From an optimization exercise on the open Yosys and OpenROAD flow, aimed at small area, a short achievable clock period and few clock cycles per item; shortcuts taken in it are not production practice. Where RTL was checked, it was by simulation tests only, not by an equivalence proof against the original. Not every run is shown, and edits may drop behaviour that the tests do not exercise. The RTL of runs 2 to 6 was laid out without a check of its function.

===== design/flow/run.sh =====
#!/bin/bash
# synth_recipe.tcl (not shown) runs the flow's synth.tcl, then flattens the netlist and writes it again
# the make line also repeats each setting of config.mk as NAME=value (left out here)
make -C /OpenROAD-flow-scripts/flow DESIGN_CONFIG=/design/flow/config.mk WORK_HOME=/design/flow/orfs CLKGATE_MAP_FILE= SYNTH_SCRIPT=/design/flow/synth_recipe.tcl finish

===== design/flow/config.mk =====
export PLATFORM = sky130hd
export DESIGN_NAME = router_bus_gnrtr
export DESIGN_NICKNAME = router_bus_gnrtr
export VERILOG_FILES = /design/flow/design.v
export SDC_FILE = /design/flow/constraint.sdc
export NUM_CORES = 4
export LEC_CHECK = 0
export CAP_MARGIN = 20
export CORE_MARGIN = 2
export CORE_UTILIZATION = 40
export SLEW_MARGIN = 20

===== design/flow/constraint.sdc =====
create_clock -name core_clock -period 5.0 [get_ports {clk}]
set_input_delay 1.0000 -clock core_clock [delete_from_list [all_inputs] [get_ports {clk}]]
set_output_delay 1.0000 -clock core_clock [all_outputs]
set_load 0.01 [all_outputs]

===== design/flow/design.v =====
module Counter_arb#(parameter mx_cnt = 32) (count, clk, en, rst);
  output reg [$clog2(mx_cnt)-1:0] count;
  input clk;
  input en;
  input rst;
     always @(posedge clk or posedge rst)begin
       if (rst)begin
           count <= 0;
       end else if (en) begin
         if(count == mx_cnt-1)begin
           count <= 0;
         end else begin
           count <= count + 1;
         end
       end
     end
endmodule
module fifo_flops_no_full #(parameter depth = 16,parameter bits = 32)(
  input [bits-1:0] Din,
  output reg [bits-1:0] Dout,
  input push,
  input pop,
  input clk,
  output reg pndng,
  input rst
);
  reg [bits-1:0] q[depth-1:0];
  reg [$clog2(depth):0] count;
  reg [$clog2(depth):0] nxt_count;
  integer k;
  genvar i;
  generate
    for(i=0;i<depth;i=i+1)begin:_dp_
       if(i==0)begin: _dp2_
         always@(posedge clk or posedge rst)begin
           if(rst) q[i] <= {bits{1'b0}};
           else if(push) q[i] <= Din;
         end
       end else begin: _dp3_
         always@(posedge clk or posedge rst)begin
           if(rst) q[i] <= {bits{1'b0}};
           else if(push) q[i] <= q[i-1];
         end
       end
    end
  endgenerate
  always@(*)begin
    Dout = {bits{1'b0}};
    for(k=0;k<depth;k=k+1)
      Dout = Dout | ((count==k+1)?q[k]:{bits{1'b0}});
  end
  always@(*)begin
    case({push,pop})
      2'b00: nxt_count = count;
      2'b01: begin
        if(count == 0) begin
          nxt_count = 0;
        end else begin
          nxt_count =count - 1;
        end
      end
      2'b10:begin
         if(count == depth)begin
           nxt_count = count;
         end else begin
           nxt_count = count+1;
        end
      end
      2'b11: nxt_count = count;
    endcase
    pndng = (count==0)?{1'b0}:{1'b1};
  end
  always@(posedge clk or posedge rst)begin
    if(rst) begin
      count <= 0;
    end else begin
      count <= nxt_count;
    end
  end
endmodule
module router_bus_gnrtr #(parameter pck_sz = 40, parameter num_ntrfs=4, parameter broadcast = {8{1'b1}}, parameter fifo_depth=8,parameter id_c = 2,parameter id_r = 2,parameter columns= 4, parameter rows = 4)(
  input clk,
  input reset,
  input [num_ntrfs*pck_sz-1:0] data_out_i_in,
  input [num_ntrfs-1:0] pndng_i_in,
  input [num_ntrfs-1:0] pop,
  output [num_ntrfs-1:0] popin,
  output [num_ntrfs-1:0] pndng,
  output [num_ntrfs*pck_sz-1:0] data_out
);
  wire pop_i;
  wire push_i;
  wire [num_ntrfs-1:0]pndng_i;
  wire [num_ntrfs*pck_sz-1:0] data_out_i;
  wire [$clog2(num_ntrfs)-1:0]trn;
  wire [pck_sz-1:0] data_in_i;
  genvar i;
  generate
    for(i=0;i<num_ntrfs; i=i+1)begin:_nu_
      router_bus_interface #(.pck_sz(pck_sz),.num_ntrfs(num_ntrfs), .ntrfs_id(i),.broadcast(broadcast),.fifo_depth(fifo_depth),.id_c(id_c),.id_r(id_r),.rows(rows), .columns(columns)) rtr_ntrfs_ (
        .clk(clk),
        .reset(reset),
        .data_in_i(data_in_i),
        .trn(trn),
        .pop(pop[i]),
        .pop_i(pop_i),
        .push_i(push_i),
        .data_out_i(data_out_i[i*pck_sz +: pck_sz]),
        .data_out_i_in(data_out_i_in[i*pck_sz +: pck_sz]),
        .data_out(data_out[i*pck_sz +: pck_sz]),
        .pndng(pndng[i]),
        .pndng_i(pndng_i[i]),
        .popin(popin[i]),
        .pndng_i_in(pndng_i_in[i])
    );
    end
  endgenerate
  Router_arbiter #(.num_ntrfs(num_ntrfs),.pck_sz(pck_sz)) arbitro(
  .reset(reset),
  .clk(clk),
  .pndng_i(pndng_i),
  .data_out_i(data_out_i),
  .trn(trn),
  .push_i(push_i),
  .pop_i(pop_i),
  .data_in_i(data_in_i)
);
endmodule 
module router_bus_interface #(parameter pck_sz = 40, parameter num_ntrfs=4, parameter [7:0]ntrfs_id = 0, parameter broadcast = {8{1'b1}}, parameter fifo_depth=4, parameter id_c=0,parameter id_r=0, parameter rows= 4, parameter columns=4) (
  input clk,
  input reset,
  input [pck_sz-1:0]data_in_i,
  input [$clog2(num_ntrfs)-1:0]trn,
  input pop_i,
  input push_i,
  input pop,
  output [pck_sz-1:0]data_out_i,
  input [pck_sz-1:0]data_out_i_in,
  output [pck_sz-1:0]data_out,
  output pndng,
  output pndng_i,
  output logic popin,
  input pndng_i_in
  );
  logic pre_psh;
  logic pre_pop;
  logic psh;
  fifo_flops_no_full #(.depth(fifo_depth),.bits(pck_sz))fifo_out (
    .Din(data_in_i),
    .Dout(data_out),
    .push(psh),
    .pop(pop),
    .clk(clk),
    .pndng(pndng),
    .rst(reset)
  );
  s_routing_table #(.id_r(id_r),.id_c(id_c),.pckg_sz(pck_sz), .rows(rows),.columns(columns)) rt (
  .Data_in(data_out_i_in),
  .Data_out_i(data_out_i)
);
  assign psh = pre_psh & push_i;
  assign popin = pre_pop & pop_i;
  assign pre_psh = ((ntrfs_id == data_in_i[pck_sz-1:pck_sz-8])|(data_in_i[pck_sz-1:pck_sz-8]== broadcast))?1:0; 
  assign pre_pop = (ntrfs_id == trn)?1:0;
  assign pndng_i = pndng_i_in;
endmodule
module rtr_rbtr_cntrl (
  input clk,
  input en,
  input rst,
  input pndng,
  output logic cnt_en,
  output logic push_i,
  output logic pop_i
);
 reg [1:0]cur_st;
 logic [1:0]nxt_st;
 parameter rst_st = 0;
 parameter psh1_st = 1;
 parameter cnt1_st = 2;
 parameter pop1_st = 3;
 always_comb begin
   case(cur_st)
     rst_st: begin
       nxt_st = pndng?psh1_st:cnt1_st;
     end 
     psh1_st: nxt_st = pop1_st;
     pop1_st: nxt_st = cnt1_st;
     cnt1_st: nxt_st = rst_st;
     default: nxt_st = rst_st;
  endcase
 end
 always@(posedge clk or posedge rst) begin
   if(rst) cur_st <= rst_st;
   else if(en) cur_st <= nxt_st;
 end
 always_comb begin
  case(cur_st)
    rst_st: begin
      cnt_en = 0;
      push_i = 0;
      pop_i = 0;
    end
    psh1_st: begin
      cnt_en = 0;
      push_i = 1;
      pop_i = 0;
    end
    pop1_st: begin
      cnt_en = 0;
      push_i = 0;
      pop_i = 1;
    end
    default: begin
      cnt_en =1;
      push_i = 0;
      pop_i = 0;
    end
  endcase
 end
endmodule
module param_mux #(parameter num_slct_lns = 2, parameter pck_sz = 4) (
  input  [num_slct_lns-1:0] select,
  input  [(2**num_slct_lns)*pck_sz-1:0]input_signal,
  output [pck_sz-1:0] out
);
  assign out = input_signal[select*pck_sz +: pck_sz];
endmodule
module param_mux_single_bit #(parameter num_slct_lns = 2) (
  input  [num_slct_lns-1:0] select,
  input  [(2**num_slct_lns)-1:0]input_signal,
  output out
);
  assign out = input_signal[select];
endmodule
module Router_arbiter #(parameter num_ntrfs=4, parameter pck_sz = 32) (
  input reset,
  input clk,
  input [num_ntrfs-1:0]pndng_i,
  input [num_ntrfs*pck_sz-1:0]data_out_i,
  output [$clog2(num_ntrfs)-1:0]trn,
  output push_i,
  output pop_i,
  output [pck_sz-1:0]data_in_i
);
  logic clk_en;
  logic cnt_en;
  wire pndng;
  assign clk_en = (pndng_i == 0)?0:1;
Counter_arb #(.mx_cnt(num_ntrfs)) contador(
  .count(trn), 
  .clk(clk), 
  .en(clk_en & cnt_en),
  .rst(reset)
 );
param_mux_single_bit #(.num_slct_lns($clog2(num_ntrfs))) pndng_mx(
 .select(trn),
 .input_signal(pndng_i),
 .out(pndng)
);
param_mux #(.num_slct_lns($clog2(num_ntrfs)),.pck_sz(pck_sz)) data_mx(
 .select(trn),
 .input_signal(data_out_i),
 .out(data_in_i)
);
rtr_rbtr_cntrl arbitro (
  .clk(clk),
  .en(clk_en),
  .rst(reset),
  .pndng(pndng),
  .cnt_en(cnt_en),
  .push_i(push_i),
  .pop_i(pop_i)
);
endmodule
module s_routing_table #(parameter id_r =0, parameter id_c = 0, parameter pckg_sz =32, parameter columns=4, parameter rows=4) (
  input [pckg_sz-1:0] Data_in,
  output logic [pckg_sz-1:0] Data_out_i
);
  always_comb begin
    Data_out_i[pckg_sz-9:0] = Data_in[pckg_sz-9:0];
    Data_out_i[pckg_sz-1:pckg_sz-8] = 8'd4;  
    if((id_r != rows)&(id_r != 1)&(id_c != columns)&(id_c != 1)) begin  
      if(Data_in[pckg_sz-17]) begin  
        if(Data_in[pckg_sz-9:pckg_sz-12] < id_r) begin
          Data_out_i[pckg_sz-1:pckg_sz-8] = 8'd0;
        end
        if(Data_in[pckg_sz-9: pckg_sz-12] > id_r) begin
          Data_out_i[pckg_sz-1:pckg_sz-8] = 8'd2;
        end
        if(Data_in[pckg_sz-9: pckg_sz-12] == id_r) begin
          if(Data_in[pckg_sz-13: pckg_sz-16] < id_c) begin
            Data_out_i[pckg_sz-1:pckg_sz-8] = 8'd3;
          end
          if(Data_in[pckg_sz-13: pckg_sz-16] > id_c) begin
            Data_out_i[pckg_sz-1:pckg_sz-8] = 8'd1;
          end
          if(Data_in[pckg_sz-13: pckg_sz-16]== id_c) begin
            Data_out_i[pckg_sz-1:pckg_sz-8] = 8'd4;
          end
        end
      end else begin  
        if(Data_in[pckg_sz-13: pckg_sz-16] < id_c) begin
          Data_out_i[pckg_sz-1:pckg_sz-8] = 8'd3;
        end
        if(Data_in[pckg_sz-13: pckg_sz-16] > id_c) begin
          Data_out_i[pckg_sz-1:pckg_sz-8] = 8'd1;
        end
        if(Data_in[pckg_sz-13: pckg_sz-16] == id_c) begin
          if(Data_in[pckg_sz-9: pckg_sz-12] < id_r) begin
            Data_out_i[pckg_sz-1:pckg_sz-8] = 8'd0;
          end
          if(Data_in[pckg_sz-9: pckg_sz-12] > id_r) begin
            Data_out_i[pckg_sz-1:pckg_sz-8] = 8'd2;
          end
          if(Data_in[pckg_sz-9: pckg_sz-12] == id_r) begin
            Data_out_i[pckg_sz-1:pckg_sz-8] = 8'd4;
          end
        end
      end
    end else begin  
      if(((Data_in[pckg_sz-9:pckg_sz-12] < id_r)&(id_r == 1))| 
         ((Data_in[pckg_sz-9:pckg_sz-12] > id_r)&(id_r == rows))| 
         ((Data_in[pckg_sz-13:pckg_sz-16] < id_c)&(id_c == 1))| 
         ((Data_in[pckg_sz-13:pckg_sz-16] > id_c)&(id_c == columns))) begin  
        if((Data_in[pckg_sz-9:pckg_sz-12] < id_r)&(id_r == 1)) begin  
          if(Data_in[pckg_sz-13: pckg_sz-16] == id_c) begin  
            Data_out_i[pckg_sz-1:pckg_sz-8] = 8'd0;
          end
          if(Data_in[pckg_sz-13: pckg_sz-16] < id_c)begin  
            Data_out_i[pckg_sz-1:pckg_sz-8] = 8'd3;
          end
          if(Data_in[pckg_sz-13: pckg_sz-16] > id_c)begin  
            Data_out_i[pckg_sz-1:pckg_sz-8] = 8'd1;
          end
        end
        if((Data_in[pckg_sz-9:pckg_sz-12] > id_r)&(id_r == rows)) begin  
          if(Data_in[pckg_sz-13: pckg_sz-16] == id_c) begin  
            Data_out_i[pckg_sz-1:pckg_sz-8] = 8'd2;
          end
          if(Data_in[pckg_sz-13: pckg_sz-16] < id_c)begin  
            Data_out_i[pckg_sz-1:pckg_sz-8] = 8'd3;
          end
          if(Data_in[pckg_sz-13: pckg_sz-16] > id_c)begin  
            Data_out_i[pckg_sz-1:pckg_sz-8] = 8'd1;
          end
        end
        if((Data_in[pckg_sz-13:pckg_sz-16] < id_c)&(id_c == 1)) begin  
          if(Data_in[pckg_sz-9: pckg_sz-12] == id_r) begin  
            Data_out_i[pckg_sz-1:pckg_sz-8] = 8'd3;
          end
          if(Data_in[pckg_sz-9: pckg_sz-12] < id_r)begin  
            Data_out_i[pckg_sz-1:pckg_sz-8] = 8'd0;
          end
          if(Data_in[pckg_sz-9: pckg_sz-12] > id_r)begin  
            Data_out_i[pckg_sz-1:pckg_sz-8] = 8'd2;
          end
        end
        if((Data_in[pckg_sz-13:pckg_sz-16] > id_c)&(id_c == columns)) begin  
          if(Data_in[pckg_sz-9: pckg_sz-12] == id_r) begin  
            Data_out_i[pckg_sz-1:pckg_sz-8] = 8'd1;
          end
          if(Data_in[pckg_sz-9: pckg_sz-12] < id_r)begin  
            Data_out_i[pckg_sz-1:pckg_sz-8] = 8'd0;
          end
          if(Data_in[pckg_sz-9: pckg_sz-12] > id_r)begin  
            Data_out_i[pckg_sz-1:pckg_sz-8] = 8'd2;
          end
        end
      end else begin  
        if(Data_in[pckg_sz-17]) begin  
          if(Data_in[pckg_sz-9:pckg_sz-12] < id_r) begin
            Data_out_i[pckg_sz-1:pckg_sz-8] = 8'd0;
          end
          if(Data_in[pckg_sz-9: pckg_sz-12] > id_r) begin
            Data_out_i[pckg_sz-1:pckg_sz-8] = 8'd2;
          end
          if(Data_in[pckg_sz-9: pckg_sz-12] == id_r) begin
            if(Data_in[pckg_sz-13: pckg_sz-16] < id_c) begin
              Data_out_i[pckg_sz-1:pckg_sz-8] = 8'd3;
            end
            if(Data_in[pckg_sz-13: pckg_sz-16] > id_c) begin
              Data_out_i[pckg_sz-1:pckg_sz-8] = 8'd1;
            end
            if(Data_in[pckg_sz-13: pckg_sz-16]== id_c) begin
              Data_out_i[pckg_sz-1:pckg_sz-8] = 8'd4;
            end
          end
        end else begin  
          if(Data_in[pckg_sz-13: pckg_sz-16] < id_c) begin
            Data_out_i[pckg_sz-1:pckg_sz-8] = 8'd3;
          end
          if(Data_in[pckg_sz-13: pckg_sz-16] > id_c) begin
            Data_out_i[pckg_sz-1:pckg_sz-8] = 8'd1;
          end
          if(Data_in[pckg_sz-13: pckg_sz-16] == id_c) begin
            if(Data_in[pckg_sz-9: pckg_sz-12] < id_r) begin
              Data_out_i[pckg_sz-1:pckg_sz-8] = 8'd0;
            end
            if(Data_in[pckg_sz-9: pckg_sz-12] > id_r) begin
              Data_out_i[pckg_sz-1:pckg_sz-8] = 8'd2;
            end
            if(Data_in[pckg_sz-9: pckg_sz-12] == id_r) begin
              Data_out_i[pckg_sz-1:pckg_sz-8] = 8'd4;
            end
          end
        end
      end
    end 
  end 
endmodule

==> summary.txt, run 1 <==
===============================================================================================
Vias per cell ....................................................................        5.658
Endpoint kind of the worst setup timing path .....................................  output port
Synth cell count leaders ......................................................... 1140 x sky130_fd_sc_hd__dfrtp_1, 936 x sky130_fd_sc_hd__mux2_2, 560 x sky130_fd_sc_hd__a22oi_1
Final weighted congestion of routability-driven global placement .................       0.8030
Transition at the pin with the smallest max-transition slack .....................     998.8 ps
Setup skew after layout ..........................................................     28.10 ps
Largest fanout of any net on the critical path ...................................           22
Mean Syn Cell Area ...............................................................    14.33 µm²
Predominant post-synthesis flop cell ............................................. sky130_fd_sc_hd__dfrtp_1
Mux share of post-synthesis cell area ............................................       26.88%
Number of enable flip-flop cells after synthesis .................................            0
Share of synthesized cell area in full adder, half adder and majority cells ......      0.6709%
Post-CTS Hold Buffers ............................................................            0
Net count reported at finish .....................................................         3936
Type of the setup path with the least slack ...................................... flop to output port
Setup repair after global routing missed its margin ..............................           no
Synthesized-area fraction occupied by ao, oa, aoi and oai cells ..................       9.353%
Fin Setup TNS ....................................................................         0 ps
Fraction of layout cells with a size suffix above 1 ..............................       35.00%
Clock input transition at the sequential cells of the worst setup and hold paths .        60 ps
Outcome .......................................................................... complete, no violations
Area of the mapped netlist .......................................................    50350 µm²
Final count of pins violating max slew ...........................................            0
Sinks on the clock net ...........................................................         1140
Reported max-cap violation count .................................................            0
Maximum buffer depth of the clock tree ...........................................            3
Fmax .............................................................................    224.7 MHz
Cell type contributing the most total cell area after synthesis .................. sky130_fd_sc_hd__dfrtp_1
Total wire length ................................................................     129.4 mm
Post-cts gate resize count .......................................................            0
Top cells by area, synth ......................................................... sky130_fd_sc_hd__dfrtp_1 57%, sky130_fd_sc_hd__mux2_2 21%, sky130_fd_sc_hd__a22oi_1 8.3%, sky130_fd_sc_hd__mux2_4 2.4%, sky130_fd_sc_hd__mux2_1 1.9%
Reg area .........................................................................    28530 µm²
H-tree levels ....................................................................            3
Average detailed-routed wire length per instance .................................     23.54 µm
# setup viols final ..............................................................            0
Critical Path RT .................................................................      4000 ps
Area growth from synthesis to layout .............................................       17.17%
Post-synthesis share of cell area spent on and, or, nand and nor gates ...........       3.116%
Register bit count reported by yosys .............................................         1140
Clk root buf ..................................................................... sky130_fd_sc_hd__clkbuf_16
===============================================================================================
Testbench counts for the RTL of run 1, summed over its fixed seeds: cycles 19,192, packets 4,800.
==> run 1: routing by layer <==
metal  wire (µm)  up-vias  GRT usage, %
li1            -    13800             -
met1       56990    16200         27.09
met2       57720      866         30.11
met3       11080      213         6.346
met4        3369       36         6.139
met5         228        -             0
==> run 1: through the flow <==
stage / hold WS, ps / cell area, µm² / setup WS, ps / util [%]
final: 488.4 / 59000 / 548.9 / 47.11
after global routing: 506.0 / 58980 / 395.9 / 47.09
after CTS: 493.3 / 58970 / 469.8 / 47.08
after detailed placement: 474.8 / 54830 / 366.6 / 43.78
after global placement: 469.2 / 54830 / 388.7 / 43.78
after floorplan: 453.4 / 50430 / -11740 / -
==> run 1: final timing paths <==
check / endpoint / slack (ps) / depth (start not counted)
setup / recovery: data_out[59] / 550 / 8
hold / removal: _nu_[2].rtr_ntrfs_.fifo_out.q[7][21] / 490 / 1
setup reg to reg: _nu_[0].rtr_ntrfs_.fifo_out.q[5][17] / 1530 / 8
hold reg to reg: _nu_[2].rtr_ntrfs_.fifo_out.q[7][21] / 490 / 1
max in group asynchronous: _nu_[2].rtr_ntrfs_.fifo_out.q[5][5] / 2910 / 3
min in group asynchronous: _nu_[0].rtr_ntrfs_.fifo_out.q[7][16] / 750 / 2
==> run 1: registers in the layout (all words and copies together) (netlist names) <==
signal,cells
_nu_.rtr_ntrfs_.fifo_out.q,1120
_nu_.rtr_ntrfs_.fifo_out.count,16
arbitro.arbitro.cur_st,2
arbitro.contador.count,2
==> run 1: critical path, stage by stage, from the launching register on <==
cell and delay (ps):
sky130_fd_sc_hd__dfrtp_1 430, sky130_fd_sc_hd__inv_1 160, sky130_fd_sc_hd__ha_1 280, sky130_fd_sc_hd__nand2_1 120, sky130_fd_sc_hd__nor2_4 520, sky130_fd_sc_hd__buf_12 280
sky130_fd_sc_hd__a22oi_1 110, sky130_fd_sc_hd__nand4_1 250, sky130_fd_sc_hd__clkdlybuf4s50_1 590
==> run 1: cell type report <==
class,count,area share [%]
sequential,1140,48.36
multi-input combinational,2085,34.42
timing repair buffer,373,6.527
clock buffer,186,6.247
tap,1650,3.499
clock inverter,32,0.7656
inverter,18,0.1209
antenna,14,0.05938
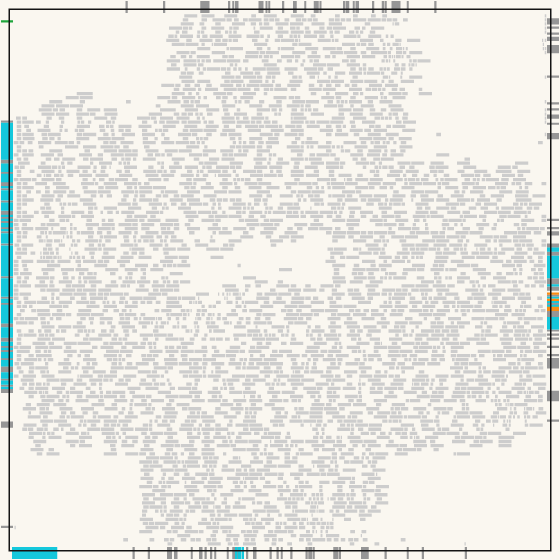
run_1/io_placement.png
Pins as bars across the die edge, other pins in gray.
- green: clk (pins 1; direction input; edge left)
- cyan: data_out_i_in (pins 160; direction input; edge 101 left, 36 bottom, 23 right)
- orange: popin (pins 4; direction output; edge right)
die height: 358.8 µm
floorplan die width: 358.8 µm
IO Port Bufs: 285

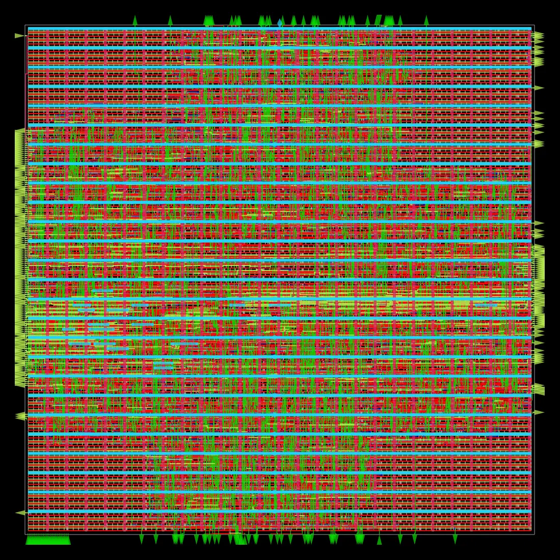
run_1/layout.png
share of the core filled with cells in the final layout: 47.11%
Cell Rows: 130

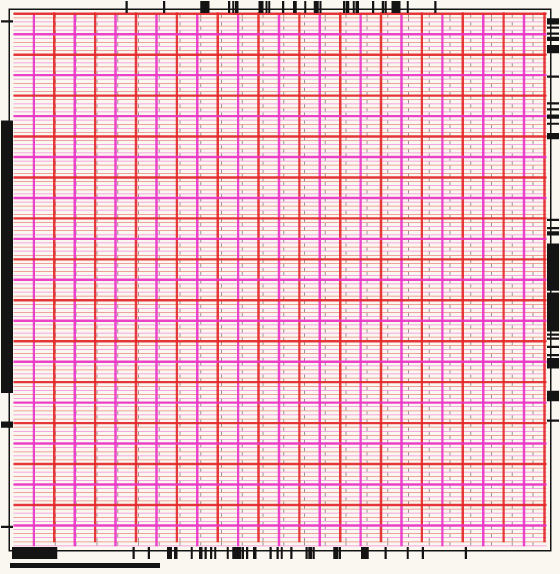
run_1/power_grid.png
Scale bar: 100 µm. Pins as bars on the die edge. Tap cells in gray.
- magenta: VSS
- red: VDD
- met1 rails: 131
- signal pins: 338
- met5 straps: 26
- met4 straps: 26
core footprint: 125200 µm²

run_1/detail.png
Region (75, 75) to (105, 105) µm. Cells in gray, sequential cells in the stronger gray; small squares are vias.
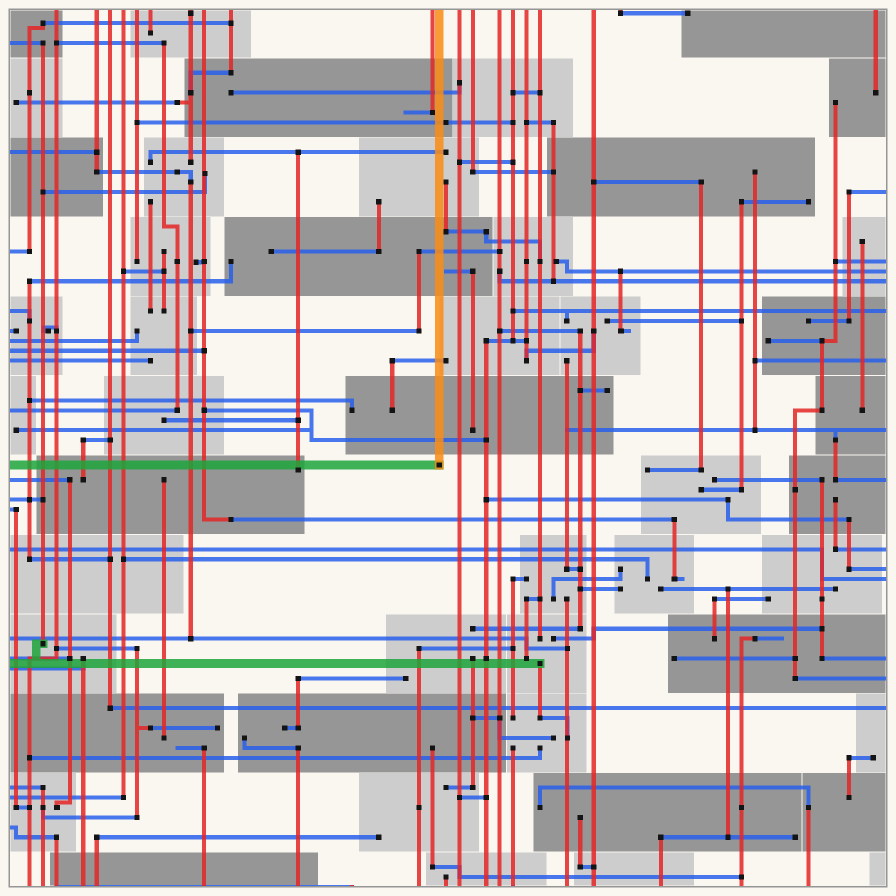

==> run 2, diff against run 1 <==
==> design/flow/design.v (replaced) <==
module rr_arbiter #(parameter n = 4) (
  input clk,
  input rst,
  input [n-1:0] req,
  output logic [n-1:0] gnt
);
  reg [n-1:0] prio;
  integer k, d, j;
  logic path, clear;
  always_comb begin
    for (k = 0; k < n; k = k + 1) begin
      path = 1'b0;
      for (d = 0; d < n; d = d + 1) begin
        clear = prio[(k + n - d) % n];
        for (j = 1; j <= d; j = j + 1)
          clear = clear & ~req[(k + n - j) % n];
        path = path | clear;
      end
      gnt[k] = req[k] & path;
    end
  end
  always @(posedge clk or posedge rst) begin
    if (rst) prio <= {{(n-1){1'b0}}, 1'b1};
    else if (|req) prio <= {gnt[n-2:0], gnt[n-1]};
  end
endmodule
module out_fifo #(parameter depth = 8, parameter bits = 32) (
  input clk,
  input rst,
  input [bits-1:0] din,
  input push,
  input pop,
  output logic [bits-1:0] dout,
  output reg pndng
);
  reg [bits-1:0] q [depth-1:0];
  reg [depth-1:0] wp;    
  reg [depth-1:0] rp;    
  wire do_pop = pop & pndng;
  integer k;
  genvar i;
  generate
    for (i = 0; i < depth; i = i + 1) begin : _e_
      always @(posedge clk)
        if (push & wp[i]) q[i] <= din;
    end
  endgenerate
  always_comb begin
    dout = {bits{1'b0}};
    for (k = 0; k < depth; k = k + 1)
      dout = dout | (q[k] & {bits{rp[k]}});
  end
  wire last = ({rp[depth-2:0], rp[depth-1]} == wp);
  always @(posedge clk or posedge rst) begin
    if (rst) begin
      wp <= {{(depth-1){1'b0}}, 1'b1};
      rp <= {{(depth-1){1'b0}}, 1'b1};
      pndng <= 1'b0;
    end else begin
      if (push) wp <= {wp[depth-2:0], wp[depth-1]};
      if (do_pop) rp <= {rp[depth-2:0], rp[depth-1]};
      if (push) pndng <= 1'b1;
      else if (do_pop & last) pndng <= 1'b0;
    end
  end
endmodule
module router_bus_gnrtr #(parameter pck_sz = 40, parameter num_ntrfs=4, parameter broadcast = {8{1'b1}}, parameter fifo_depth=8,parameter id_c = 2,parameter id_r = 2,parameter columns= 4, parameter rows = 4)(
  input clk,
  input reset,
  input [num_ntrfs*pck_sz-1:0] data_out_i_in,
  input [num_ntrfs-1:0] pndng_i_in,
  input [num_ntrfs-1:0] pop,
  output [num_ntrfs-1:0] popin,
  output [num_ntrfs-1:0] pndng,
  output [num_ntrfs*pck_sz-1:0] data_out
);
  localparam pb = pck_sz - 8;     
  logic [3:0] req [0:3];    
  logic [3:0] gnt [0:3];
  logic [3:0] drop;         
  logic [3:0] take;
  logic [pb-1:0] win [0:3];
  genvar i, o;
  generate
    for (i = 0; i < 4; i = i + 1) begin : _in_
      wire [3:0] r = data_out_i_in[i*pck_sz + pb - 1 -: 4];
      wire [3:0] c = data_out_i_in[i*pck_sz + pb - 5 -: 4];
      wire m = data_out_i_in[i*pck_sz + pb - 9];
      wire rlt = r < id_r, rgt = r > id_r, clt = c < id_c, cgt = c > id_c;
      wire req0 = m ? rlt : (!clt & !cgt & rlt);
      wire req2 = m ? rgt : (!clt & !cgt & rgt);
      wire req3 = m ? (!rlt & !rgt & clt) : clt;
      wire req1 = m ? (!rlt & !rgt & cgt) : cgt;
      always_comb begin
        req[0][i] = pndng_i_in[i] & req0;
        req[1][i] = pndng_i_in[i] & req1;
        req[2][i] = pndng_i_in[i] & req2;
        req[3][i] = pndng_i_in[i] & req3;
        drop[i] = pndng_i_in[i] & !req0 & !req1 & !req2 & !req3;
        take[i] = drop[i] | gnt[0][i] | gnt[1][i] | gnt[2][i] | gnt[3][i];
      end
      assign popin[i] = take[i];
    end
    for (o = 0; o < 4; o = o + 1) begin : _out_
      rr_arbiter #(.n(4)) arb (
        .clk(clk), .rst(reset), .req(req[o]), .gnt(gnt[o])
      );
      always_comb begin
        win[o] = {pb{1'b0}};
        for (int j = 0; j < 4; j = j + 1)
          win[o] = win[o] | (data_out_i_in[j*pck_sz +: pb] & {pb{gnt[o][j]}});
      end
      out_fifo #(.depth(fifo_depth), .bits(pb)) fifo_out (
        .clk(clk), .rst(reset), .din(win[o]), .push(|req[o]), .pop(pop[o]),
        .dout(data_out[o*pck_sz +: pb]), .pndng(pndng[o])
      );
      assign data_out[o*pck_sz + pb +: 8] = 8'(o);
    end
  endgenerate
endmodule
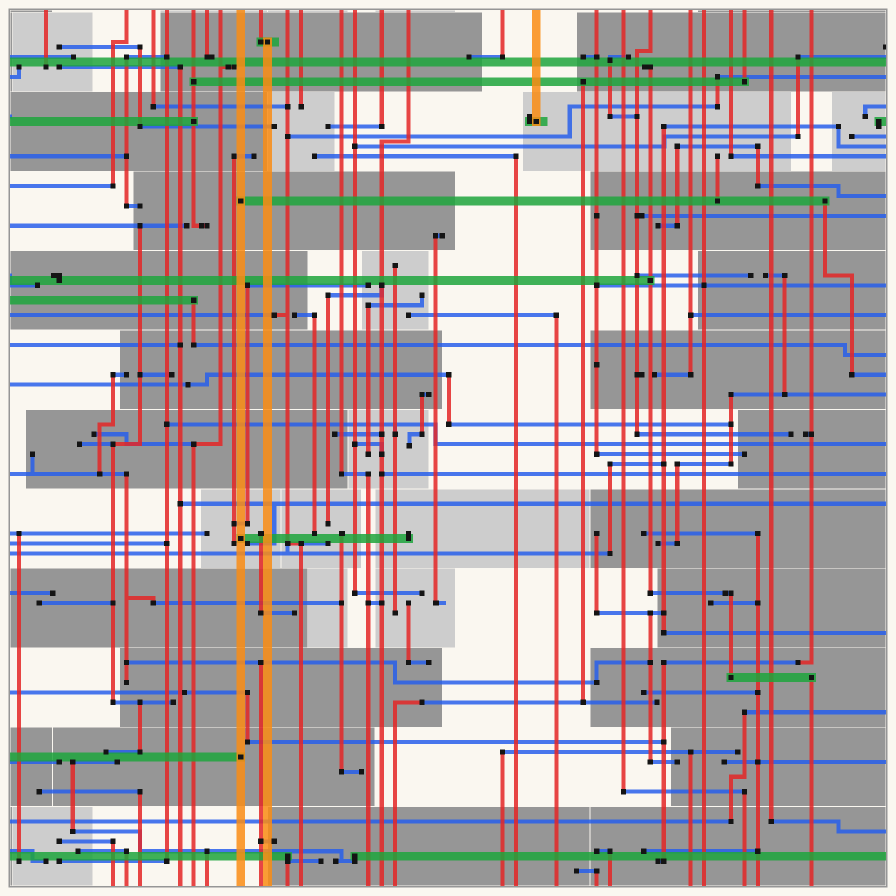
run_2/detail.png
Region (68, 68) to (98, 98) µm. Cells in gray, sequential cells in the stronger gray; small squares are vias.
- blue: metal 1
- green: metal 3
- orange: metal 4
- red: metal 2
- cells with their middle in the window: 31
- most frequent: edfxtp_1 (19), a22oi_1 (7), nand4_1 (2)
- sequential cells in the window: 19
- netlist names of flops here include: _out_.fifo_out.q (19)

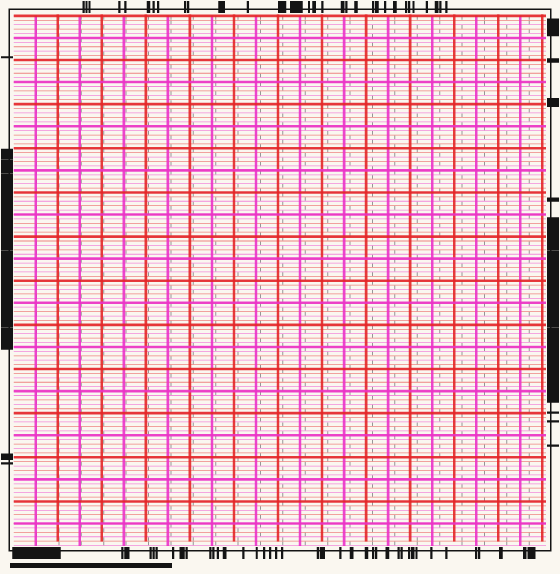
run_2/power_grid.png
Scale bar: 100 µm. Pins as bars on the die edge. Tap cells in gray.
- magenta: VSS
- red: VDD
- signal pins: 338
- met1 rails: 121
- met4 straps: 24
- rows: 120
- met5 straps: 24
die height: 332.7 µm
floorplan die width: 332.7 µm

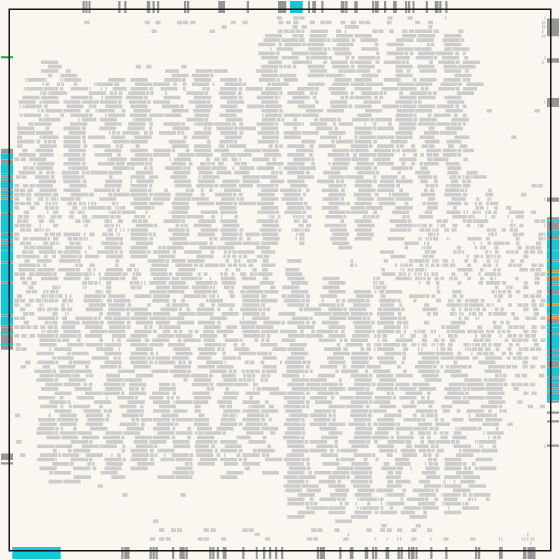
run_2/io_placement.png
Pins as bars across the die edge, other pins in gray.
- green: clk (pins 1; direction input; edge left)
- cyan: data_out_i_in (pins 160; direction input; edge 66 left, 54 right, 32 bottom, 8 top)
- orange: popin (pins 4; direction output; edge right)
- all pins by edge: 103 right, 96 left, 87 bottom, 52 top
IO Port Bufs: 273

==> summary.txt, run 2 <==
===============================================================================================
Outcome .......................................................................... complete, no violations
Register with the most flip-flops ................................................ _out_.fifo_out.q
Clock input transition at the sequential cells of the worst setup and hold paths .        60 ps   about the same
Biggest registers after layout ................................................... _out_.fifo_out.q (1024), _out_.fifo_out.rp (32), _out_.fifo_out.wp (32)
Mux share of post-synthesis cell area ............................................       1.042%   -26 points
Post-cts gate resize count .......................................................            0   unchanged
Share of synthesized cell area in full adder, half adder and majority cells ......           0%   -0.67 points
Post-route met1 wirelength .......................................................     57.59 mm   +1.0%
Top layer used by detailed routing ...............................................         met5
Vias per cell ....................................................................        6.286   +11%
Post-synthesis share of cell area spent on and, or, nand and nor gates ...........       4.484%   +1.4 points
Synth cell count leaders ......................................................... 1024 x sky130_fd_sc_hd__edfxtp_1, 540 x sky130_fd_sc_hd__a22oi_1, 180 x sky130_fd_sc_hd__clkbuf_1
Clk root buf ..................................................................... sky130_fd_sc_hd__clkbuf_16
Fin Setup TNS ....................................................................         0 ps   unchanged
Critical Path RT .................................................................      4000 ps   about the same
Cell type contributing the most total cell area after synthesis .................. sky130_fd_sc_hd__edfxtp_1
Largest fanout of any net on the critical path ...................................            3   -86%
Setup skew after layout ..........................................................     30.48 ps   +2.385 ps
Total wire length ................................................................     142.2 mm   +9.9%
Worst path cell trace ............................................................ clkdlybuf4s50_1 -> nor4b_2 -> o21ai_1 -> a21oi_1 -> buf_4 -> a211oi_4 -> a311o_1 -> or4_1 -> clkdlybuf4s50_1
Post-CTS Hold Buffers ............................................................            0   unchanged
CP peak stage delay ..............................................................       510 ps   -80 ps
# setup viols final ..............................................................            0   unchanged
Core footprint ...................................................................   107100 µm²   -15%
===============================================================================================
==> run 2: cell types whose count changed after synthesis, sizes merged, moves of 33 or more <==
cell	change
a221o	+62
a222oi	+34
a32o	+60
buf	-102
clkbuf	+42
dfrtp	-1068
edfxtp	+1024
mux2	-1062
mux4	-33
nand2	+103
nand3	+37
==> run 2: kinds of logic after synthesis <==
kind of cell / after synthesis
AOI/OAI and AO/OA: 833
xor gates and xnor gates: 32
buffers and inverters: 246
DFF: 1108
muxes: 40
other: 2
and+or+nand+nor: 361
==> run 2: final timing paths <==
check                                           to                     from  slack (ps)
setup / recovery                          popin[3]        data_out_i_in[66]          90
hold / removal             _out_[2].fifo_out.wp[6]  _out_[2].fifo_out.wp[6]         510
setup reg to reg           _out_[0].fifo_out.pndng  _out_[0].fifo_out.rp[0]        2270
hold reg to reg            _out_[2].fifo_out.wp[6]  _out_[2].fifo_out.wp[6]         510
max in group asynchronous  _out_[3].fifo_out.rp[0]                    reset        3170
min in group asynchronous     _out_[3].arb.prio[3]                    reset         880
==> run 2: layout make-up <==
class                           count  share of cell area [%]
Clock buffer                      139                   5.552
Inverter                           15                  0.1126
Multi-Input combinational cell   1346                   18.87
Antenna cell                        9                 0.04313
Timing Repair Buffer              408                   7.533
Sequential cell                  1108                   63.01
Clock inverter                     67                   1.519
Tap cell                         1403                   3.362
==> run 2: routing by layer <==
metal | vias up | GRT usage [%]
met3 | 291 | 6.664
met1 | 14410 | 35.31
met4 | 8 | 7.509
li1 | 11640 | -
met2 | 1900 | 37.55
met5 | - | 0
==> run 2: per-stage QoR <==
stage | instances | cell area [µm²]
floorplan | 2700 | 43520
global placement | 4280 | 48500
detailed placement | 4280 | 48500
CTS | 4486 | 52200
global route | 4487 | 52200
finish | 4495 | 52220
run_2/layout.png
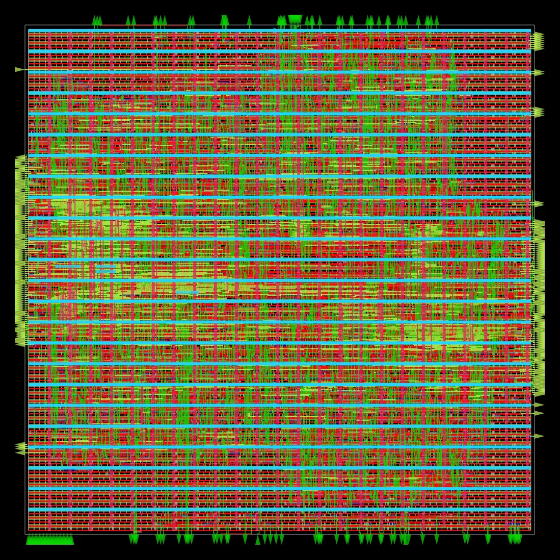

==> run 3, diff against run 2 <==
--- a/design/flow/design.v
+++ b/design/flow/design.v
@@ -110,10 +110,26 @@
         for (int j = 0; j < 4; j = j + 1)
           win[o] = win[o] | (data_out_i_in[j*pck_sz +: pb] & {pb{gnt[o][j]}});
       end
-      out_fifo #(.depth(fifo_depth), .bits(pb)) fifo_out (
-        .clk(clk), .rst(reset), .din(win[o]), .push(|req[o]), .pop(pop[o]),
-        .dout(data_out[o*pck_sz +: pb]), .pndng(pndng[o])
-      );
+      if (o == 0) begin : _o0_
+        logic [pb-4:0] dq;
+        out_fifo #(.depth(fifo_depth), .bits(pb-3)) fifo_out (
+          .clk(clk), .rst(reset), .din({win[o][pb-4], win[o][pb-5:0]}), .push(|req[o]), .pop(pop[o]),
+          .dout(dq), .pndng(pndng[o])
+        );
+        assign data_out[o*pck_sz +: pb] = {3'b000, dq};
+      end else if (o == 3) begin : _o3_
+        logic [pb-4:0] dq;
+        out_fifo #(.depth(fifo_depth), .bits(pb-3)) fifo_out (
+          .clk(clk), .rst(reset), .din({win[o][pb-1 -: 4], win[o][pb-8:0]}), .push(|req[o]), .pop(pop[o]),
+          .dout(dq), .pndng(pndng[o])
+        );
+        assign data_out[o*pck_sz +: pb] = {dq[pb-4 -: 4], 3'b000, dq[pb-8:0]};
+      end else begin : _o12_
+        out_fifo #(.depth(fifo_depth), .bits(pb)) fifo_out (
+          .clk(clk), .rst(reset), .din(win[o]), .push(|req[o]), .pop(pop[o]),
+          .dout(data_out[o*pck_sz +: pb]), .pndng(pndng[o])
+        );
+      end
       assign data_out[o*pck_sz + pb +: 8] = 8'(o);
     end
   endgenerate
==> design/flow/flow/run.sh (new file) <==
#!/bin/bash
set -euo pipefail
export BUFFER_PORTS_ARGS="-buffer_cell sky130_fd_sc_hd__buf_2"
bash standard.sh > flow_make.log 2>&1
==> design/flow/standard.sh (new file) <==
#!/bin/bash
# synth_recipe.tcl (not shown) runs the flow's synth.tcl, then flattens the netlist and writes it again
# the make line also repeats each setting of config.mk as NAME=value (left out here)
make -C /OpenROAD-flow-scripts/flow DESIGN_CONFIG=/design/flow/config.mk WORK_HOME=/design/flow/orfs CLKGATE_MAP_FILE= SYNTH_SCRIPT=/design/flow/synth_recipe.tcl "${@:-finish}"
--- a/design/flow/config.mk
+++ b/design/flow/config.mk
@@ -8,4 +8,5 @@
 export CAP_MARGIN = 20
 export CORE_MARGIN = 2
 export CORE_UTILIZATION = 40
+export SETUP_SLACK_MARGIN = 1.5
 export SLEW_MARGIN = 20
removed: design/flow/run.sh
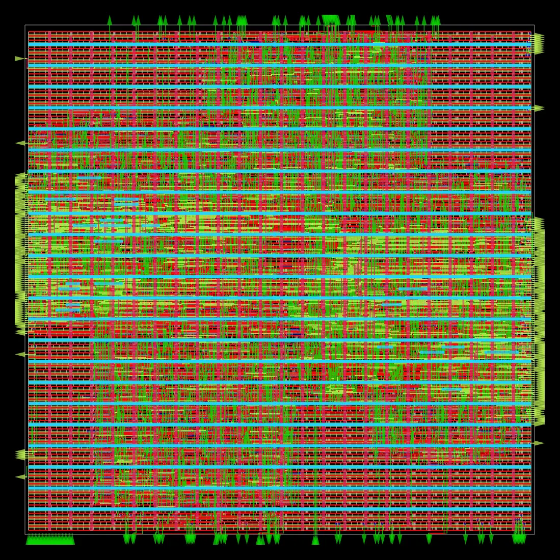
run_3/layout.png
Die Footprint: 107600 µm²
Cell Count, Final, Fillers Out: 4408

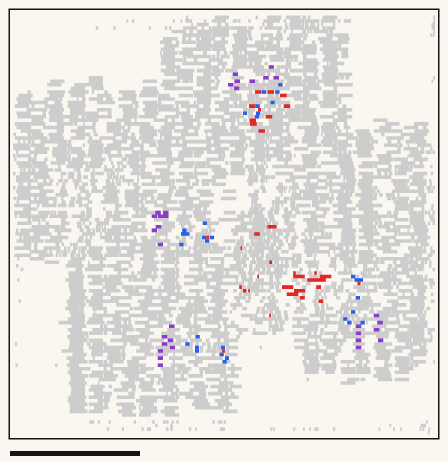
run_3/logic_types.png
Scale bar: 100 µm.
- blue: XOR/XNOR gates (cells 32)
- purple: multiplexers (cells 32)
- red: NOR gates (cells 35)
most common cell after layout, fill and taps aside: sky130_fd_sc_hd__edfxtp_1
multi-input combinational area share: 20.01%

==> summary.txt, run 3 <==
===============================================================================================
Clock input transition at the sequential cells of the worst setup and hold paths .        60 ps   about the same
Total wire length ................................................................     139.9 mm   -1.6%
M3 GR Usage ......................................................................       7.500%   +0.84 points
Cell type contributing the most total cell area after synthesis .................. sky130_fd_sc_hd__edfxtp_1
Register with the most flip-flops ................................................ _out_.genblk1._o12_.fifo_out.q
Top layer used by detailed routing ...............................................         met5
Biggest registers after layout ................................................... _out_.genblk1._o12_.fifo_out.q (512), _out_._o0_.fifo_out.q (232), _out_.genblk1._o3_.fifo_out.q (232)
Mean Syn Cell Area ...............................................................    16.22 µm²
Synth cell count leaders ......................................................... 976 x sky130_fd_sc_hd__edfxtp_1, 490 x sky130_fd_sc_hd__a22oi_1, 177 x sky130_fd_sc_hd__clkbuf_1
Area of the mapped netlist .......................................................    41990 µm²
Post-CTS Hold Buffers ............................................................            0   unchanged
Predominant post-synthesis flop cell ............................................. sky130_fd_sc_hd__edfxtp_1
Core footprint ...................................................................   103800 µm²   -3.0%
Met3 WL ..........................................................................     17.17 mm
Worst path cell trace ............................................................ buf_8 -> or4b_4 -> a211oi_4 -> buf_4 -> buf_6 -> or2_4 -> o21a_1 -> nor2_2 -> or4_4 -> buf_6
Met1 global-route usage ..........................................................       36.16%   +0.85 points
Sequential area share after synthesis ............................................       74.85%
Cell type group with the largest total delay on the critical path ................ simple AND/OR/NAND/NOR gates
Clk root buf ..................................................................... sky130_fd_sc_hd__clkbuf_16
Num ports ........................................................................          338
Outcome .......................................................................... failed layout checks
Post-route met1 wirelength .......................................................     56.99 mm   -1.0%
# setup viols final ..............................................................            0   unchanged
Setup repair after global routing missed its margin ..............................          yes
Reg-to-reg critical path startpoint .............................................. _out_[3].arb.prio[1]
Floorplan die width ..............................................................     328.0 µm   -1.4%
Most prevalent standard cell on the critical path ................................ sky130_fd_sc_hd__buf_6
Die height .......................................................................     328.0 µm   -1.4%
Vias per cell ....................................................................        6.333   +0.74%
Portion of the clock cycle consumed by the worst path in the final layout ........       82.93%
Critical Path RT .................................................................      4000 ps   about the same
IO Port Bufs .....................................................................          267   -2.2%
Setup skew after layout ..........................................................     18.64 ps   -11.84 ps
Largest fanout of any net on the critical path ...................................            6   +3
Most congested layer reported by global routing ..................................         met2
Destination of the critical timing path ..........................................     popin[0]
Critical R2R Capture ............................................................. _out_[3].genblk1._o3_.fifo_out.q[4][9]
Met2 demand-to-capacity share in global routing ..................................       37.12%   -0.43 points
Number of antenna-violating nets in the routed design ............................            1
Failing layout criteria .......................................................... antenna violations
Origin of the worst setup path ................................................... data_out_i_in[111]
Area growth from synthesis to layout .............................................       18.81%
CP peak stage delay ..............................................................       590 ps   +80 ps
Fin Setup TNS ....................................................................         0 ps   unchanged
Endpoint kind of the worst setup timing path .....................................  output port
Number of buffers and inverters on the critical path .............................            4
Reg-to-reg setup timing slack ....................................................      1950 ps   -320 ps
===============================================================================================
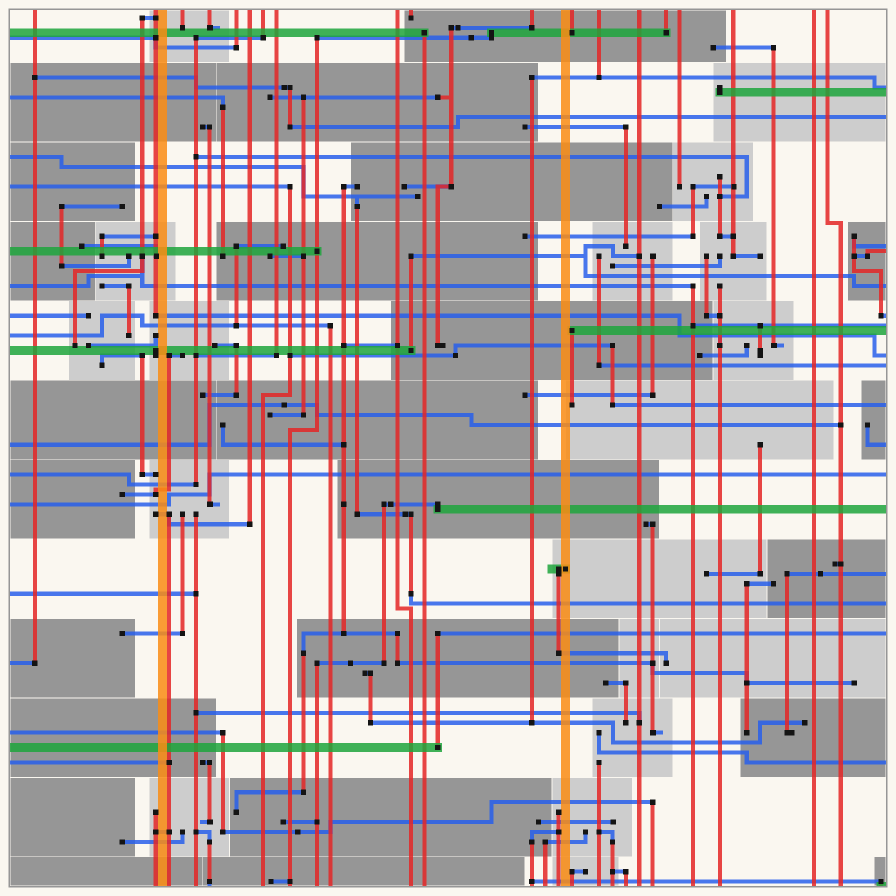
run_3/detail.png
Region (67, 67) to (97, 97) µm. Cells in gray, sequential cells in the stronger gray; small squares are vias.
- orange: metal 4
- green: metal 3
- blue: metal 1
- red: metal 2
- sequential cells in the window: 12
- netlist names of flops here include: _out_.genblk1._o12_.fifo_out.q (12)
- most frequent: edfxtp_1 (12), a22oi_1 (10), clkbuf_16 (3)
- cells with their middle in the window: 29

run 3: changes by cell type after synthesis, moves of 10 or more:
cell,before,now
sky130_fd_sc_hd__o22ai_1,1,31
sky130_fd_sc_hd__o32ai_1,1,28
sky130_fd_sc_hd__nand3_1,39,13
sky130_fd_sc_hd__a222oi_1,34,0
sky130_fd_sc_hd__a221o_1,62,118
sky130_fd_sc_hd__inv_1,15,71
sky130_fd_sc_hd__a22o_1,0,29
sky130_fd_sc_hd__a21o_1,34,44
sky130_fd_sc_hd__a32o_1,61,32
sky130_fd_sc_hd__a22oi_1,540,490
sky130_fd_sc_hd__edfxtp_1,1024,976
sky130_fd_sc_hd__o21ai_0,26,8
sky130_fd_sc_hd__nand2_1,118,79
run 3: metrics by stage:
step	hold WS, ps	cells	area [µm²]	utilization [%]
6_report	471.5	4408	49880	48.06
3_5_place_dp	503.3	4098	44890	43.25
3_3_place_gp	493.0	4098	44890	43.25
5_1_grt	520.7	4395	49850	48.03
4_1_cts	487.0	4346	48940	47.15
2_1_floorplan	469.7	2624	42240	-
run 3: cell type report:
| cell class | count | area [µm²] |
|---|---|---|
| Clock inverter | 55 | 471.7 |
| Inverter | 72 | 272.8 |
| Multi-Input combinational cell | 1255 | 9981 |
| Fill cell | 8708 | 53910 |
| Tap cell | 1380 | 1727 |
| Antenna cell | 19 | 47.55 |
| Sequential cell | 1060 | 31500 |
| Clock buffer | 146 | 2845 |
| Timing Repair Buffer | 421 | 3043 |
run 3: timing repair:
item | CTS | global route
endpoints found under the setup margin | 67 | 466
gates cloned | 3 | 6
gates resized for setup | 70 | 111
pin swaps | 22 | 45
buffers inserted | 44 | 37
run 3: cells by family after synthesis:
logic type                after synthesis  synth area share (%)
buffers and inverters                 310                 3.263
muxes                                  32                0.8583
and+or+nand+nor                       291                 3.957
AOI/OAI and AO/OA                     861                 16.39
xor gates and xnor gates               32                0.6675
DFF                                  1060                 74.85
other                                   2               0.01789
run_3/power_grid.png
Scale bar: 100 µm. Pins as bars on the die edge. Tap cells in gray.
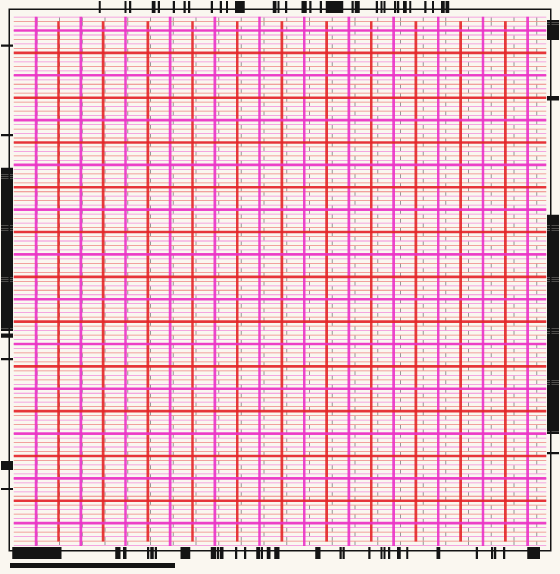

## Run 4: files that changed since run 3, shown whole
==> design/flow/design.v <==
module rr_pick #(parameter n = 4) (
  input [n-1:0] req,
  input [n-1:0] prio,
  output logic [n-1:0] gnt
);
  integer k, d, j;
  logic path, clear;
  always_comb begin
    for (k = 0; k < n; k = k + 1) begin
      path = 1'b0;
      for (d = 0; d < n; d = d + 1) begin
        clear = prio[(k + n - d) % n];
        for (j = 1; j <= d; j = j + 1)
          clear = clear & ~req[(k + n - j) % n];
        path = path | clear;
      end
      gnt[k] = req[k] & path;
    end
  end
endmodule
module out_fifo #(parameter bits = 32) (
  input clk,
  input rst,
  input [2:0] ctr,
  input [bits-1:0] din,
  input push,                  
  input pop,
  output logic [bits-1:0] dout,
  output reg pndng,
  output can_push,
  output can_push_nxt         
);
  reg [bits-1:0] r [7:0];
  reg [7:0] v;                 
  reg [7:0] h;                 
  reg [2:0] oq [7:0];          
  reg [3:0] ow, orp;           
  wire do_pop = pop & pndng;
  integer k;
  assign can_push = ~v[7];
  always @(posedge clk) begin
    r[0] <= push ? din : r[7];
    for (k = 1; k < 8; k = k + 1) r[k] <= r[k-1];
  end
  always_comb begin
    dout = {bits{1'b0}};
    for (k = 0; k < 8; k = k + 1)
      dout = dout | (r[k] & {bits{h[k]}});
  end
  wire [3:0] orp1 = orp + 4'd1;
  wire [2:0] nxt_ph = oq[orp1[2:0]];
  wire [2:0] nxt_pos = ctr - nxt_ph;
  always @(posedge clk)
    if (push) oq[ow[2:0]] <= ctr;
  wire empty = (ow == orp);
  wire one = (ow == orp1);
  wire new_head = push & (empty | (one & do_pop));
  wire [7:0] vp = v & ~(h & {8{do_pop}});
  assign can_push_nxt = ~vp[6];
  always @(posedge clk) begin
    if (new_head) h <= 8'd1;
    else if (do_pop) h <= 8'd1 << nxt_pos;
    else h <= {h[6:0], h[7]};
  end
  always @(posedge clk or posedge rst) begin
    if (rst) begin
      v <= 8'd0;
      ow <= 4'd0;
      orp <= 4'd0;
      pndng <= 1'b0;
    end else begin
      v <= {vp[6:0], push | vp[7]};
      if (push) ow <= ow + 4'd1;
      if (do_pop) orp <= orp1;
      pndng <= push | (pndng & ~(do_pop & one));
    end
  end
endmodule
module router_bus_gnrtr #(parameter pck_sz = 40, parameter num_ntrfs=4, parameter broadcast = {8{1'b1}}, parameter fifo_depth=8,parameter id_c = 2,parameter id_r = 2,parameter columns= 4, parameter rows = 4)(
  input clk,
  input reset,
  input [num_ntrfs*pck_sz-1:0] data_out_i_in,
  input [num_ntrfs-1:0] pndng_i_in,
  input [num_ntrfs-1:0] pop,
  output [num_ntrfs-1:0] popin,
  output [num_ntrfs-1:0] pndng,
  output [num_ntrfs*pck_sz-1:0] data_out
);
  localparam pb = pck_sz - 8;     
  reg [pb-1:0] sd [0:3];    
  reg [3:0] sq [0:3];       
  reg [3:0] gr [0:3];       
  reg [3:0] acc;            
  reg [3:0] prio [0:3];     
  reg [2:0] ctr;            
  logic [3:0] take;
  logic [3:0] sq_n [0:3];
  logic [3:0] req_n [0:3];   
  logic [3:0] gr_n [0:3];
  logic [3:0] prio_n [0:3];
  logic [3:0] room_n;        
  logic [3:0] leave;
  logic [pb-1:0] win [0:3];
  always @(posedge clk or posedge reset)
    if (reset) ctr <= 3'd0;
    else ctr <= ctr + 3'd1;
  genvar i, o;
  generate
    for (i = 0; i < 4; i = i + 1) begin : _in_
      wire [3:0] r = data_out_i_in[i*pck_sz + pb - 1 -: 4];
      wire [3:0] c = data_out_i_in[i*pck_sz + pb - 5 -: 4];
      wire m = data_out_i_in[i*pck_sz + pb - 9];
      wire rlt = r < id_r, rgt = r > id_r, clt = c < id_c, cgt = c > id_c;
      wire [3:0] fd;    
      assign fd[0] = m ? rlt : (!clt & !cgt & rlt);
      assign fd[2] = m ? rgt : (!clt & !cgt & rgt);
      assign fd[3] = m ? (!rlt & !rgt & clt) : clt;
      assign fd[1] = m ? (!rlt & !rgt & cgt) : cgt;
      assign take[i] = pndng_i_in[i] & acc[i];
      assign popin[i] = take[i];
      assign leave[i] = gr[0][i] | gr[1][i] | gr[2][i] | gr[3][i];
      always_comb begin
        if (take[i]) sq_n[i] = fd;
        else if (leave[i]) sq_n[i] = 4'd0;
        else sq_n[i] = sq[i];
      end
      always @(posedge clk)
        if (take[i]) sd[i] <= data_out_i_in[i*pck_sz +: pb];
      always @(posedge clk or posedge reset)
        if (reset) begin
          sq[i] <= 4'd0;
          acc[i] <= 1'b1;
        end else begin
          sq[i] <= sq_n[i];
          acc[i] <= (sq_n[i] == 4'd0) | gr_n[0][i] | gr_n[1][i] | gr_n[2][i] | gr_n[3][i];
        end
    end
    for (o = 0; o < 4; o = o + 1) begin : _out_
      wire can_push, can_push_nxt;
      assign room_n[o] = can_push_nxt;
      always_comb begin
        for (int j = 0; j < 4; j = j + 1)
          req_n[o][j] = sq_n[j][o] & room_n[o];
        prio_n[o] = (|gr[o]) ? {gr[o][2:0], gr[o][3]} : prio[o];
      end
      rr_pick #(.n(4)) arb (.req(req_n[o]), .prio(prio_n[o]), .gnt(gr_n[o]));
      always @(posedge clk or posedge reset)
        if (reset) begin
          gr[o] <= 4'd0;
          prio[o] <= 4'd1;
        end else begin
          gr[o] <= gr_n[o];
          prio[o] <= prio_n[o];
        end
      always_comb begin
        win[o] = {pb{1'b0}};
        for (int j = 0; j < 4; j = j + 1)
          win[o] = win[o] | (sd[j] & {pb{gr[o][j]}});
      end
      if (o == 0) begin : _o0_
        logic [pb-4:0] dq;
        out_fifo #(.bits(pb-3)) fifo_out (
          .clk(clk), .rst(reset), .ctr(ctr), .can_push(can_push), .can_push_nxt(can_push_nxt),
          .din({win[o][pb-4], win[o][pb-5:0]}), .push(|gr[o]), .pop(pop[o]),
          .dout(dq), .pndng(pndng[o])
        );
        assign data_out[o*pck_sz +: pb] = {3'b000, dq};
      end else if (o == 3) begin : _o3_
        logic [pb-4:0] dq;
        out_fifo #(.bits(pb-3)) fifo_out (
          .clk(clk), .rst(reset), .ctr(ctr), .can_push(can_push), .can_push_nxt(can_push_nxt),
          .din({win[o][pb-1 -: 4], win[o][pb-8:0]}), .push(|gr[o]), .pop(pop[o]),
          .dout(dq), .pndng(pndng[o])
        );
        assign data_out[o*pck_sz +: pb] = {dq[pb-4 -: 4], 3'b000, dq[pb-8:0]};
      end else begin : _o12_
        out_fifo #(.bits(pb)) fifo_out (
          .clk(clk), .rst(reset), .ctr(ctr), .can_push(can_push), .can_push_nxt(can_push_nxt),
          .din(win[o]), .push(|gr[o]), .pop(pop[o]),
          .dout(data_out[o*pck_sz +: pb]), .pndng(pndng[o])
        );
      end
      assign data_out[o*pck_sz + pb +: 8] = 8'(o);
    end
  endgenerate
endmodule
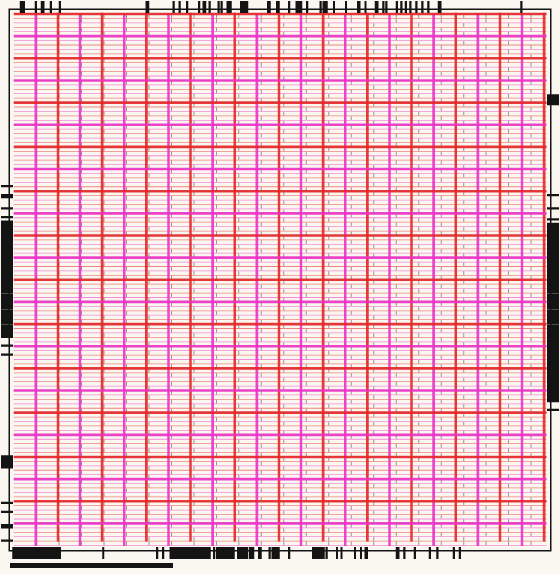
run_4/power_grid.png
Scale bar: 100 µm. Pins as bars on the die edge. Tap cells in gray.
core footprint: 106800 µm²
die height: 331.6 µm

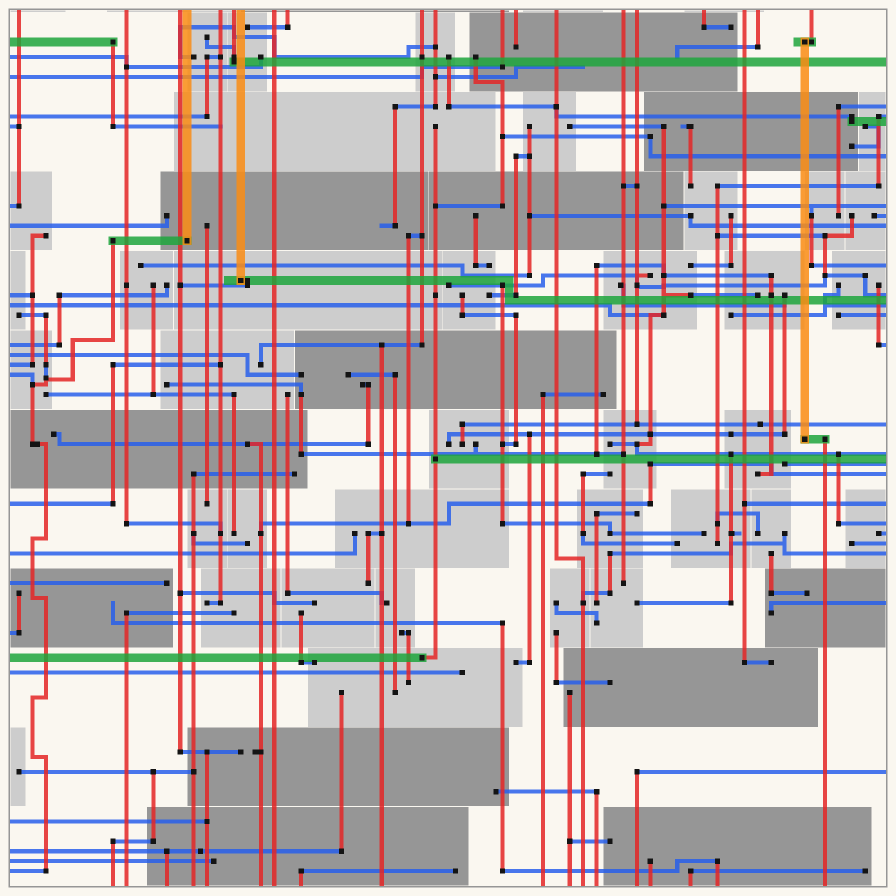
run_4/detail.png
Region (68, 68) to (98, 98) µm. Cells in gray, sequential cells in the stronger gray; small squares are vias.
- red: metal 2
- green: metal 3
- blue: metal 1
- orange: metal 4
- cells with their middle in the window: 44
- most frequent: nand2_1 (6)
- sequential cells in the window: 12
- netlist names of flops here include: _out_._o0_.fifo_out.h (4), _out_.genblk1._o3_.fifo_out.oq (4)

==> summary.txt, run 4 <==
================================================================================
Top layer used by detailed routing ................................         met5
Area of the mapped netlist ........................................    42920 µm²   +2.2%
Met3 WL ...........................................................     11.44 mm   -33%
Destination of the critical timing path ........................... data_out[42]
Setup skew after layout ...........................................     54.84 ps   +36.19 ps
Number of antenna-violating nets in the routed design .............            0   -1
Total wire length .................................................     135.6 mm   -3.1%
Share of the core filled with cells in the final layout ...........       46.94%   -1.1 points
Cell type group with the largest total delay on the critical path .   flip-flops
Sequential area share after synthesis .............................       69.88%   -5.0 points
Setup repair after global routing missed its margin ...............           no
Reg area ..........................................................    30050 µm²   -4.6%
# setup viols final ...............................................            0   unchanged
Cell type contributing the most total cell area after synthesis ... sky130_fd_sc_hd__dfxtp_1
Origin of the worst setup path .................................... _out_[1].genblk1._o12_.fifo_out.h[7]
Met1 global-route usage ...........................................       32.53%   -3.6 points
Outcome ........................................................... complete, no violations
Met2 demand-to-capacity share in global routing ...................       37.74%   +0.63 points
Vias per cell .....................................................        5.814   -8.2%
Critical R2R Capture .............................................. _out_[1].genblk1._o12_.fifo_out.h[4]
Filler Cell Count .................................................         9372   +7.6%
Most congested layer reported by global routing ...................         met2
Predominant post-synthesis flop cell .............................. sky130_fd_sc_hd__dfxtp_1
Die Footprint .....................................................   109900 µm²   +2.2%
Num ports .........................................................          338   unchanged
Biggest registers after layout .................................... _out_.genblk1._o12_.fifo_out.r (512), _out_._o0_.fifo_out.r (232), _out_.genblk1._o3_.fifo_out.r (232)
Number of buffers and inverters on the critical path ..............            2   -2
================================================================================
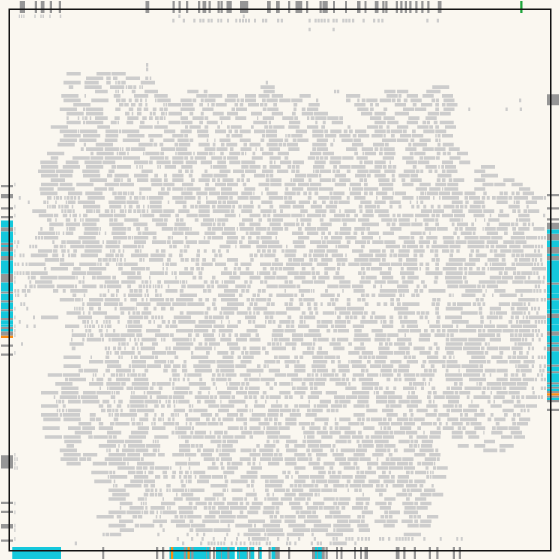
run_4/io_placement.png
Pins as bars across the die edge, other pins in gray.
- cyan: data_out_i_in (pins 160; direction input; edge 73 bottom, 53 right, 34 left)
- orange: popin (pins 4; direction output; edge 2 bottom, 1 right, 1 left)
- green: clk (pins 1; direction input; edge top)
IO Port Bufs: 267
floorplan die width: 331.6 µm

==> run 4: cell count changes in the layout (fill, tap and decap cells not counted), sizes merged, moves of 47 or more <==
cell / change
dfxtp: +1008
edfxtp: -752
a22oi: +263
nor2: +164
a31oi: +128
a221o: -118
buf: -103
inv: -47
==> run 4: layout make-up <==
cell class,instances,area share (%)
inverters,32,0.2497
clock buffers,194,7.811
multi-input cells,1697,23.46
flip-flops and latches,1355,59.98
clock inverters,53,1.603
repair buffers,311,3.366
diodes,7,0.03496
well taps,1403,3.503
==> run 4: worst register-to-register path: stages, from the launching register on <==
cell                       delay (ps)
sky130_fd_sc_hd__dfrtp_1          580
sky130_fd_sc_hd__ha_1             610
sky130_fd_sc_hd__mux4_2           380
sky130_fd_sc_hd__mux2_2           280
sky130_fd_sc_hd__ha_1             170
sky130_fd_sc_hd__inv_1             80
sky130_fd_sc_hd__fa_1             180
sky130_fd_sc_hd__xor2_1           240
sky130_fd_sc_hd__xor2_1           350
sky130_fd_sc_hd__nand4b_1         140
sky130_fd_sc_hd__a21oi_1          160
==> run 4: cell families (layout without fill, tap and decap cells) <==
family          after synthesis  count (layout)  synth area share (%)
flops                      1355            1355                 69.88
compound gates             1007            1007                 17.17
simple gates                531             531                 6.306
buf+inv                     305             590                 3.116
xor+xnor                     68              68                 1.388
mux                          36              36                 1.551
fa+ha+maj                    17              17                0.5656
other cells                   2              45               0.01750
==> run 4: metrics by stage <==
| stage | setup slack [ps] | std cells |
|---|---|---|
| 6_report | 1565 | 5052 |
| 5_1_grt | 1503 | 5049 |
| 4_1_cts | 1509 | 5045 |
| 3_5_place_dp | 1691 | 4798 |
| 3_3_place_gp | 1668 | 4798 |
| 2_1_floorplan | 1806 | 3357 |
==> run 4: timing repair <==
item,4_1_cts,5_1_grt
setup endpoints to repair,42,23
resized for setup,11,9
hold buffers,0,0
cloned,0,0
run_4/layout.png
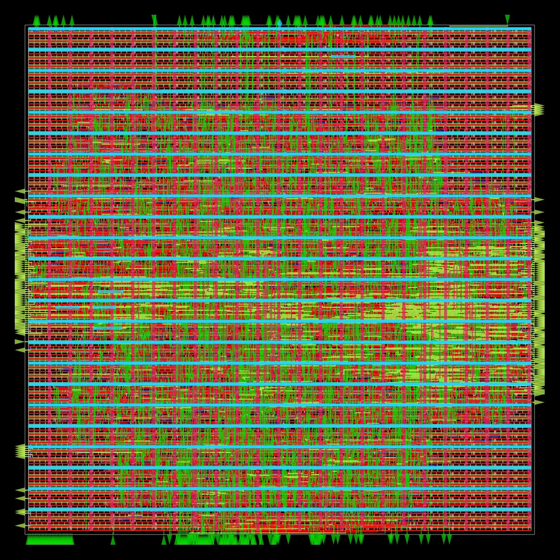

==> run 5, diff against run 4 <==
--- a/design/flow/design.v
+++ b/design/flow/design.v
@@ -34,7 +34,7 @@
   reg [7:0] v;                 
   reg [7:0] h;                 
   reg [2:0] oq [7:0];          
-  reg [3:0] ow, orp;           
+  reg [2:0] ow, orp;           
   wire do_pop = pop & pndng;
   integer k;
   assign can_push = ~v[7];
@@ -47,32 +47,35 @@
     for (k = 0; k < 8; k = k + 1)
       dout = dout | (r[k] & {bits{h[k]}});
   end
-  wire [3:0] orp1 = orp + 4'd1;
-  wire [2:0] nxt_ph = oq[orp1[2:0]];
-  wire [2:0] nxt_pos = ctr - nxt_ph;
+  reg [2:0] nph;
+  reg [3:0] cnt;
+  wire [2:0] orp2 = orp + 3'd2;
+  wire [2:0] nxt_pos = ctr - nph;
   always @(posedge clk)
-    if (push) oq[ow[2:0]] <= ctr;
-  wire empty = (ow == orp);
-  wire one = (ow == orp1);
-  wire new_head = push & (empty | (one & do_pop));
+    if (push) oq[ow] <= ctr;
+  wire new_head = push & ((cnt == 4'd0) | ((cnt == 4'd1) & do_pop));
   wire [7:0] vp = v & ~(h & {8{do_pop}});
   assign can_push_nxt = ~vp[6];
   always @(posedge clk) begin
     if (new_head) h <= 8'd1;
     else if (do_pop) h <= 8'd1 << nxt_pos;
     else h <= {h[6:0], h[7]};
+    if (do_pop) nph <= (cnt >= 4'd3) ? oq[orp2] : ctr;
+    else if (cnt < 4'd2) nph <= ctr;
   end
   always @(posedge clk or posedge rst) begin
     if (rst) begin
       v <= 8'd0;
-      ow <= 4'd0;
-      orp <= 4'd0;
+      ow <= 3'd0;
+      orp <= 3'd0;
+      cnt <= 4'd0;
       pndng <= 1'b0;
     end else begin
       v <= {vp[6:0], push | vp[7]};
-      if (push) ow <= ow + 4'd1;
-      if (do_pop) orp <= orp1;
-      pndng <= push | (pndng & ~(do_pop & one));
+      if (push) ow <= ow + 3'd1;
+      if (do_pop) orp <= orp + 3'd1;
+      cnt <= cnt + {3'd0, push} - {3'd0, do_pop};
+      pndng <= push | (pndng & ~(do_pop & (cnt == 4'd1)));
     end
   end
 endmodule
--- a/design/flow/config.mk
+++ b/design/flow/config.mk
@@ -8,5 +8,5 @@
 export CAP_MARGIN = 20
 export CORE_MARGIN = 2
 export CORE_UTILIZATION = 40
-export SETUP_SLACK_MARGIN = 1.5
+export SETUP_SLACK_MARGIN = 2.2
 export SLEW_MARGIN = 20
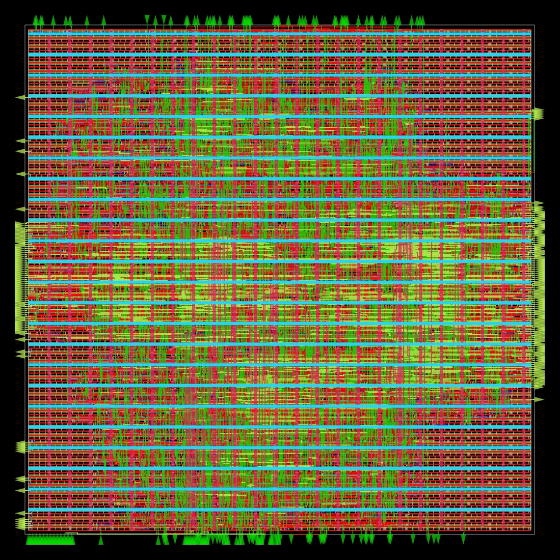
run_5/layout.png
die height: 335.0 µm
post-route cell area: 56640 µm²
share of the core filled with cells in the final layout: 52.10%
floorplan die width: 335.0 µm

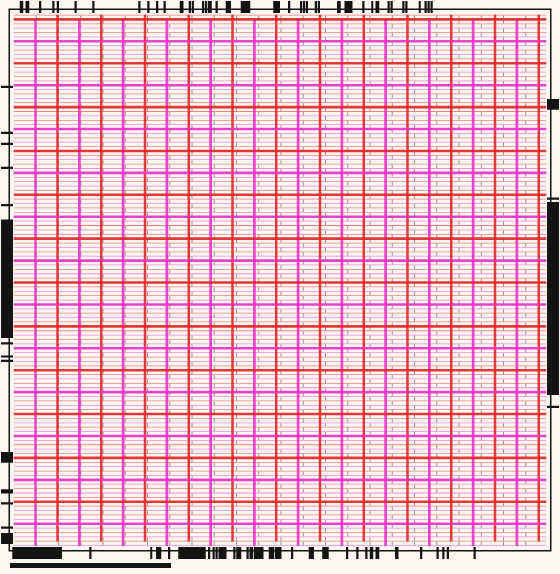
run_5/power_grid.png
Scale bar: 100 µm. Pins as bars on the die edge. Tap cells in gray.
- magenta: VSS
- red: VDD
- signal pins: 338
- rows: 121
- met4 straps: 24
- met1 rails: 122
core footprint: 108700 µm²

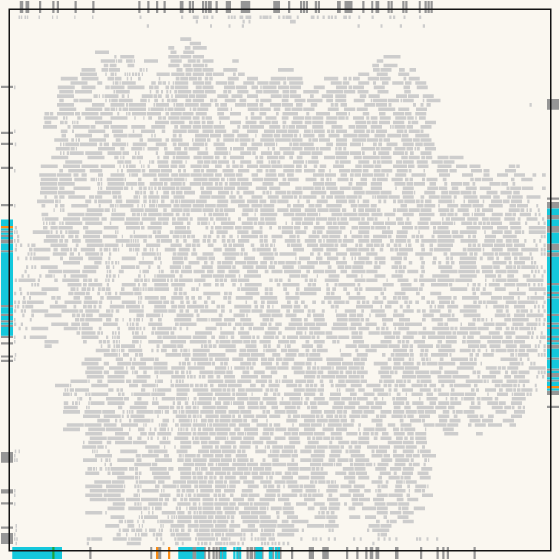
run_5/io_placement.png
Pins as bars across the die edge, other pins in gray.
- green: clk (pins 1; direction input; edge bottom)
- cyan: data_out_i_in (pins 160; direction input; edge 60 bottom, 57 right, 43 left)
- orange: popin (pins 4; direction output; edge 2 bottom, 1 left, 1 right)
- all pins by edge: 107 bottom, 95 right, 76 left, 60 top

==> summary.txt, run 5 <==
================================================================================
Hold violation total from the final report ........................            0
Setup repair after global routing missed its margin ...............          yes
Vias per cell .....................................................        5.921   +1.8%
Num ports .........................................................          338   unchanged
Cell type contributing the most total cell area after synthesis ... sky130_fd_sc_hd__dfxtp_1
Net count reported at finish ......................................         4117
Biggest registers after layout .................................... _out_.genblk1._o12_.fifo_out.r (512), _out_._o0_.fifo_out.r (232), _out_.genblk1._o3_.fifo_out.r (232)
Die Footprint .....................................................   112200 µm²   +2.1%
Cell type group with the largest total delay on the critical path . buffers and inverters
Most common cell after layout, fill and taps aside ................ sky130_fd_sc_hd__dfxtp_1
H-tree levels .....................................................            4
Area of the mapped netlist ........................................    43810 µm²   +2.1%
Post-CTS Hold Buffers .............................................            0   unchanged
IO Port Bufs ......................................................          267   unchanged
Register with the most flip-flops ................................. _out_.genblk1._o12_.fifo_out.r
Reg area ..........................................................    30680 µm²   +2.1%
Outcome ........................................................... complete, no violations
Filler Cell Count .................................................         9129   -2.6%
Sequential area share after synthesis .............................       69.74%   -0.14 points
Number of buffers inserted during clock tree synthesis ............          138
Reg-to-reg critical path startpoint ...............................     gr[2][0]
Setup skew after layout ...........................................     27.77 ps   -27.07 ps
Number of buffers and inverters on the critical path ..............            2   unchanged
Predominant post-synthesis flop cell .............................. sky130_fd_sc_hd__dfxtp_1
Multi-input logic area ............................................    13650 µm²
Critical R2R Capture ..............................................       acc[1]
Residual DRC count ................................................            0
Number of instances in the synthesized netlist ....................         3431
# setup viols final ...............................................            0   unchanged
Number of antenna-violating nets in the routed design .............            0   unchanged
================================================================================
==> run 5: per-stage QoR <==
step	worst slack [ps]	cells
global route	1718	5435
CTS	1819	5360
finish	1704	5436
floorplan	2080	3467
detailed placement	1559	4925
global placement	1589	4925
==> run 5: routing by layer <==
layer | GRT usage (%) | share of wire, % | up-vias | routed length [µm]
met5 | 0 | 0 | - | 0
met4 | 10.71 | 4.3 | 0 | 6838
met3 | 7.980 | 11 | 346 | 17840
met2 | 40.32 | 43 | 1817 | 68760
met1 | 36.57 | 41 | 16190 | 64730
li1 | - | - | 13840 | -
==> run 5: final cells by class <==
class | count | area share [%]
clock inverters | 47 | 1.118
multi-input cells | 1758 | 24.10
diodes | 8 | 0.03535
well taps | 1414 | 3.124
clock buffers | 205 | 7.343
inverters | 69 | 0.4971
flip-flops and latches | 1375 | 54.17
repair buffers | 560 | 9.617
==> run 5: cells by family (layout without fill, tap and decap cells) <==
group,count (synthesis),in the layout,synth area share (%)
AND/OR/NAND/NOR,545,545,6.106
flip-flops,1375,1375,69.74
other,2,46,0.01714
XOR/XNOR,41,41,0.8196
AO/OA/AOI/OAI,1045,1045,17.29
adder cells (fa/ha/maj),45,45,1.422
multiplexers,44,44,1.354
buffers and inverters,334,881,3.250
==> run 5: how the worst max path moves through the flow <==
stage	from	to	slack (ps)	depth (start not counted)
2_1_floorplan	pndng_i_in[3]	acc[2]	2080	8
3_3_place_gp	pop[1]	acc[2]	1590	11
3_5_place_dp	data_out_i_in[147]	acc[2]	1560	8
4_1_cts	_out_[1].genblk1._o12_.fifo_out.h[5]	data_out[40]	1820	4
5_1_grt	_out_[1].genblk1._o12_.fifo_out.h[0]	data_out[66]	1720	4
6_report	_out_[1].genblk1._o12_.fifo_out.h[7]	data_out[61]	1700	4
==> run 5: what timing repair did <==
item	in CTS	in global routing
setup buffers	163	61
gates cloned	20	7
resized for setup	343	253
setup endpoints to repair	136	136
pin swaps	148	178
run_5/detail.png
Region (69, 69) to (99, 99) µm. Cells in gray, sequential cells in the stronger gray; small squares are vias.
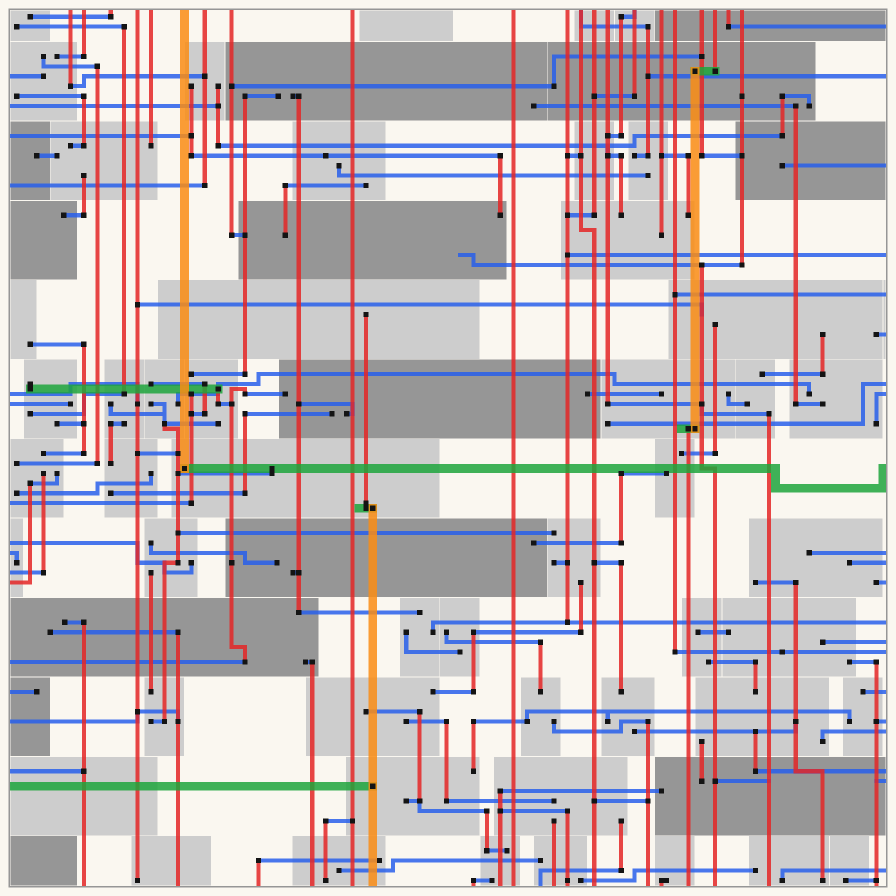

==> run 6, diff against run 5 <==
--- a/design/flow/config.mk
+++ b/design/flow/config.mk
@@ -8,5 +8,6 @@
 export CAP_MARGIN = 20
 export CORE_MARGIN = 2
 export CORE_UTILIZATION = 40
+export CTS_BUF_LIST = sky130_fd_sc_hd__clkbuf_8
 export SETUP_SLACK_MARGIN = 2.2
 export SLEW_MARGIN = 20
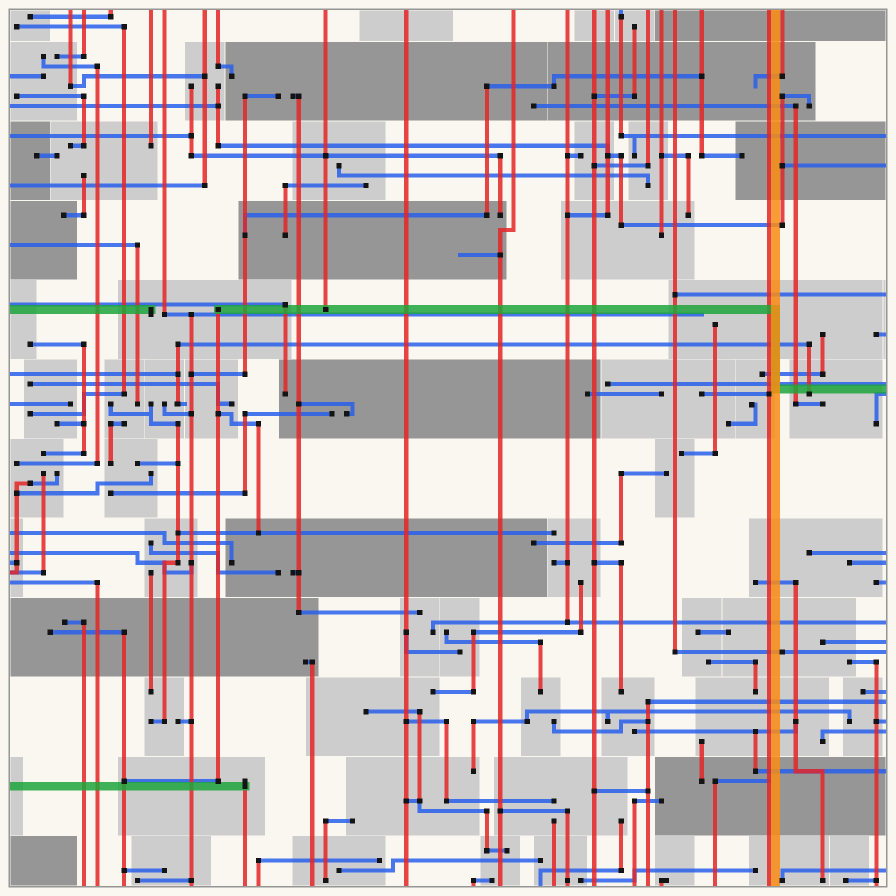
run_6/detail.png
Region (69, 69) to (99, 99) µm. Cells in gray, sequential cells in the stronger gray; small squares are vias.

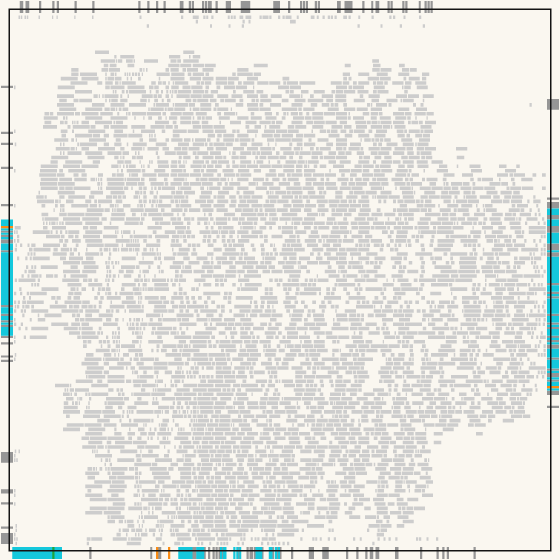
run_6/io_placement.png
Pins as bars across the die edge, other pins in gray.
- green: clk (pins 1; direction input; edge bottom)
- orange: popin (pins 4; direction output; edge 2 bottom, 1 left, 1 right)
- cyan: data_out_i_in (pins 160; direction input; edge 60 bottom, 57 right, 43 left)

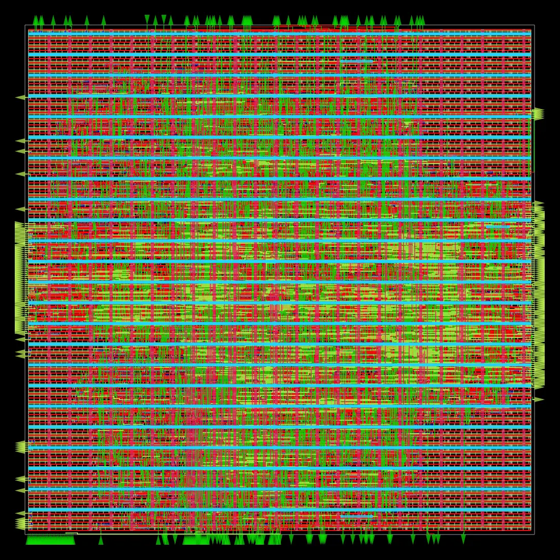
run_6/layout.png
Die Footprint: 112200 µm²
Cell Rows: 121
share of the core filled with cells in the final layout: 51.32%

==> summary.txt, run 6 <==
==============================================================================
Outcome ......................................................... complete, no violations
Most common cell after layout, fill and taps aside .............. sky130_fd_sc_hd__dfxtp_1
Number of instances in the synthesized netlist ..................         3431   unchanged
Area of the mapped netlist ......................................    43810 µm²   unchanged
Register with the most flip-flops ............................... _out_.genblk1._o12_.fifo_out.r
Setup repair after global routing missed its margin .............          yes
Core footprint ..................................................   108700 µm²   unchanged
Synth cell count leaders ........................................ 1008 x sky130_fd_sc_hd__dfxtp_1, 756 x sky130_fd_sc_hd__a22oi_1, 236 x sky130_fd_sc_hd__edfxtp_1
H-tree levels ...................................................            4   unchanged
Vias per cell ...................................................        5.820   -1.7%
IO Port Bufs ....................................................          267   unchanged
Biggest registers after layout .................................. _out_.genblk1._o12_.fifo_out.r (512), _out_._o0_.fifo_out.r (232), _out_.genblk1._o3_.fifo_out.r (232)
Post-placement cell count .......................................         4925   unchanged
Cell type contributing the most total cell area after synthesis . sky130_fd_sc_hd__dfxtp_1
Die height ......................................................     335.0 µm   unchanged
M3 GR Usage .....................................................       7.171%   -0.81 points
Cell Count, Final, Fillers Out ..................................         5569   +2.4%
Residual DRC count ..............................................            0   unchanged
Hold violation total from the final report ......................            0   unchanged
Number of buffers inserted during clock tree synthesis ..........          209   +51%
Met1 global-route usage .........................................       37.37%   +0.80 points
Num ports .......................................................          338   unchanged
Predominant post-synthesis flop cell ............................ sky130_fd_sc_hd__dfxtp_1
Number of antenna-violating nets in the routed design ...........            0   unchanged
Post-CTS Hold Buffers ...........................................            0   unchanged
==============================================================================
-- run 6: final cells by class --
| class | count | area, µm² |
|---|---|---|
| timing repair buffer | 549 | 5285 |
| tap | 1414 | 1769 |
| antenna | 12 | 30.03 |
| clock inverter | 143 | 720.7 |
| multi-input combinational | 1758 | 13590 |
| inverter | 69 | 281.5 |
| fill | 9297 | 52920 |
| sequential | 1375 | 30680 |
| clock buffer | 249 | 3427 |
-- run 6: path summary, 6_finish.rpt --
| check | start | end | slack [ps] | cells after the start |
|---|---|---|---|---|
| worst max-delay path | _out_[1].genblk1._o12_.fifo_out.h[3] | data_out[65] | 1580 | 4 |
| worst min-delay path | reset | _out_[0]._o0_.fifo_out.cnt[2] | 280 | 3 |
| worst max register to register | acc[3] | acc[1] | 2300 | 11 |
| worst min register to register | _out_[1].genblk1._o12_.fifo_out.r[3][9] | _out_[1].genblk1._o12_.fifo_out.r[4][9] | 280 | 0 |
| max in group asynchronous | reset | _out_[2].genblk1._o12_.fifo_out.orp[1] | 4000 | 3 |
| min in group core_clock | data_out_i_in[135] | sd[3][15] | 280 | 1 |
-- run 6: worst max-delay path, stage by stage (launching register included) --
cell and delay, ps:
sky130_fd_sc_hd__dfxtp_4 400, sky130_fd_sc_hd__buf_4 200, sky130_fd_sc_hd__a22oi_2 160, sky130_fd_sc_hd__nand4_1 460, sky130_fd_sc_hd__buf_2 330
-- run 6: logic make-up (layout without fill, tap and decap cells) --
family	after synthesis	after routing	synth area share, %
AOI/OAI and AO/OA	1045	1045	17.29
xor gates and xnor gates	41	41	0.8196
adders and majority gates	45	45	1.422
buffers and inverters	334	1010	3.250
DFF	1375	1375	69.74
muxes	44	44	1.354
other	2	50	0.01714
and+or+nand+nor	545	545	6.106
-- run 6: per-layer routing --
metal / vias up / wire length, µm
li1: 14010 / -
met1: 16070 / 64890
met2: 1930 / 67530
met3: 394 / 17340
met4: 6 / 7317
met5: - / 52
-- run 6: what timing repair did --
item / in CTS / in global routing
gates resized for setup: 357 / 223
cloned: 20 / 3
pin swaps: 161 / 159
setup buffers: 171 / 46
setup endpoints to repair: 136 / 146
-- run 6: through the flow --
stage	setup slack (ps)	hold WS, ps	area, µm²	utilization (%)
final	1578	276.1	55780	51.32
after global routing	1529	242.2	55780	51.31
after CTS	1625	191.8	54250	49.91
after detailed placement	1559	336.1	46330	42.62
after global placement	1589	332.7	46330	42.62
after floorplan	2080	331.1	44030	-
==> run 7: a larger rewrite; changed files in full <==
==> design/flow/design.v <==
module rr_pick #(parameter n = 4) (
  input [n-1:0] req,
  input [n-1:0] prio,
  output logic [n-1:0] gnt
);
  integer k, d, j;
  logic path, clear;
  always_comb begin
    for (k = 0; k < n; k = k + 1) begin
      path = 1'b0;
      for (d = 0; d < n; d = d + 1) begin
        clear = prio[(k + n - d) % n];
        for (j = 1; j <= d; j = j + 1)
          clear = clear & ~req[(k + n - j) % n];
        path = path | clear;
      end
      gnt[k] = req[k] & path;
    end
  end
endmodule
module out_fifo #(parameter bits = 32) (
  input clk,
  input rst,
  input [2:0] ctr,
  input [bits-1:0] d0, d1, d2, d3,   
  input [3:0] sel,             
  input pop,
  output [bits-1:0] dout,
  output reg pndng,
  output can_push_nxt          
);
  reg [bits-1:0] hd;           
  reg [bits-1:0] r [6:0];
  reg [6:0] v;                 
  reg [6:0] h;                 
  reg [2:0] oq [6:0];          
  reg [2:0] ow, orp;           
  reg [2:0] nph;               
  reg [2:0] cnt;               
  integer k;
  function automatic [2:0] inc7(input [2:0] x);
    inc7 = (x == 3'd6) ? 3'd0 : x + 3'd1;
  endfunction
  wire push = |sel;
  wire [bits-1:0] win = (d0 & {bits{sel[0]}}) | (d1 & {bits{sel[1]}}) |
                        (d2 & {bits{sel[2]}}) | (d3 & {bits{sel[3]}});
  wire do_pop = pop & pndng;
  wire adv = ~pndng | do_pop;            
  wire ring_any = (cnt != 3'd0);
  wire from_ring = adv & ring_any;
  wire to_ring = push & ~(adv & ~ring_any);
  logic [bits-1:0] rd;
  always_comb begin
    rd = {bits{1'b0}};
    for (k = 0; k < 7; k = k + 1)
      rd = rd | (r[k] & {bits{h[k]}});
  end
  assign dout = hd;
  always @(posedge clk) begin
    if (adv) hd <= ring_any ? rd : win;
    r[0] <= to_ring ? win : r[6];
    for (k = 1; k < 7; k = k + 1) r[k] <= r[k-1];
  end
  wire [2:0] dpos = ctr - nph;
  wire [2:0] nxt_pos = (ctr >= nph) ? dpos : dpos - 3'd1;
  wire [2:0] orp2 = inc7(inc7(orp));
  always @(posedge clk)
    if (to_ring) oq[ow] <= ctr;
  wire new_old = to_ring & ((cnt == 3'd0) | ((cnt == 3'd1) & from_ring));
  wire [6:0] vp = v & ~(h & {7{from_ring}});
  assign can_push_nxt = ~vp[5];
  always @(posedge clk) begin
    if (new_old) h <= 7'd1;
    else if (from_ring) h <= 7'd1 << nxt_pos;
    else h <= {h[5:0], h[6]};
    if (from_ring) nph <= (cnt >= 3'd3) ? oq[orp2] : ctr;
    else if (cnt < 3'd2) nph <= ctr;
  end
  always @(posedge clk or posedge rst) begin
    if (rst) begin
      v <= 7'd0;
      ow <= 3'd0;
      orp <= 3'd0;
      cnt <= 3'd0;
      pndng <= 1'b0;
    end else begin
      v <= {vp[5:0], to_ring | vp[6]};
      if (to_ring) ow <= inc7(ow);
      if (from_ring) orp <= inc7(orp);
      cnt <= cnt + {2'd0, to_ring} - {2'd0, from_ring};
      pndng <= (pndng & ~do_pop) | ring_any | push;
    end
  end
endmodule
module router_bus_gnrtr #(parameter pck_sz = 40, parameter num_ntrfs=4, parameter broadcast = {8{1'b1}}, parameter fifo_depth=8,parameter id_c = 2,parameter id_r = 2,parameter columns= 4, parameter rows = 4)(
  input clk,
  input reset,
  input [num_ntrfs*pck_sz-1:0] data_out_i_in,
  input [num_ntrfs-1:0] pndng_i_in,
  input [num_ntrfs-1:0] pop,
  output [num_ntrfs-1:0] popin,
  output [num_ntrfs-1:0] pndng,
  output [num_ntrfs*pck_sz-1:0] data_out
);
  localparam pb = pck_sz - 8;     
  reg [pb-1:0] sd [0:3];    
  reg [3:0] sq [0:3];       
  reg [3:0] gr [0:3];       
  reg [3:0] acc;            
  reg [3:0] prio [0:3];     
  reg [2:0] ctr;            
  logic [3:0] take;
  logic [3:0] sq_n [0:3];
  logic [3:0] req_n [0:3];   
  logic [3:0] gr_n [0:3];
  logic [3:0] prio_n [0:3];
  logic [3:0] room_n;        
  logic [3:0] leave;
  always @(posedge clk or posedge reset)
    if (reset) ctr <= 3'd0;
    else ctr <= (ctr == 3'd6) ? 3'd0 : ctr + 3'd1;
  genvar i, o;
  generate
    for (i = 0; i < 4; i = i + 1) begin : _in_
      wire [3:0] r = data_out_i_in[i*pck_sz + pb - 1 -: 4];
      wire [3:0] c = data_out_i_in[i*pck_sz + pb - 5 -: 4];
      wire m = data_out_i_in[i*pck_sz + pb - 9];
      wire rlt = r < id_r, rgt = r > id_r, clt = c < id_c, cgt = c > id_c;
      wire [3:0] fd;    
      assign fd[0] = m ? rlt : (!clt & !cgt & rlt);
      assign fd[2] = m ? rgt : (!clt & !cgt & rgt);
      assign fd[3] = m ? (!rlt & !rgt & clt) : clt;
      assign fd[1] = m ? (!rlt & !rgt & cgt) : cgt;
      assign take[i] = pndng_i_in[i] & acc[i];
      assign popin[i] = take[i];
      assign leave[i] = gr[0][i] | gr[1][i] | gr[2][i] | gr[3][i];
      always_comb begin
        if (take[i]) sq_n[i] = fd;
        else if (leave[i]) sq_n[i] = 4'd0;
        else sq_n[i] = sq[i];
      end
      always @(posedge clk)
        if (take[i]) sd[i] <= data_out_i_in[i*pck_sz +: pb];
      always @(posedge clk or posedge reset)
        if (reset) begin
          sq[i] <= 4'd0;
          acc[i] <= 1'b1;
        end else begin
          sq[i] <= sq_n[i];
          acc[i] <= (sq_n[i] == 4'd0) | gr_n[0][i] | gr_n[1][i] | gr_n[2][i] | gr_n[3][i];
        end
    end
    for (o = 0; o < 4; o = o + 1) begin : _out_
      wire can_push_nxt;
      assign room_n[o] = can_push_nxt;
      always_comb begin
        for (int j = 0; j < 4; j = j + 1)
          req_n[o][j] = sq_n[j][o] & room_n[o];
        prio_n[o] = (|gr[o]) ? {gr[o][2:0], gr[o][3]} : prio[o];
      end
      rr_pick #(.n(4)) arb (.req(req_n[o]), .prio(prio_n[o]), .gnt(gr_n[o]));
      always @(posedge clk or posedge reset)
        if (reset) begin
          gr[o] <= 4'd0;
          prio[o] <= 4'd1;
        end else begin
          gr[o] <= gr_n[o];
          prio[o] <= prio_n[o];
        end
      if (o == 0) begin : _o0_
        logic [pb-4:0] dq;
        out_fifo #(.bits(pb-3)) fifo_out (
          .clk(clk), .rst(reset), .ctr(ctr), .can_push_nxt(can_push_nxt),
          .d0({sd[0][pb-4], sd[0][pb-5:0]}), .d1({sd[1][pb-4], sd[1][pb-5:0]}),
          .d2({sd[2][pb-4], sd[2][pb-5:0]}), .d3({sd[3][pb-4], sd[3][pb-5:0]}), .sel(gr[o]), .pop(pop[o]),
          .dout(dq), .pndng(pndng[o])
        );
        assign data_out[o*pck_sz +: pb] = {3'b000, dq};
      end else if (o == 3) begin : _o3_
        logic [pb-4:0] dq;
        out_fifo #(.bits(pb-3)) fifo_out (
          .clk(clk), .rst(reset), .ctr(ctr), .can_push_nxt(can_push_nxt),
          .d0({sd[0][pb-1 -: 4], sd[0][pb-8:0]}), .d1({sd[1][pb-1 -: 4], sd[1][pb-8:0]}),
          .d2({sd[2][pb-1 -: 4], sd[2][pb-8:0]}), .d3({sd[3][pb-1 -: 4], sd[3][pb-8:0]}), .sel(gr[o]), .pop(pop[o]),
          .dout(dq), .pndng(pndng[o])
        );
        assign data_out[o*pck_sz +: pb] = {dq[pb-4 -: 4], 3'b000, dq[pb-8:0]};
      end else begin : _o12_
        out_fifo #(.bits(pb)) fifo_out (
          .clk(clk), .rst(reset), .ctr(ctr), .can_push_nxt(can_push_nxt),
          .d0(sd[0]), .d1(sd[1]), .d2(sd[2]), .d3(sd[3]), .sel(gr[o]), .pop(pop[o]),
          .dout(data_out[o*pck_sz +: pb]), .pndng(pndng[o])
        );
      end
      assign data_out[o*pck_sz + pb +: 8] = 8'(o);
    end
  endgenerate
endmodule
==> design/flow/config.mk <==
export PLATFORM = sky130hd
export DESIGN_NAME = router_bus_gnrtr
export DESIGN_NICKNAME = router_bus_gnrtr
export VERILOG_FILES = /design/flow/design.v
export SDC_FILE = /design/flow/constraint.sdc
export NUM_CORES = 4
export LEC_CHECK = 0
export CAP_MARGIN = 20
export CORE_MARGIN = 2
export CORE_UTILIZATION = 40
export SETUP_SLACK_MARGIN = 2.3
export SLEW_MARGIN = 20
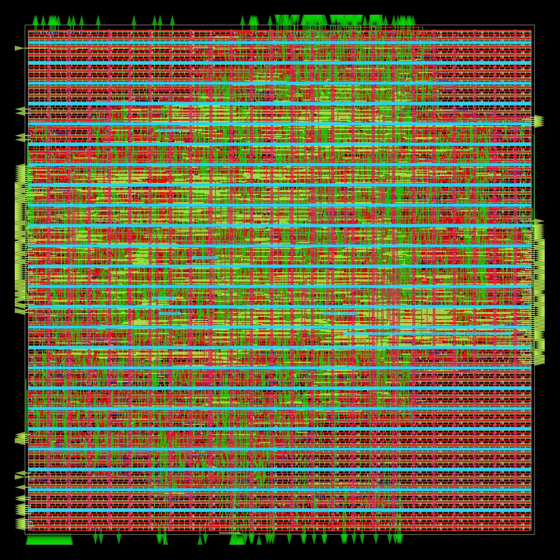
run_7/layout.png
floorplan die width: 340.9 µm
share of the core filled with cells in the final layout: 47.57%

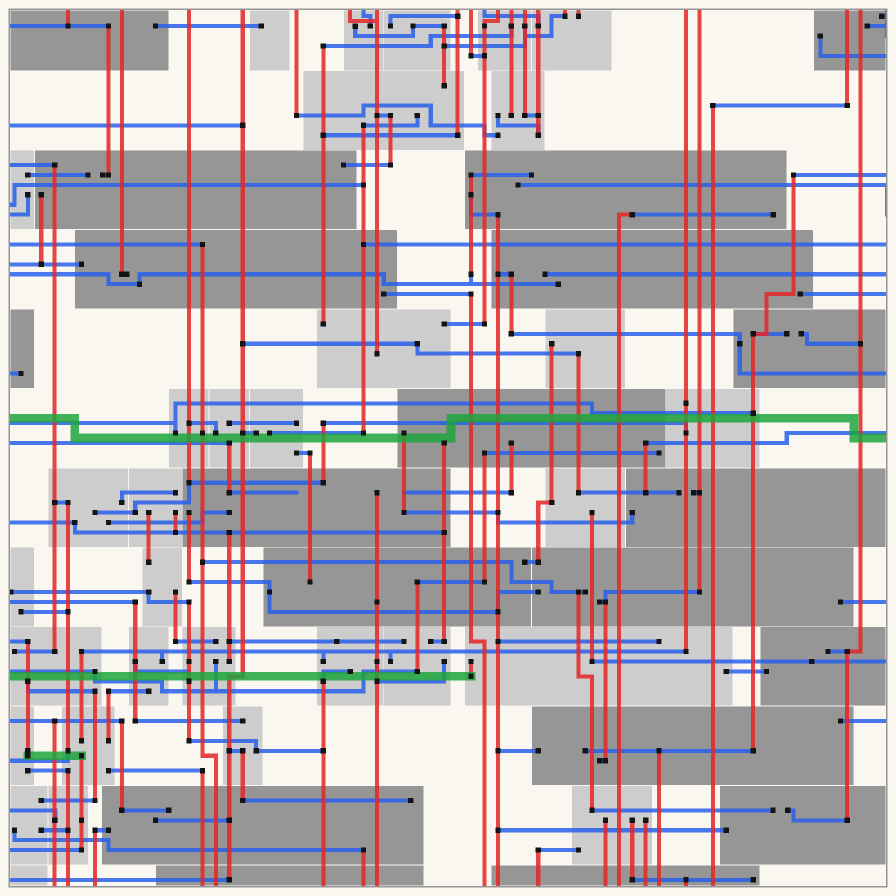
run_7/detail.png
Region (70, 70) to (100, 100) µm. Cells in gray, sequential cells in the stronger gray; small squares are vias.

==> summary.txt, run 7 <==
==========================================================================================
Tightest hold margin ........................................................     321.9 ps   +45.77 ps
Postcts setup bufs ..........................................................           10   -94%
Most common cell after layout, fill and taps aside .......................... sky130_fd_sc_hd__dfxtp_1
Area of the mapped netlist ..................................................    45400 µm²   +3.6%
Worst path cell trace ....................................................... buf_2 -> nand2_4 -> clkinvlp_4 -> buf_6
Cell type group with the largest total delay on the critical path ........... buffers and inverters
Number of buffers inserted during clock tree synthesis ......................          139   -33%
Post-route cell area ........................................................    53510 µm²   -4.1%
Die Footprint ...............................................................   116200 µm²   +3.6%
Synth cell count leaders .................................................... 882 x sky130_fd_sc_hd__dfxtp_1, 490 x sky130_fd_sc_hd__a22oi_1, 346 x sky130_fd_sc_hd__edfxtp_1
Number of buffers and inverters on the critical path ........................            3   +1
Residual DRC count ..........................................................            0   unchanged
Outcome ..................................................................... complete, no violations
H-tree levels ...............................................................            4   unchanged
Worst Hold Path Cells .......................................................            0
Register with the most flip-flops ........................................... _out_.genblk1._o12_.fifo_out.r
Number of instances in the synthesized netlist ..............................         3655   +6.5%
Post-placement cell count ...................................................         5229   +6.2%
Predominant post-synthesis flop cell ........................................ sky130_fd_sc_hd__dfxtp_1
Synthesized-area fraction occupied by ao, oa, aoi and oai cells .............       18.56%   +1.3 points
Cell Count, Final, Fillers Out ..............................................         5515   -0.97%
Largest family of logic cells by synthesized area ........................... compound AO/OA/AOI/OAI gates
Library cell contributing the largest single delay on the critical path ..... sky130_fd_sc_hd__clkinvlp_4
Post-CTS Hold Buffers .......................................................            0   unchanged
CP peak stage delay .........................................................       280 ps   -180 ps
Setup repair after global routing missed its margin .........................          yes
Share of synthesized cell area in full adder, half adder and majority cells .       1.235%   -0.19 points
Depth of the worst register-to-register path ................................            5   -6
Total placed instance area ..................................................    48220 µm²   +4.1%
Post-cts gate resize count ..................................................           36   -90%
Number of antenna-violating nets in the routed design .......................            0   unchanged
==========================================================================================
Testbench counts for the RTL of run 7, summed over its fixed seeds: cycles 1,890, packets 4,800.
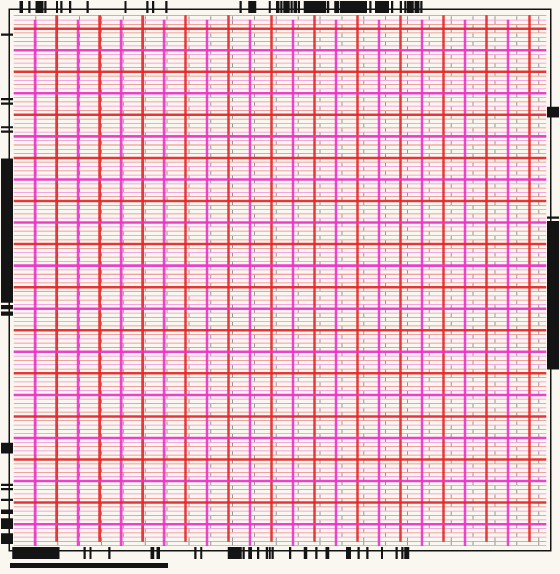
run_7/power_grid.png
Scale bar: 100 µm. Pins as bars on the die edge. Tap cells in gray.
- red: VDD
- magenta: VSS
- met5 straps: 24
- met4 straps: 24
- tap cells: 1500
core footprint: 112500 µm²
die height: 340.9 µm

[run 7: changes by cell type after synthesis, sizes merged, moves of 21 or more]
cell | before | now
buf | 62 | 88
edfxtp | 236 | 346
o21ai | 29 | 50
a22oi | 756 | 490
nand4 | 124 | 2
xnor2 | 28 | 7
dfxtp | 1008 | 882
nand3 | 13 | 158
a222oi | 0 | 122
a31oi | 132 | 271
inv | 69 | 105
nor2 | 188 | 286
[run 7: logic make-up after synthesis]
group / after synthesis
xor gates and xnor gates: 17
DFF: 1351
adders and majority gates: 40
AOI/OAI and AO/OA: 1144
other: 2
muxes: 28
buffers and inverters: 390
and+or+nand+nor: 683
[run 7: stage by stage]
step	utilization [%]	setup slack (ps)
2_1_floorplan	-	1801
3_3_place_gp	42.86	1488
3_5_place_dp	42.86	1419
4_1_cts	47.42	2214
5_1_grt	47.55	2218
6_report	47.57	2237
[run 7: metal layers]
layer  routed length [µm]  share of wire, %  track usage (%)  vias up
li1                     -                 -                -    14390
met5                  184              0.12           0.6536        -
met3                18550                12            7.832      298
met1                63610                42            35.98    16170
met2                65030                42            37.11     1919
met4                 5769               3.8            9.728       14
[run 7: layout make-up]
class / count / area, µm²
multi-input cells: 1950 / 13160
diodes: 11 / 27.53
clock inverters: 66 / 822.0
inverters: 106 / 449.2
well taps: 1500 / 1877
flip-flops and latches: 1351 / 31160
repair buffers: 337 / 1946
clock buffers: 194 / 4070
fillers: 9955 / 58990
[run 7: path summary, 6_finish.rpt]
check,start,end,slack [ps]
max,pndng_i_in[0],popin[0],2240
min,_out_[3].genblk1._o3_.fifo_out.r[3][18],_out_[3].genblk1._o3_.fifo_out.r[4][18],320
max reg2reg,_out_[2].genblk1._o12_.fifo_out.h[3],_out_[2].genblk1._o12_.fifo_out.hd[20],2320
min reg2reg,_out_[3].genblk1._o3_.fifo_out.r[3][18],_out_[3].genblk1._o3_.fifo_out.r[4][18],320
max in group asynchronous,reset,gr[2][1],3980
min in group asynchronous,reset,_out_[3].genblk1._o3_.fifo_out.ow[2],450
run_7/io_placement.png
Pins as bars across the die edge, other pins in gray.
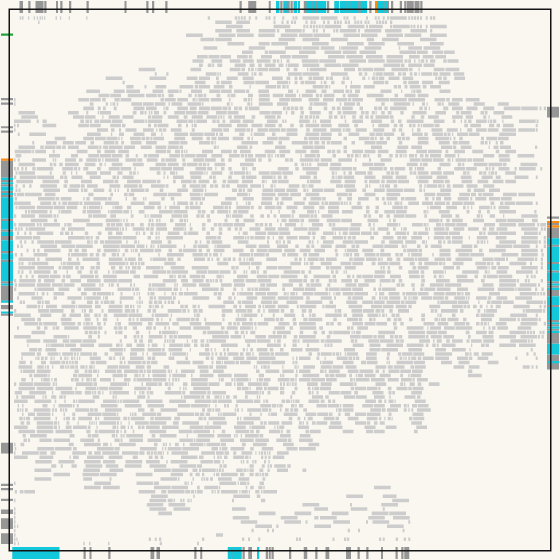

==> run 8, diff against run 7 <==
--- a/design/flow/design.v
+++ b/design/flow/design.v
@@ -106,16 +106,15 @@
   reg [pb-1:0] sd [0:3];    
   reg [3:0] sq [0:3];       
   reg [3:0] gr [0:3];       
-  reg [3:0] acc;            
+  reg [3:0] nacc;           
+  reg [3:0] lv;             
   reg [3:0] prio [0:3];     
   reg [2:0] ctr;            
   logic [3:0] take;
   logic [3:0] sq_n [0:3];
   logic [3:0] req_n [0:3];   
   logic [3:0] gr_n [0:3];
-  logic [3:0] prio_n [0:3];
   logic [3:0] room_n;        
-  logic [3:0] leave;
   always @(posedge clk or posedge reset)
     if (reset) ctr <= 3'd0;
     else ctr <= (ctr == 3'd6) ? 3'd0 : ctr + 3'd1;
@@ -131,23 +130,25 @@
       assign fd[2] = m ? rgt : (!clt & !cgt & rgt);
       assign fd[3] = m ? (!rlt & !rgt & clt) : clt;
       assign fd[1] = m ? (!rlt & !rgt & cgt) : cgt;
-      assign take[i] = pndng_i_in[i] & acc[i];
+      assign take[i] = pndng_i_in[i] & ~nacc[i];
       assign popin[i] = take[i];
-      assign leave[i] = gr[0][i] | gr[1][i] | gr[2][i] | gr[3][i];
       always_comb begin
         if (take[i]) sq_n[i] = fd;
-        else if (leave[i]) sq_n[i] = 4'd0;
+        else if (lv[i]) sq_n[i] = 4'd0;
         else sq_n[i] = sq[i];
       end
       always @(posedge clk)
-        if (take[i]) sd[i] <= data_out_i_in[i*pck_sz +: pb];
+        if (~nacc[i]) sd[i] <= data_out_i_in[i*pck_sz +: pb];
+      wire lv_n = gr_n[0][i] | gr_n[1][i] | gr_n[2][i] | gr_n[3][i];
       always @(posedge clk or posedge reset)
         if (reset) begin
           sq[i] <= 4'd0;
-          acc[i] <= 1'b1;
+          nacc[i] <= 1'b0;
+          lv[i] <= 1'b0;
         end else begin
           sq[i] <= sq_n[i];
-          acc[i] <= (sq_n[i] == 4'd0) | gr_n[0][i] | gr_n[1][i] | gr_n[2][i] | gr_n[3][i];
+          nacc[i] <= (sq_n[i] != 4'd0) & ~lv_n;
+          lv[i] <= lv_n;
         end
     end
     for (o = 0; o < 4; o = o + 1) begin : _out_
@@ -156,16 +157,15 @@
       always_comb begin
         for (int j = 0; j < 4; j = j + 1)
           req_n[o][j] = sq_n[j][o] & room_n[o];
-        prio_n[o] = (|gr[o]) ? {gr[o][2:0], gr[o][3]} : prio[o];
       end
-      rr_pick #(.n(4)) arb (.req(req_n[o]), .prio(prio_n[o]), .gnt(gr_n[o]));
+      rr_pick #(.n(4)) arb (.req(req_n[o]), .prio(prio[o]), .gnt(gr_n[o]));
       always @(posedge clk or posedge reset)
         if (reset) begin
           gr[o] <= 4'd0;
           prio[o] <= 4'd1;
         end else begin
           gr[o] <= gr_n[o];
-          prio[o] <= prio_n[o];
+          if (|gr_n[o]) prio[o] <= {gr_n[o][2:0], gr_n[o][3]};
         end
       if (o == 0) begin : _o0_
         logic [pb-4:0] dq;
--- a/design/flow/config.mk
+++ b/design/flow/config.mk
@@ -8,5 +8,7 @@
 export CAP_MARGIN = 20
 export CORE_MARGIN = 2
 export CORE_UTILIZATION = 40
-export SETUP_SLACK_MARGIN = 2.3
+export CTS_CLUSTER_DIAMETER = 80
+export CTS_CLUSTER_SIZE = 20
+export SETUP_SLACK_MARGIN = 2.4
 export SLEW_MARGIN = 20
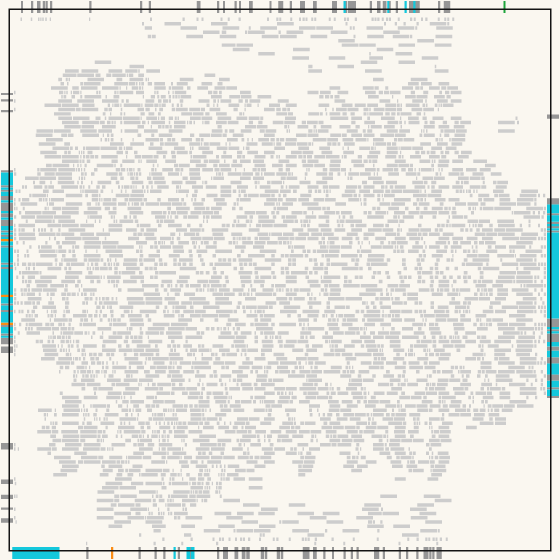
run_8/io_placement.png
Pins as bars across the die edge, other pins in gray.
die height: 341.8 µm
floorplan die width: 341.8 µm

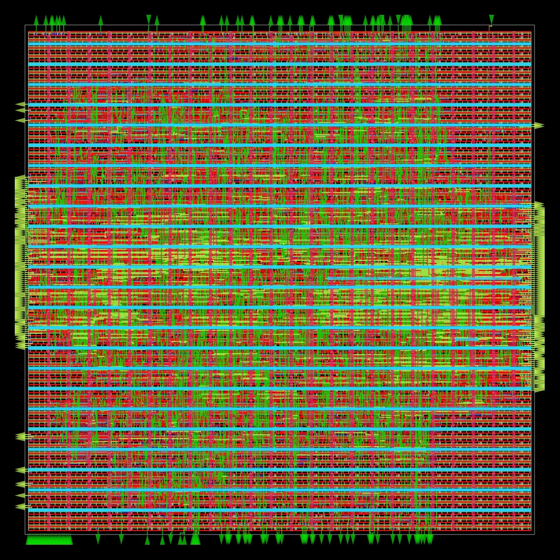
run_8/layout.png
Die Footprint: 116900 µm²
total wire length: 138.0 mm
Cell Count, Final, Fillers Out: 5397
num ports: 338
Cell Rows: 123

==> summary.txt, run 8 <==
===============================================================================================
Reg area .........................................................................    31260 µm²   +0.31%
Clock tree from TritonCTS ........................................................         done
H-tree levels ....................................................................            3   -1
Post-placement cell count ........................................................         5240   +0.21%
Hold endpoint .................................................................... _out_[1].genblk1._o12_.fifo_out.r[5][1]
Area of the mapped netlist .......................................................    45650 µm²   +0.55%
Library cell contributing the largest single delay on the critical path .......... sky130_fd_sc_hd__fa_2
Residual DRC count ...............................................................            0   unchanged
Clock input transition at the sequential cells of the worst setup and hold paths .        80 ps
Number of buffers inserted during clock tree synthesis ...........................           81   -42%
Synthesized-area fraction occupied by ao, oa, aoi and oai cells ..................       18.52%   -0.041 points
Worst path cell trace ............................................................ clkinvlp_4 -> buf_6 -> ha_1 -> inv_2 -> fa_2 -> inv_2 -> ha_1 -> inv_1 -> a211oi_2 -> xnor2_1 -> or3_4 -> o21ai_0
Tightest hold margin .............................................................     333.7 ps   +11.77 ps
Reg-to-reg critical path startpoint ..............................................       ctr[0]
Number of instances in the synthesized netlist ...................................         3679   +0.66%
Worst hold path startpoint ....................................................... _out_[1].genblk1._o12_.fifo_out.r[4][1]
Filler Cell Count ................................................................        10180   +2.3%
Share of synthesized cell area in full adder, half adder and majority cells ......       1.228%   -0.0068 points
Register with the most flip-flops ................................................ _out_.genblk1._o12_.fifo_out.r
Share of the core filled with cells in the final layout ..........................       45.66%   -1.9 points
CP peak stage delay ..............................................................       470 ps   +190 ps
Multi-input logic area ...........................................................    13610 µm²   +3.5%
Worst Hold Path Cells ............................................................            0   unchanged
Post-route cell area .............................................................    51510 µm²   -3.7%
Critical R2R Capture ............................................................. _out_[1].genblk1._o12_.fifo_out.h[1]
Reg-to-reg setup timing slack ....................................................      2390 ps   +70 ps
Synth cell count leaders ......................................................... 882 x sky130_fd_sc_hd__dfxtp_1, 431 x sky130_fd_sc_hd__a22oi_1, 346 x sky130_fd_sc_hd__edfxtp_1
Outcome .......................................................................... complete, no violations
Number of antenna-violating nets in the routed design ............................            0   unchanged
Predominant post-synthesis flop cell ............................................. sky130_fd_sc_hd__dfxtp_1
Detailed-placement wirelength estimate ...........................................     91.96 mm
Core footprint ...................................................................   112800 µm²   +0.27%
Most common cell after layout, fill and taps aside ............................... sky130_fd_sc_hd__dfxtp_1
===============================================================================================
Testbench counts for the RTL of run 8, summed over its fixed seeds: cycles 1,890, packets 4,800.
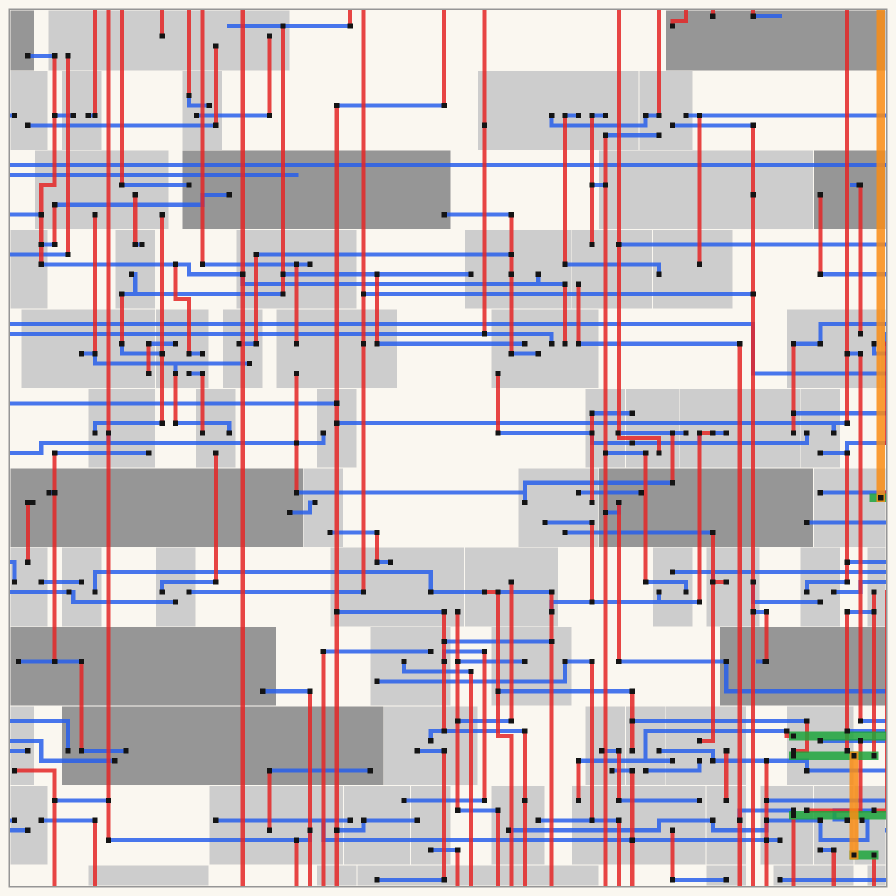
run_8/detail.png
Region (70, 70) to (100, 100) µm. Cells in gray, sequential cells in the stronger gray; small squares are vias.
- blue: metal 1
- orange: metal 4
- green: metal 3
- red: metal 2
- netlist names of flops here include: _out_.genblk1._o12_.fifo_out.nph (3), _out_.genblk1._o12_.fifo_out.h (2)
- most frequent: inv_1 (6), nand2_1 (6)
- cells with their middle in the window: 59
- sequential cells in the window: 7

## run 8: critical path: cells and delay by family (launching register included)
family                     cells  cell delay [ps]
adders and majority gates      3              830
and+or+nand+nor                1              420
DFF                            1              410
buffers and inverters          5              410
xor gates and xnor gates       1              140
AOI/OAI and AO/OA              2              310
## run 8: layout make-up
cell class	count	area share, %
Antenna cell	1	0.004858
Clock buffer	125	4.440
Clock inverter	12	0.2308
Inverter	104	0.8842
Multi-Input combinational cell	1970	26.42
Sequential cell	1355	60.69
Tap cell	1500	3.644
Timing Repair Buffer	330	3.685
## run 8: cell families after synthesis
family | Yosys count
DFF | 1355
AOI/OAI and AO/OA | 1133
and+or+nand+nor | 718
buffers and inverters | 390
adders and majority gates | 40
muxes | 28
xor gates and xnor gates | 13
other | 2
## run 8: worst max path at each step
stage	depth (start not counted)	slack, ps	endpoint	start
2_1_floorplan	7	1830	_out_[1].genblk1._o12_.fifo_out.h[1]	pop[1]
3_3_place_gp	7	1500	_out_[3].genblk1._o3_.fifo_out.cnt[1]	gr[3][0]
3_5_place_dp	7	1510	_out_[3].genblk1._o3_.fifo_out.cnt[1]	gr[3][0]
4_1_cts	7	2280	_out_[3].genblk1._o3_.fifo_out.cnt[1]	gr[3][0]
5_1_grt	12	2270	_out_[1].genblk1._o12_.fifo_out.h[2]	ctr[0]
6_report	12	2390	_out_[1].genblk1._o12_.fifo_out.h[1]	ctr[0]
## run 8: per-layer routing
metal / track usage [%] / wire (µm) / up-vias
li1: - / - / 14180
met1: 31.10 / 57120 / 15490
met2: 35.34 / 62610 / 1487
met3: 5.250 / 13320 / 236
met4: 8.306 / 4834 / 4
met5: 0.7761 / 141 / -
## run 8: what timing repair did
item | CTS | global route
pin swaps | 8 | 20
endpoints found under the setup margin | 191 | 49
hold buffers | 0 | 0
gates resized for setup | 48 | 52
gates cloned | 1 | 0
buffers inserted | 7 | 11
## run 8: stage by stage
stage / setup WS, ps
finish: 2385
global route: 2273
floorplan: 1826
detailed placement: 1507
global placement: 1504
CTS: 2281
run_8/power_grid.png
Scale bar: 100 µm. Pins as bars on the die edge. Tap cells in gray.
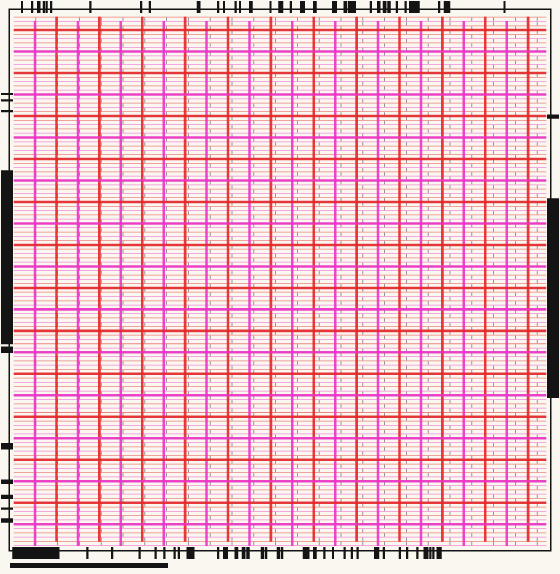

## Run 9: large edit since run 8, in outline
design/flow/design.v: 198 -> 211 lines; modules unchanged: 1
  out_fifo: edited, 74 -> 81 lines
  router_bus_gnrtr: edited, 104 -> 110 lines
==> design/flow/flow/run.sh (replaced) <==
#!/bin/bash
set -euo pipefail
export BUFFER_PORTS_ARGS="-buffer_cell sky130_fd_sc_hd__buf_1"
bash standard.sh > flow_make.log 2>&1
--- a/design/flow/config.mk
+++ b/design/flow/config.mk
@@ -8,7 +8,7 @@
 export CAP_MARGIN = 20
 export CORE_MARGIN = 2
-export CORE_UTILIZATION = 40
+export CORE_UTILIZATION = 55
 export CTS_CLUSTER_DIAMETER = 80
 export CTS_CLUSTER_SIZE = 20
-export SETUP_SLACK_MARGIN = 2.4
+export SETUP_SLACK_MARGIN = 2.5
 export SLEW_MARGIN = 20
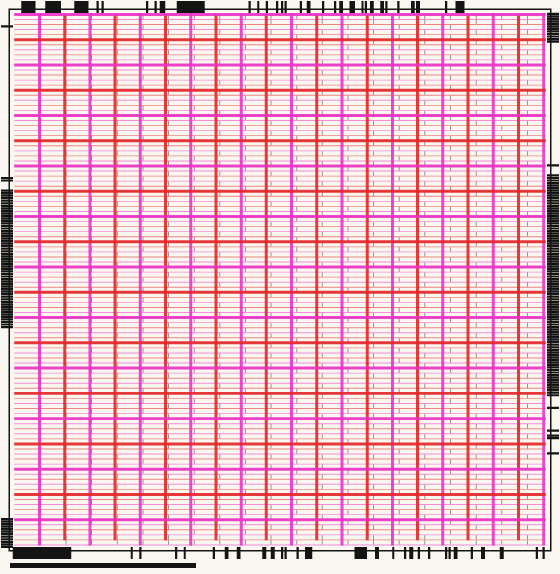
run_9/power_grid.png
Scale bar: 100 µm. Pins as bars on the die edge. Tap cells in gray.
core footprint: 81720 µm²
die height: 290.7 µm
floorplan die width: 290.7 µm

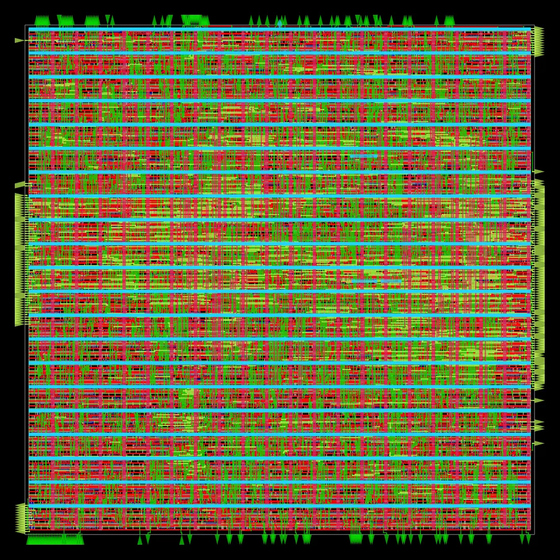
run_9/layout.png
Die Footprint: 84500 µm²
Cell Count, Final, Fillers Out: 4781
share of the core filled with cells in the final layout: 60.89%
Cell Rows: 105
post-route cell area: 49750 µm²

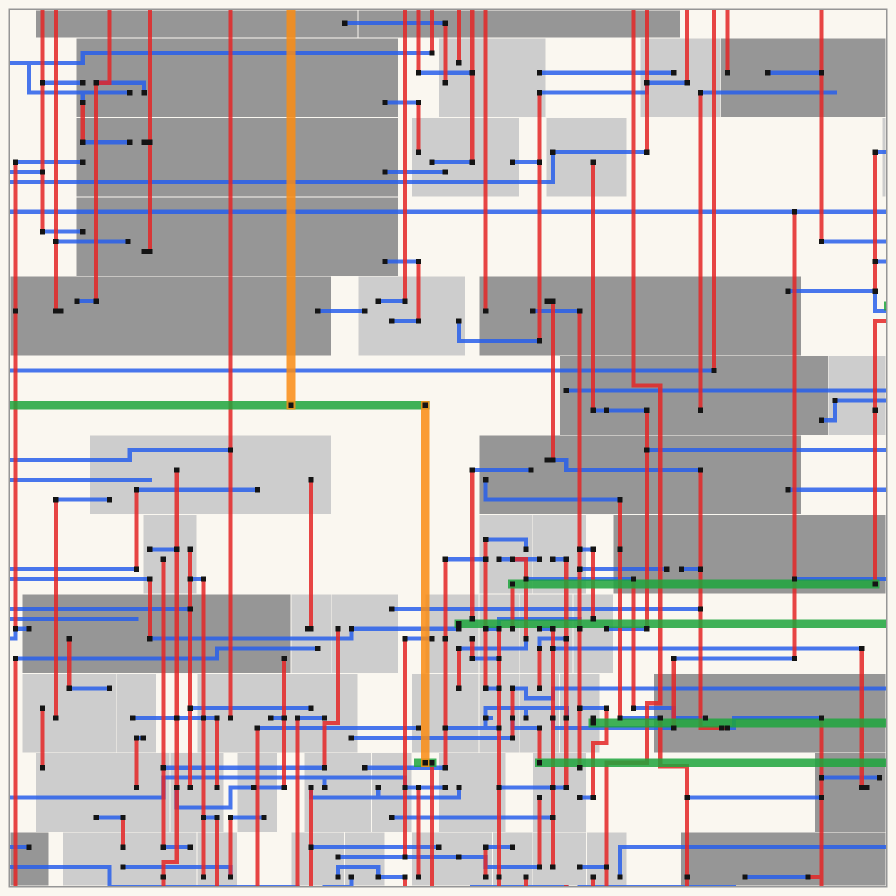
run_9/detail.png
Region (58, 58) to (88, 88) µm. Cells in gray, sequential cells in the stronger gray; small squares are vias.
- orange: metal 4
- blue: metal 1
- green: metal 3
- red: metal 2
- most frequent: nand2_1 (10), edfxtp_1 (9), o21ai_0 (7)
- sequential cells in the window: 12
- cells with their middle in the window: 50
- netlist names of flops here include: _out_._o0_.fifo_out.nph (5), _out_.genblk1._o12_.fifo_out.oq (4), ct1h (2)

==> summary.txt, run 9 <==
=====================================================================
Total met2 wirelength after detailed routing ...........     63.92 mm   +2.1%
Worst Hold Path Cells ..................................            0   unchanged
Most congested layer reported by global routing ........         met2
Number of buffers inserted during clock tree synthesis .           78   -3.7%
Postcts setup bufs .....................................            5   -2
H-tree levels ..........................................            3   unchanged
Worst slack at placement ...............................      1327 ps   -180.4 ps
Critical R2R Capture ................................... _out_[1].genblk1._o12_.fifo_out.r[0][13]
Met3 WL ................................................     13.08 mm   -1.8%
Detailed-placement wirelength estimate .................     90.66 mm   -1.4%
Reg-to-reg setup timing slack ..........................      2610 ps   +220 ps
Post-placement cell count ..............................         4619   -12%
Total wire length ......................................     138.8 mm   +0.60%
Worst setup margin .....................................      2510 ps   +124.4 ps
Most common cell after layout, fill and taps aside ..... sky130_fd_sc_hd__dfxtp_1
Area of the mapped netlist .............................    45210 µm²   -0.98%
Number of buffers and inverters on the critical path ...            1   -4
Hold endpoint .......................................... _out_[0]._o0_.fifo_out.r[3][20]
Register with the most flip-flops ...................... _out_.genblk1._o12_.fifo_out.r
Predominant post-synthesis flop cell ................... sky130_fd_sc_hd__dfxtp_1
Residual DRC count .....................................            0   unchanged
Post-CTS Hold Buffers ..................................            0   unchanged
Outcome ................................................ complete, no violations
=====================================================================
Testbench counts for the RTL of run 9, summed over its fixed seeds: cycles 1,898, packets 4,800.
run 9: cell count changes in the layout (fill, tap and decap cells not counted), moves of 26 or more:
cell,previous run,this run
sky130_fd_sc_hd__buf_2,267,3
sky130_fd_sc_hd__buf_1,0,262
sky130_fd_sc_hd__nor2_1,311,189
sky130_fd_sc_hd__a31oi_1,267,158
sky130_fd_sc_hd__a22oi_1,431,532
sky130_fd_sc_hd__nand3_1,106,141
sky130_fd_sc_hd__nand2_1,140,111
sky130_fd_sc_hd__a222oi_1,122,150
sky130_fd_sc_hd__a221oi_1,32,6
run 9: kinds of logic (layout without fill, tap and decap cells):
| family | after synthesis | after routing | synth area share [%] |
|---|---|---|---|
| muxes | 39 | 39 | 0.9382 |
| xor gates and xnor gates | 4 | 4 | 0.07749 |
| and+or+nand+nor | 586 | 586 | 6.144 |
| AOI/OAI and AO/OA | 1083 | 1083 | 18.23 |
| DFF | 1378 | 1378 | 70.54 |
| other | 2 | 40 | 0.01661 |
| buffers and inverters | 366 | 561 | 3.435 |
| adders and majority gates | 20 | 20 | 0.6200 |
run 9: worst max path at each step:
stage                       start       to  slack, ps  cells after the start
5_1_grt        data_out_i_in[149]    lv[1]       2500                      8
2_1_floorplan   data_out_i_in[30]    lv[2]       2230                      8
3_3_place_gp               pop[0]    lv[2]       1370                      9
4_1_cts         data_out_i_in[30]    lv[2]       2480                      8
6_report       data_out_i_in[104]  nacc[3]       2510                      8
3_5_place_dp               pop[0]    lv[2]       1330                      9
run 9: layout make-up:
type / count / area (µm²)
Antenna cell: 2 / 5.005
Sequential cell: 1378 / 31940
Clock inverter: 4 / 53.80
Fill cell: 6443 / 31960
Timing Repair Buffer: 335 / 1570
Multi-Input combinational cell: 1770 / 12330
Inverter: 88 / 352.8
Clock buffer: 134 / 2162
Tap cell: 1070 / 1339

## separate check: timing with driven ports
The results above use ideal ports. As a check the final layouts listed here were re-extracted and re-timed, cells and wires unchanged.
Step 1 sets driving cells, clkbuf_16 on the clock port and buf_2 on the other inputs (assumed; they add their load-dependent delay and slew).
Step 2 moves the port delays by t, midway between the first and last clock arrival at a register: inputs arrive t later, outputs are due t later. That takes back most of the time a late clock gives input paths.
Three values: ideal, step 1, step 2; two values: the first two.
run | t, ns | slack for setup (ns) | hold slack, ns | worst setup path after step 2 | slew at the worst register clock pin (ns)
run 1 | 0.785 | 0.549 / 0.477 / 0.150 | 0.488 / 0.488 / 0.488 | input to register | 0.06 / 0.06
run 2 | 0.754 | 0.089 / 0.060 / 0.060 | 0.511 / 0.511 / 0.511 | input to output | 0.07 / 0.07
run 3 | 0.769 | 0.853 / 0.784 / 0.409 | 0.471 / 0.424 / 0.518 | input to register | 0.07 / 0.07
run 4 | 0.807 | 1.565 / 1.490 / 1.593 | 0.335 / 0.305 / 0.335 | input to register | 0.07 / 0.07
run 5 | 0.807 | 1.704 / 1.633 / 1.679 | 0.343 / 0.343 / 0.343 | input to register | 0.07 / 0.07
run 6 | 0.926 | 1.578 / 1.513 / 1.530 | 0.276 / 0.233 / 0.284 | input to register | 0.07 / 0.07
run 7 | 0.828 | 2.237 / 2.181 / 1.552 | 0.322 / 0.322 / 0.322 | input to register | 0.07 / 0.07
run 8 | 0.744 | 2.385 / 2.375 / 1.712 | 0.334 / 0.334 / 0.334 | input to register | 0.09 / 0.09
run 9 | 0.714 | 2.510 / 2.490 / 1.835 | 0.337 / 0.337 / 0.337 | input to register | 0.09 / 0.09
For run 7, which loses most, drivers alone change the setup slack by -0.056 ns; drivers and shift together by -0.685 ns.
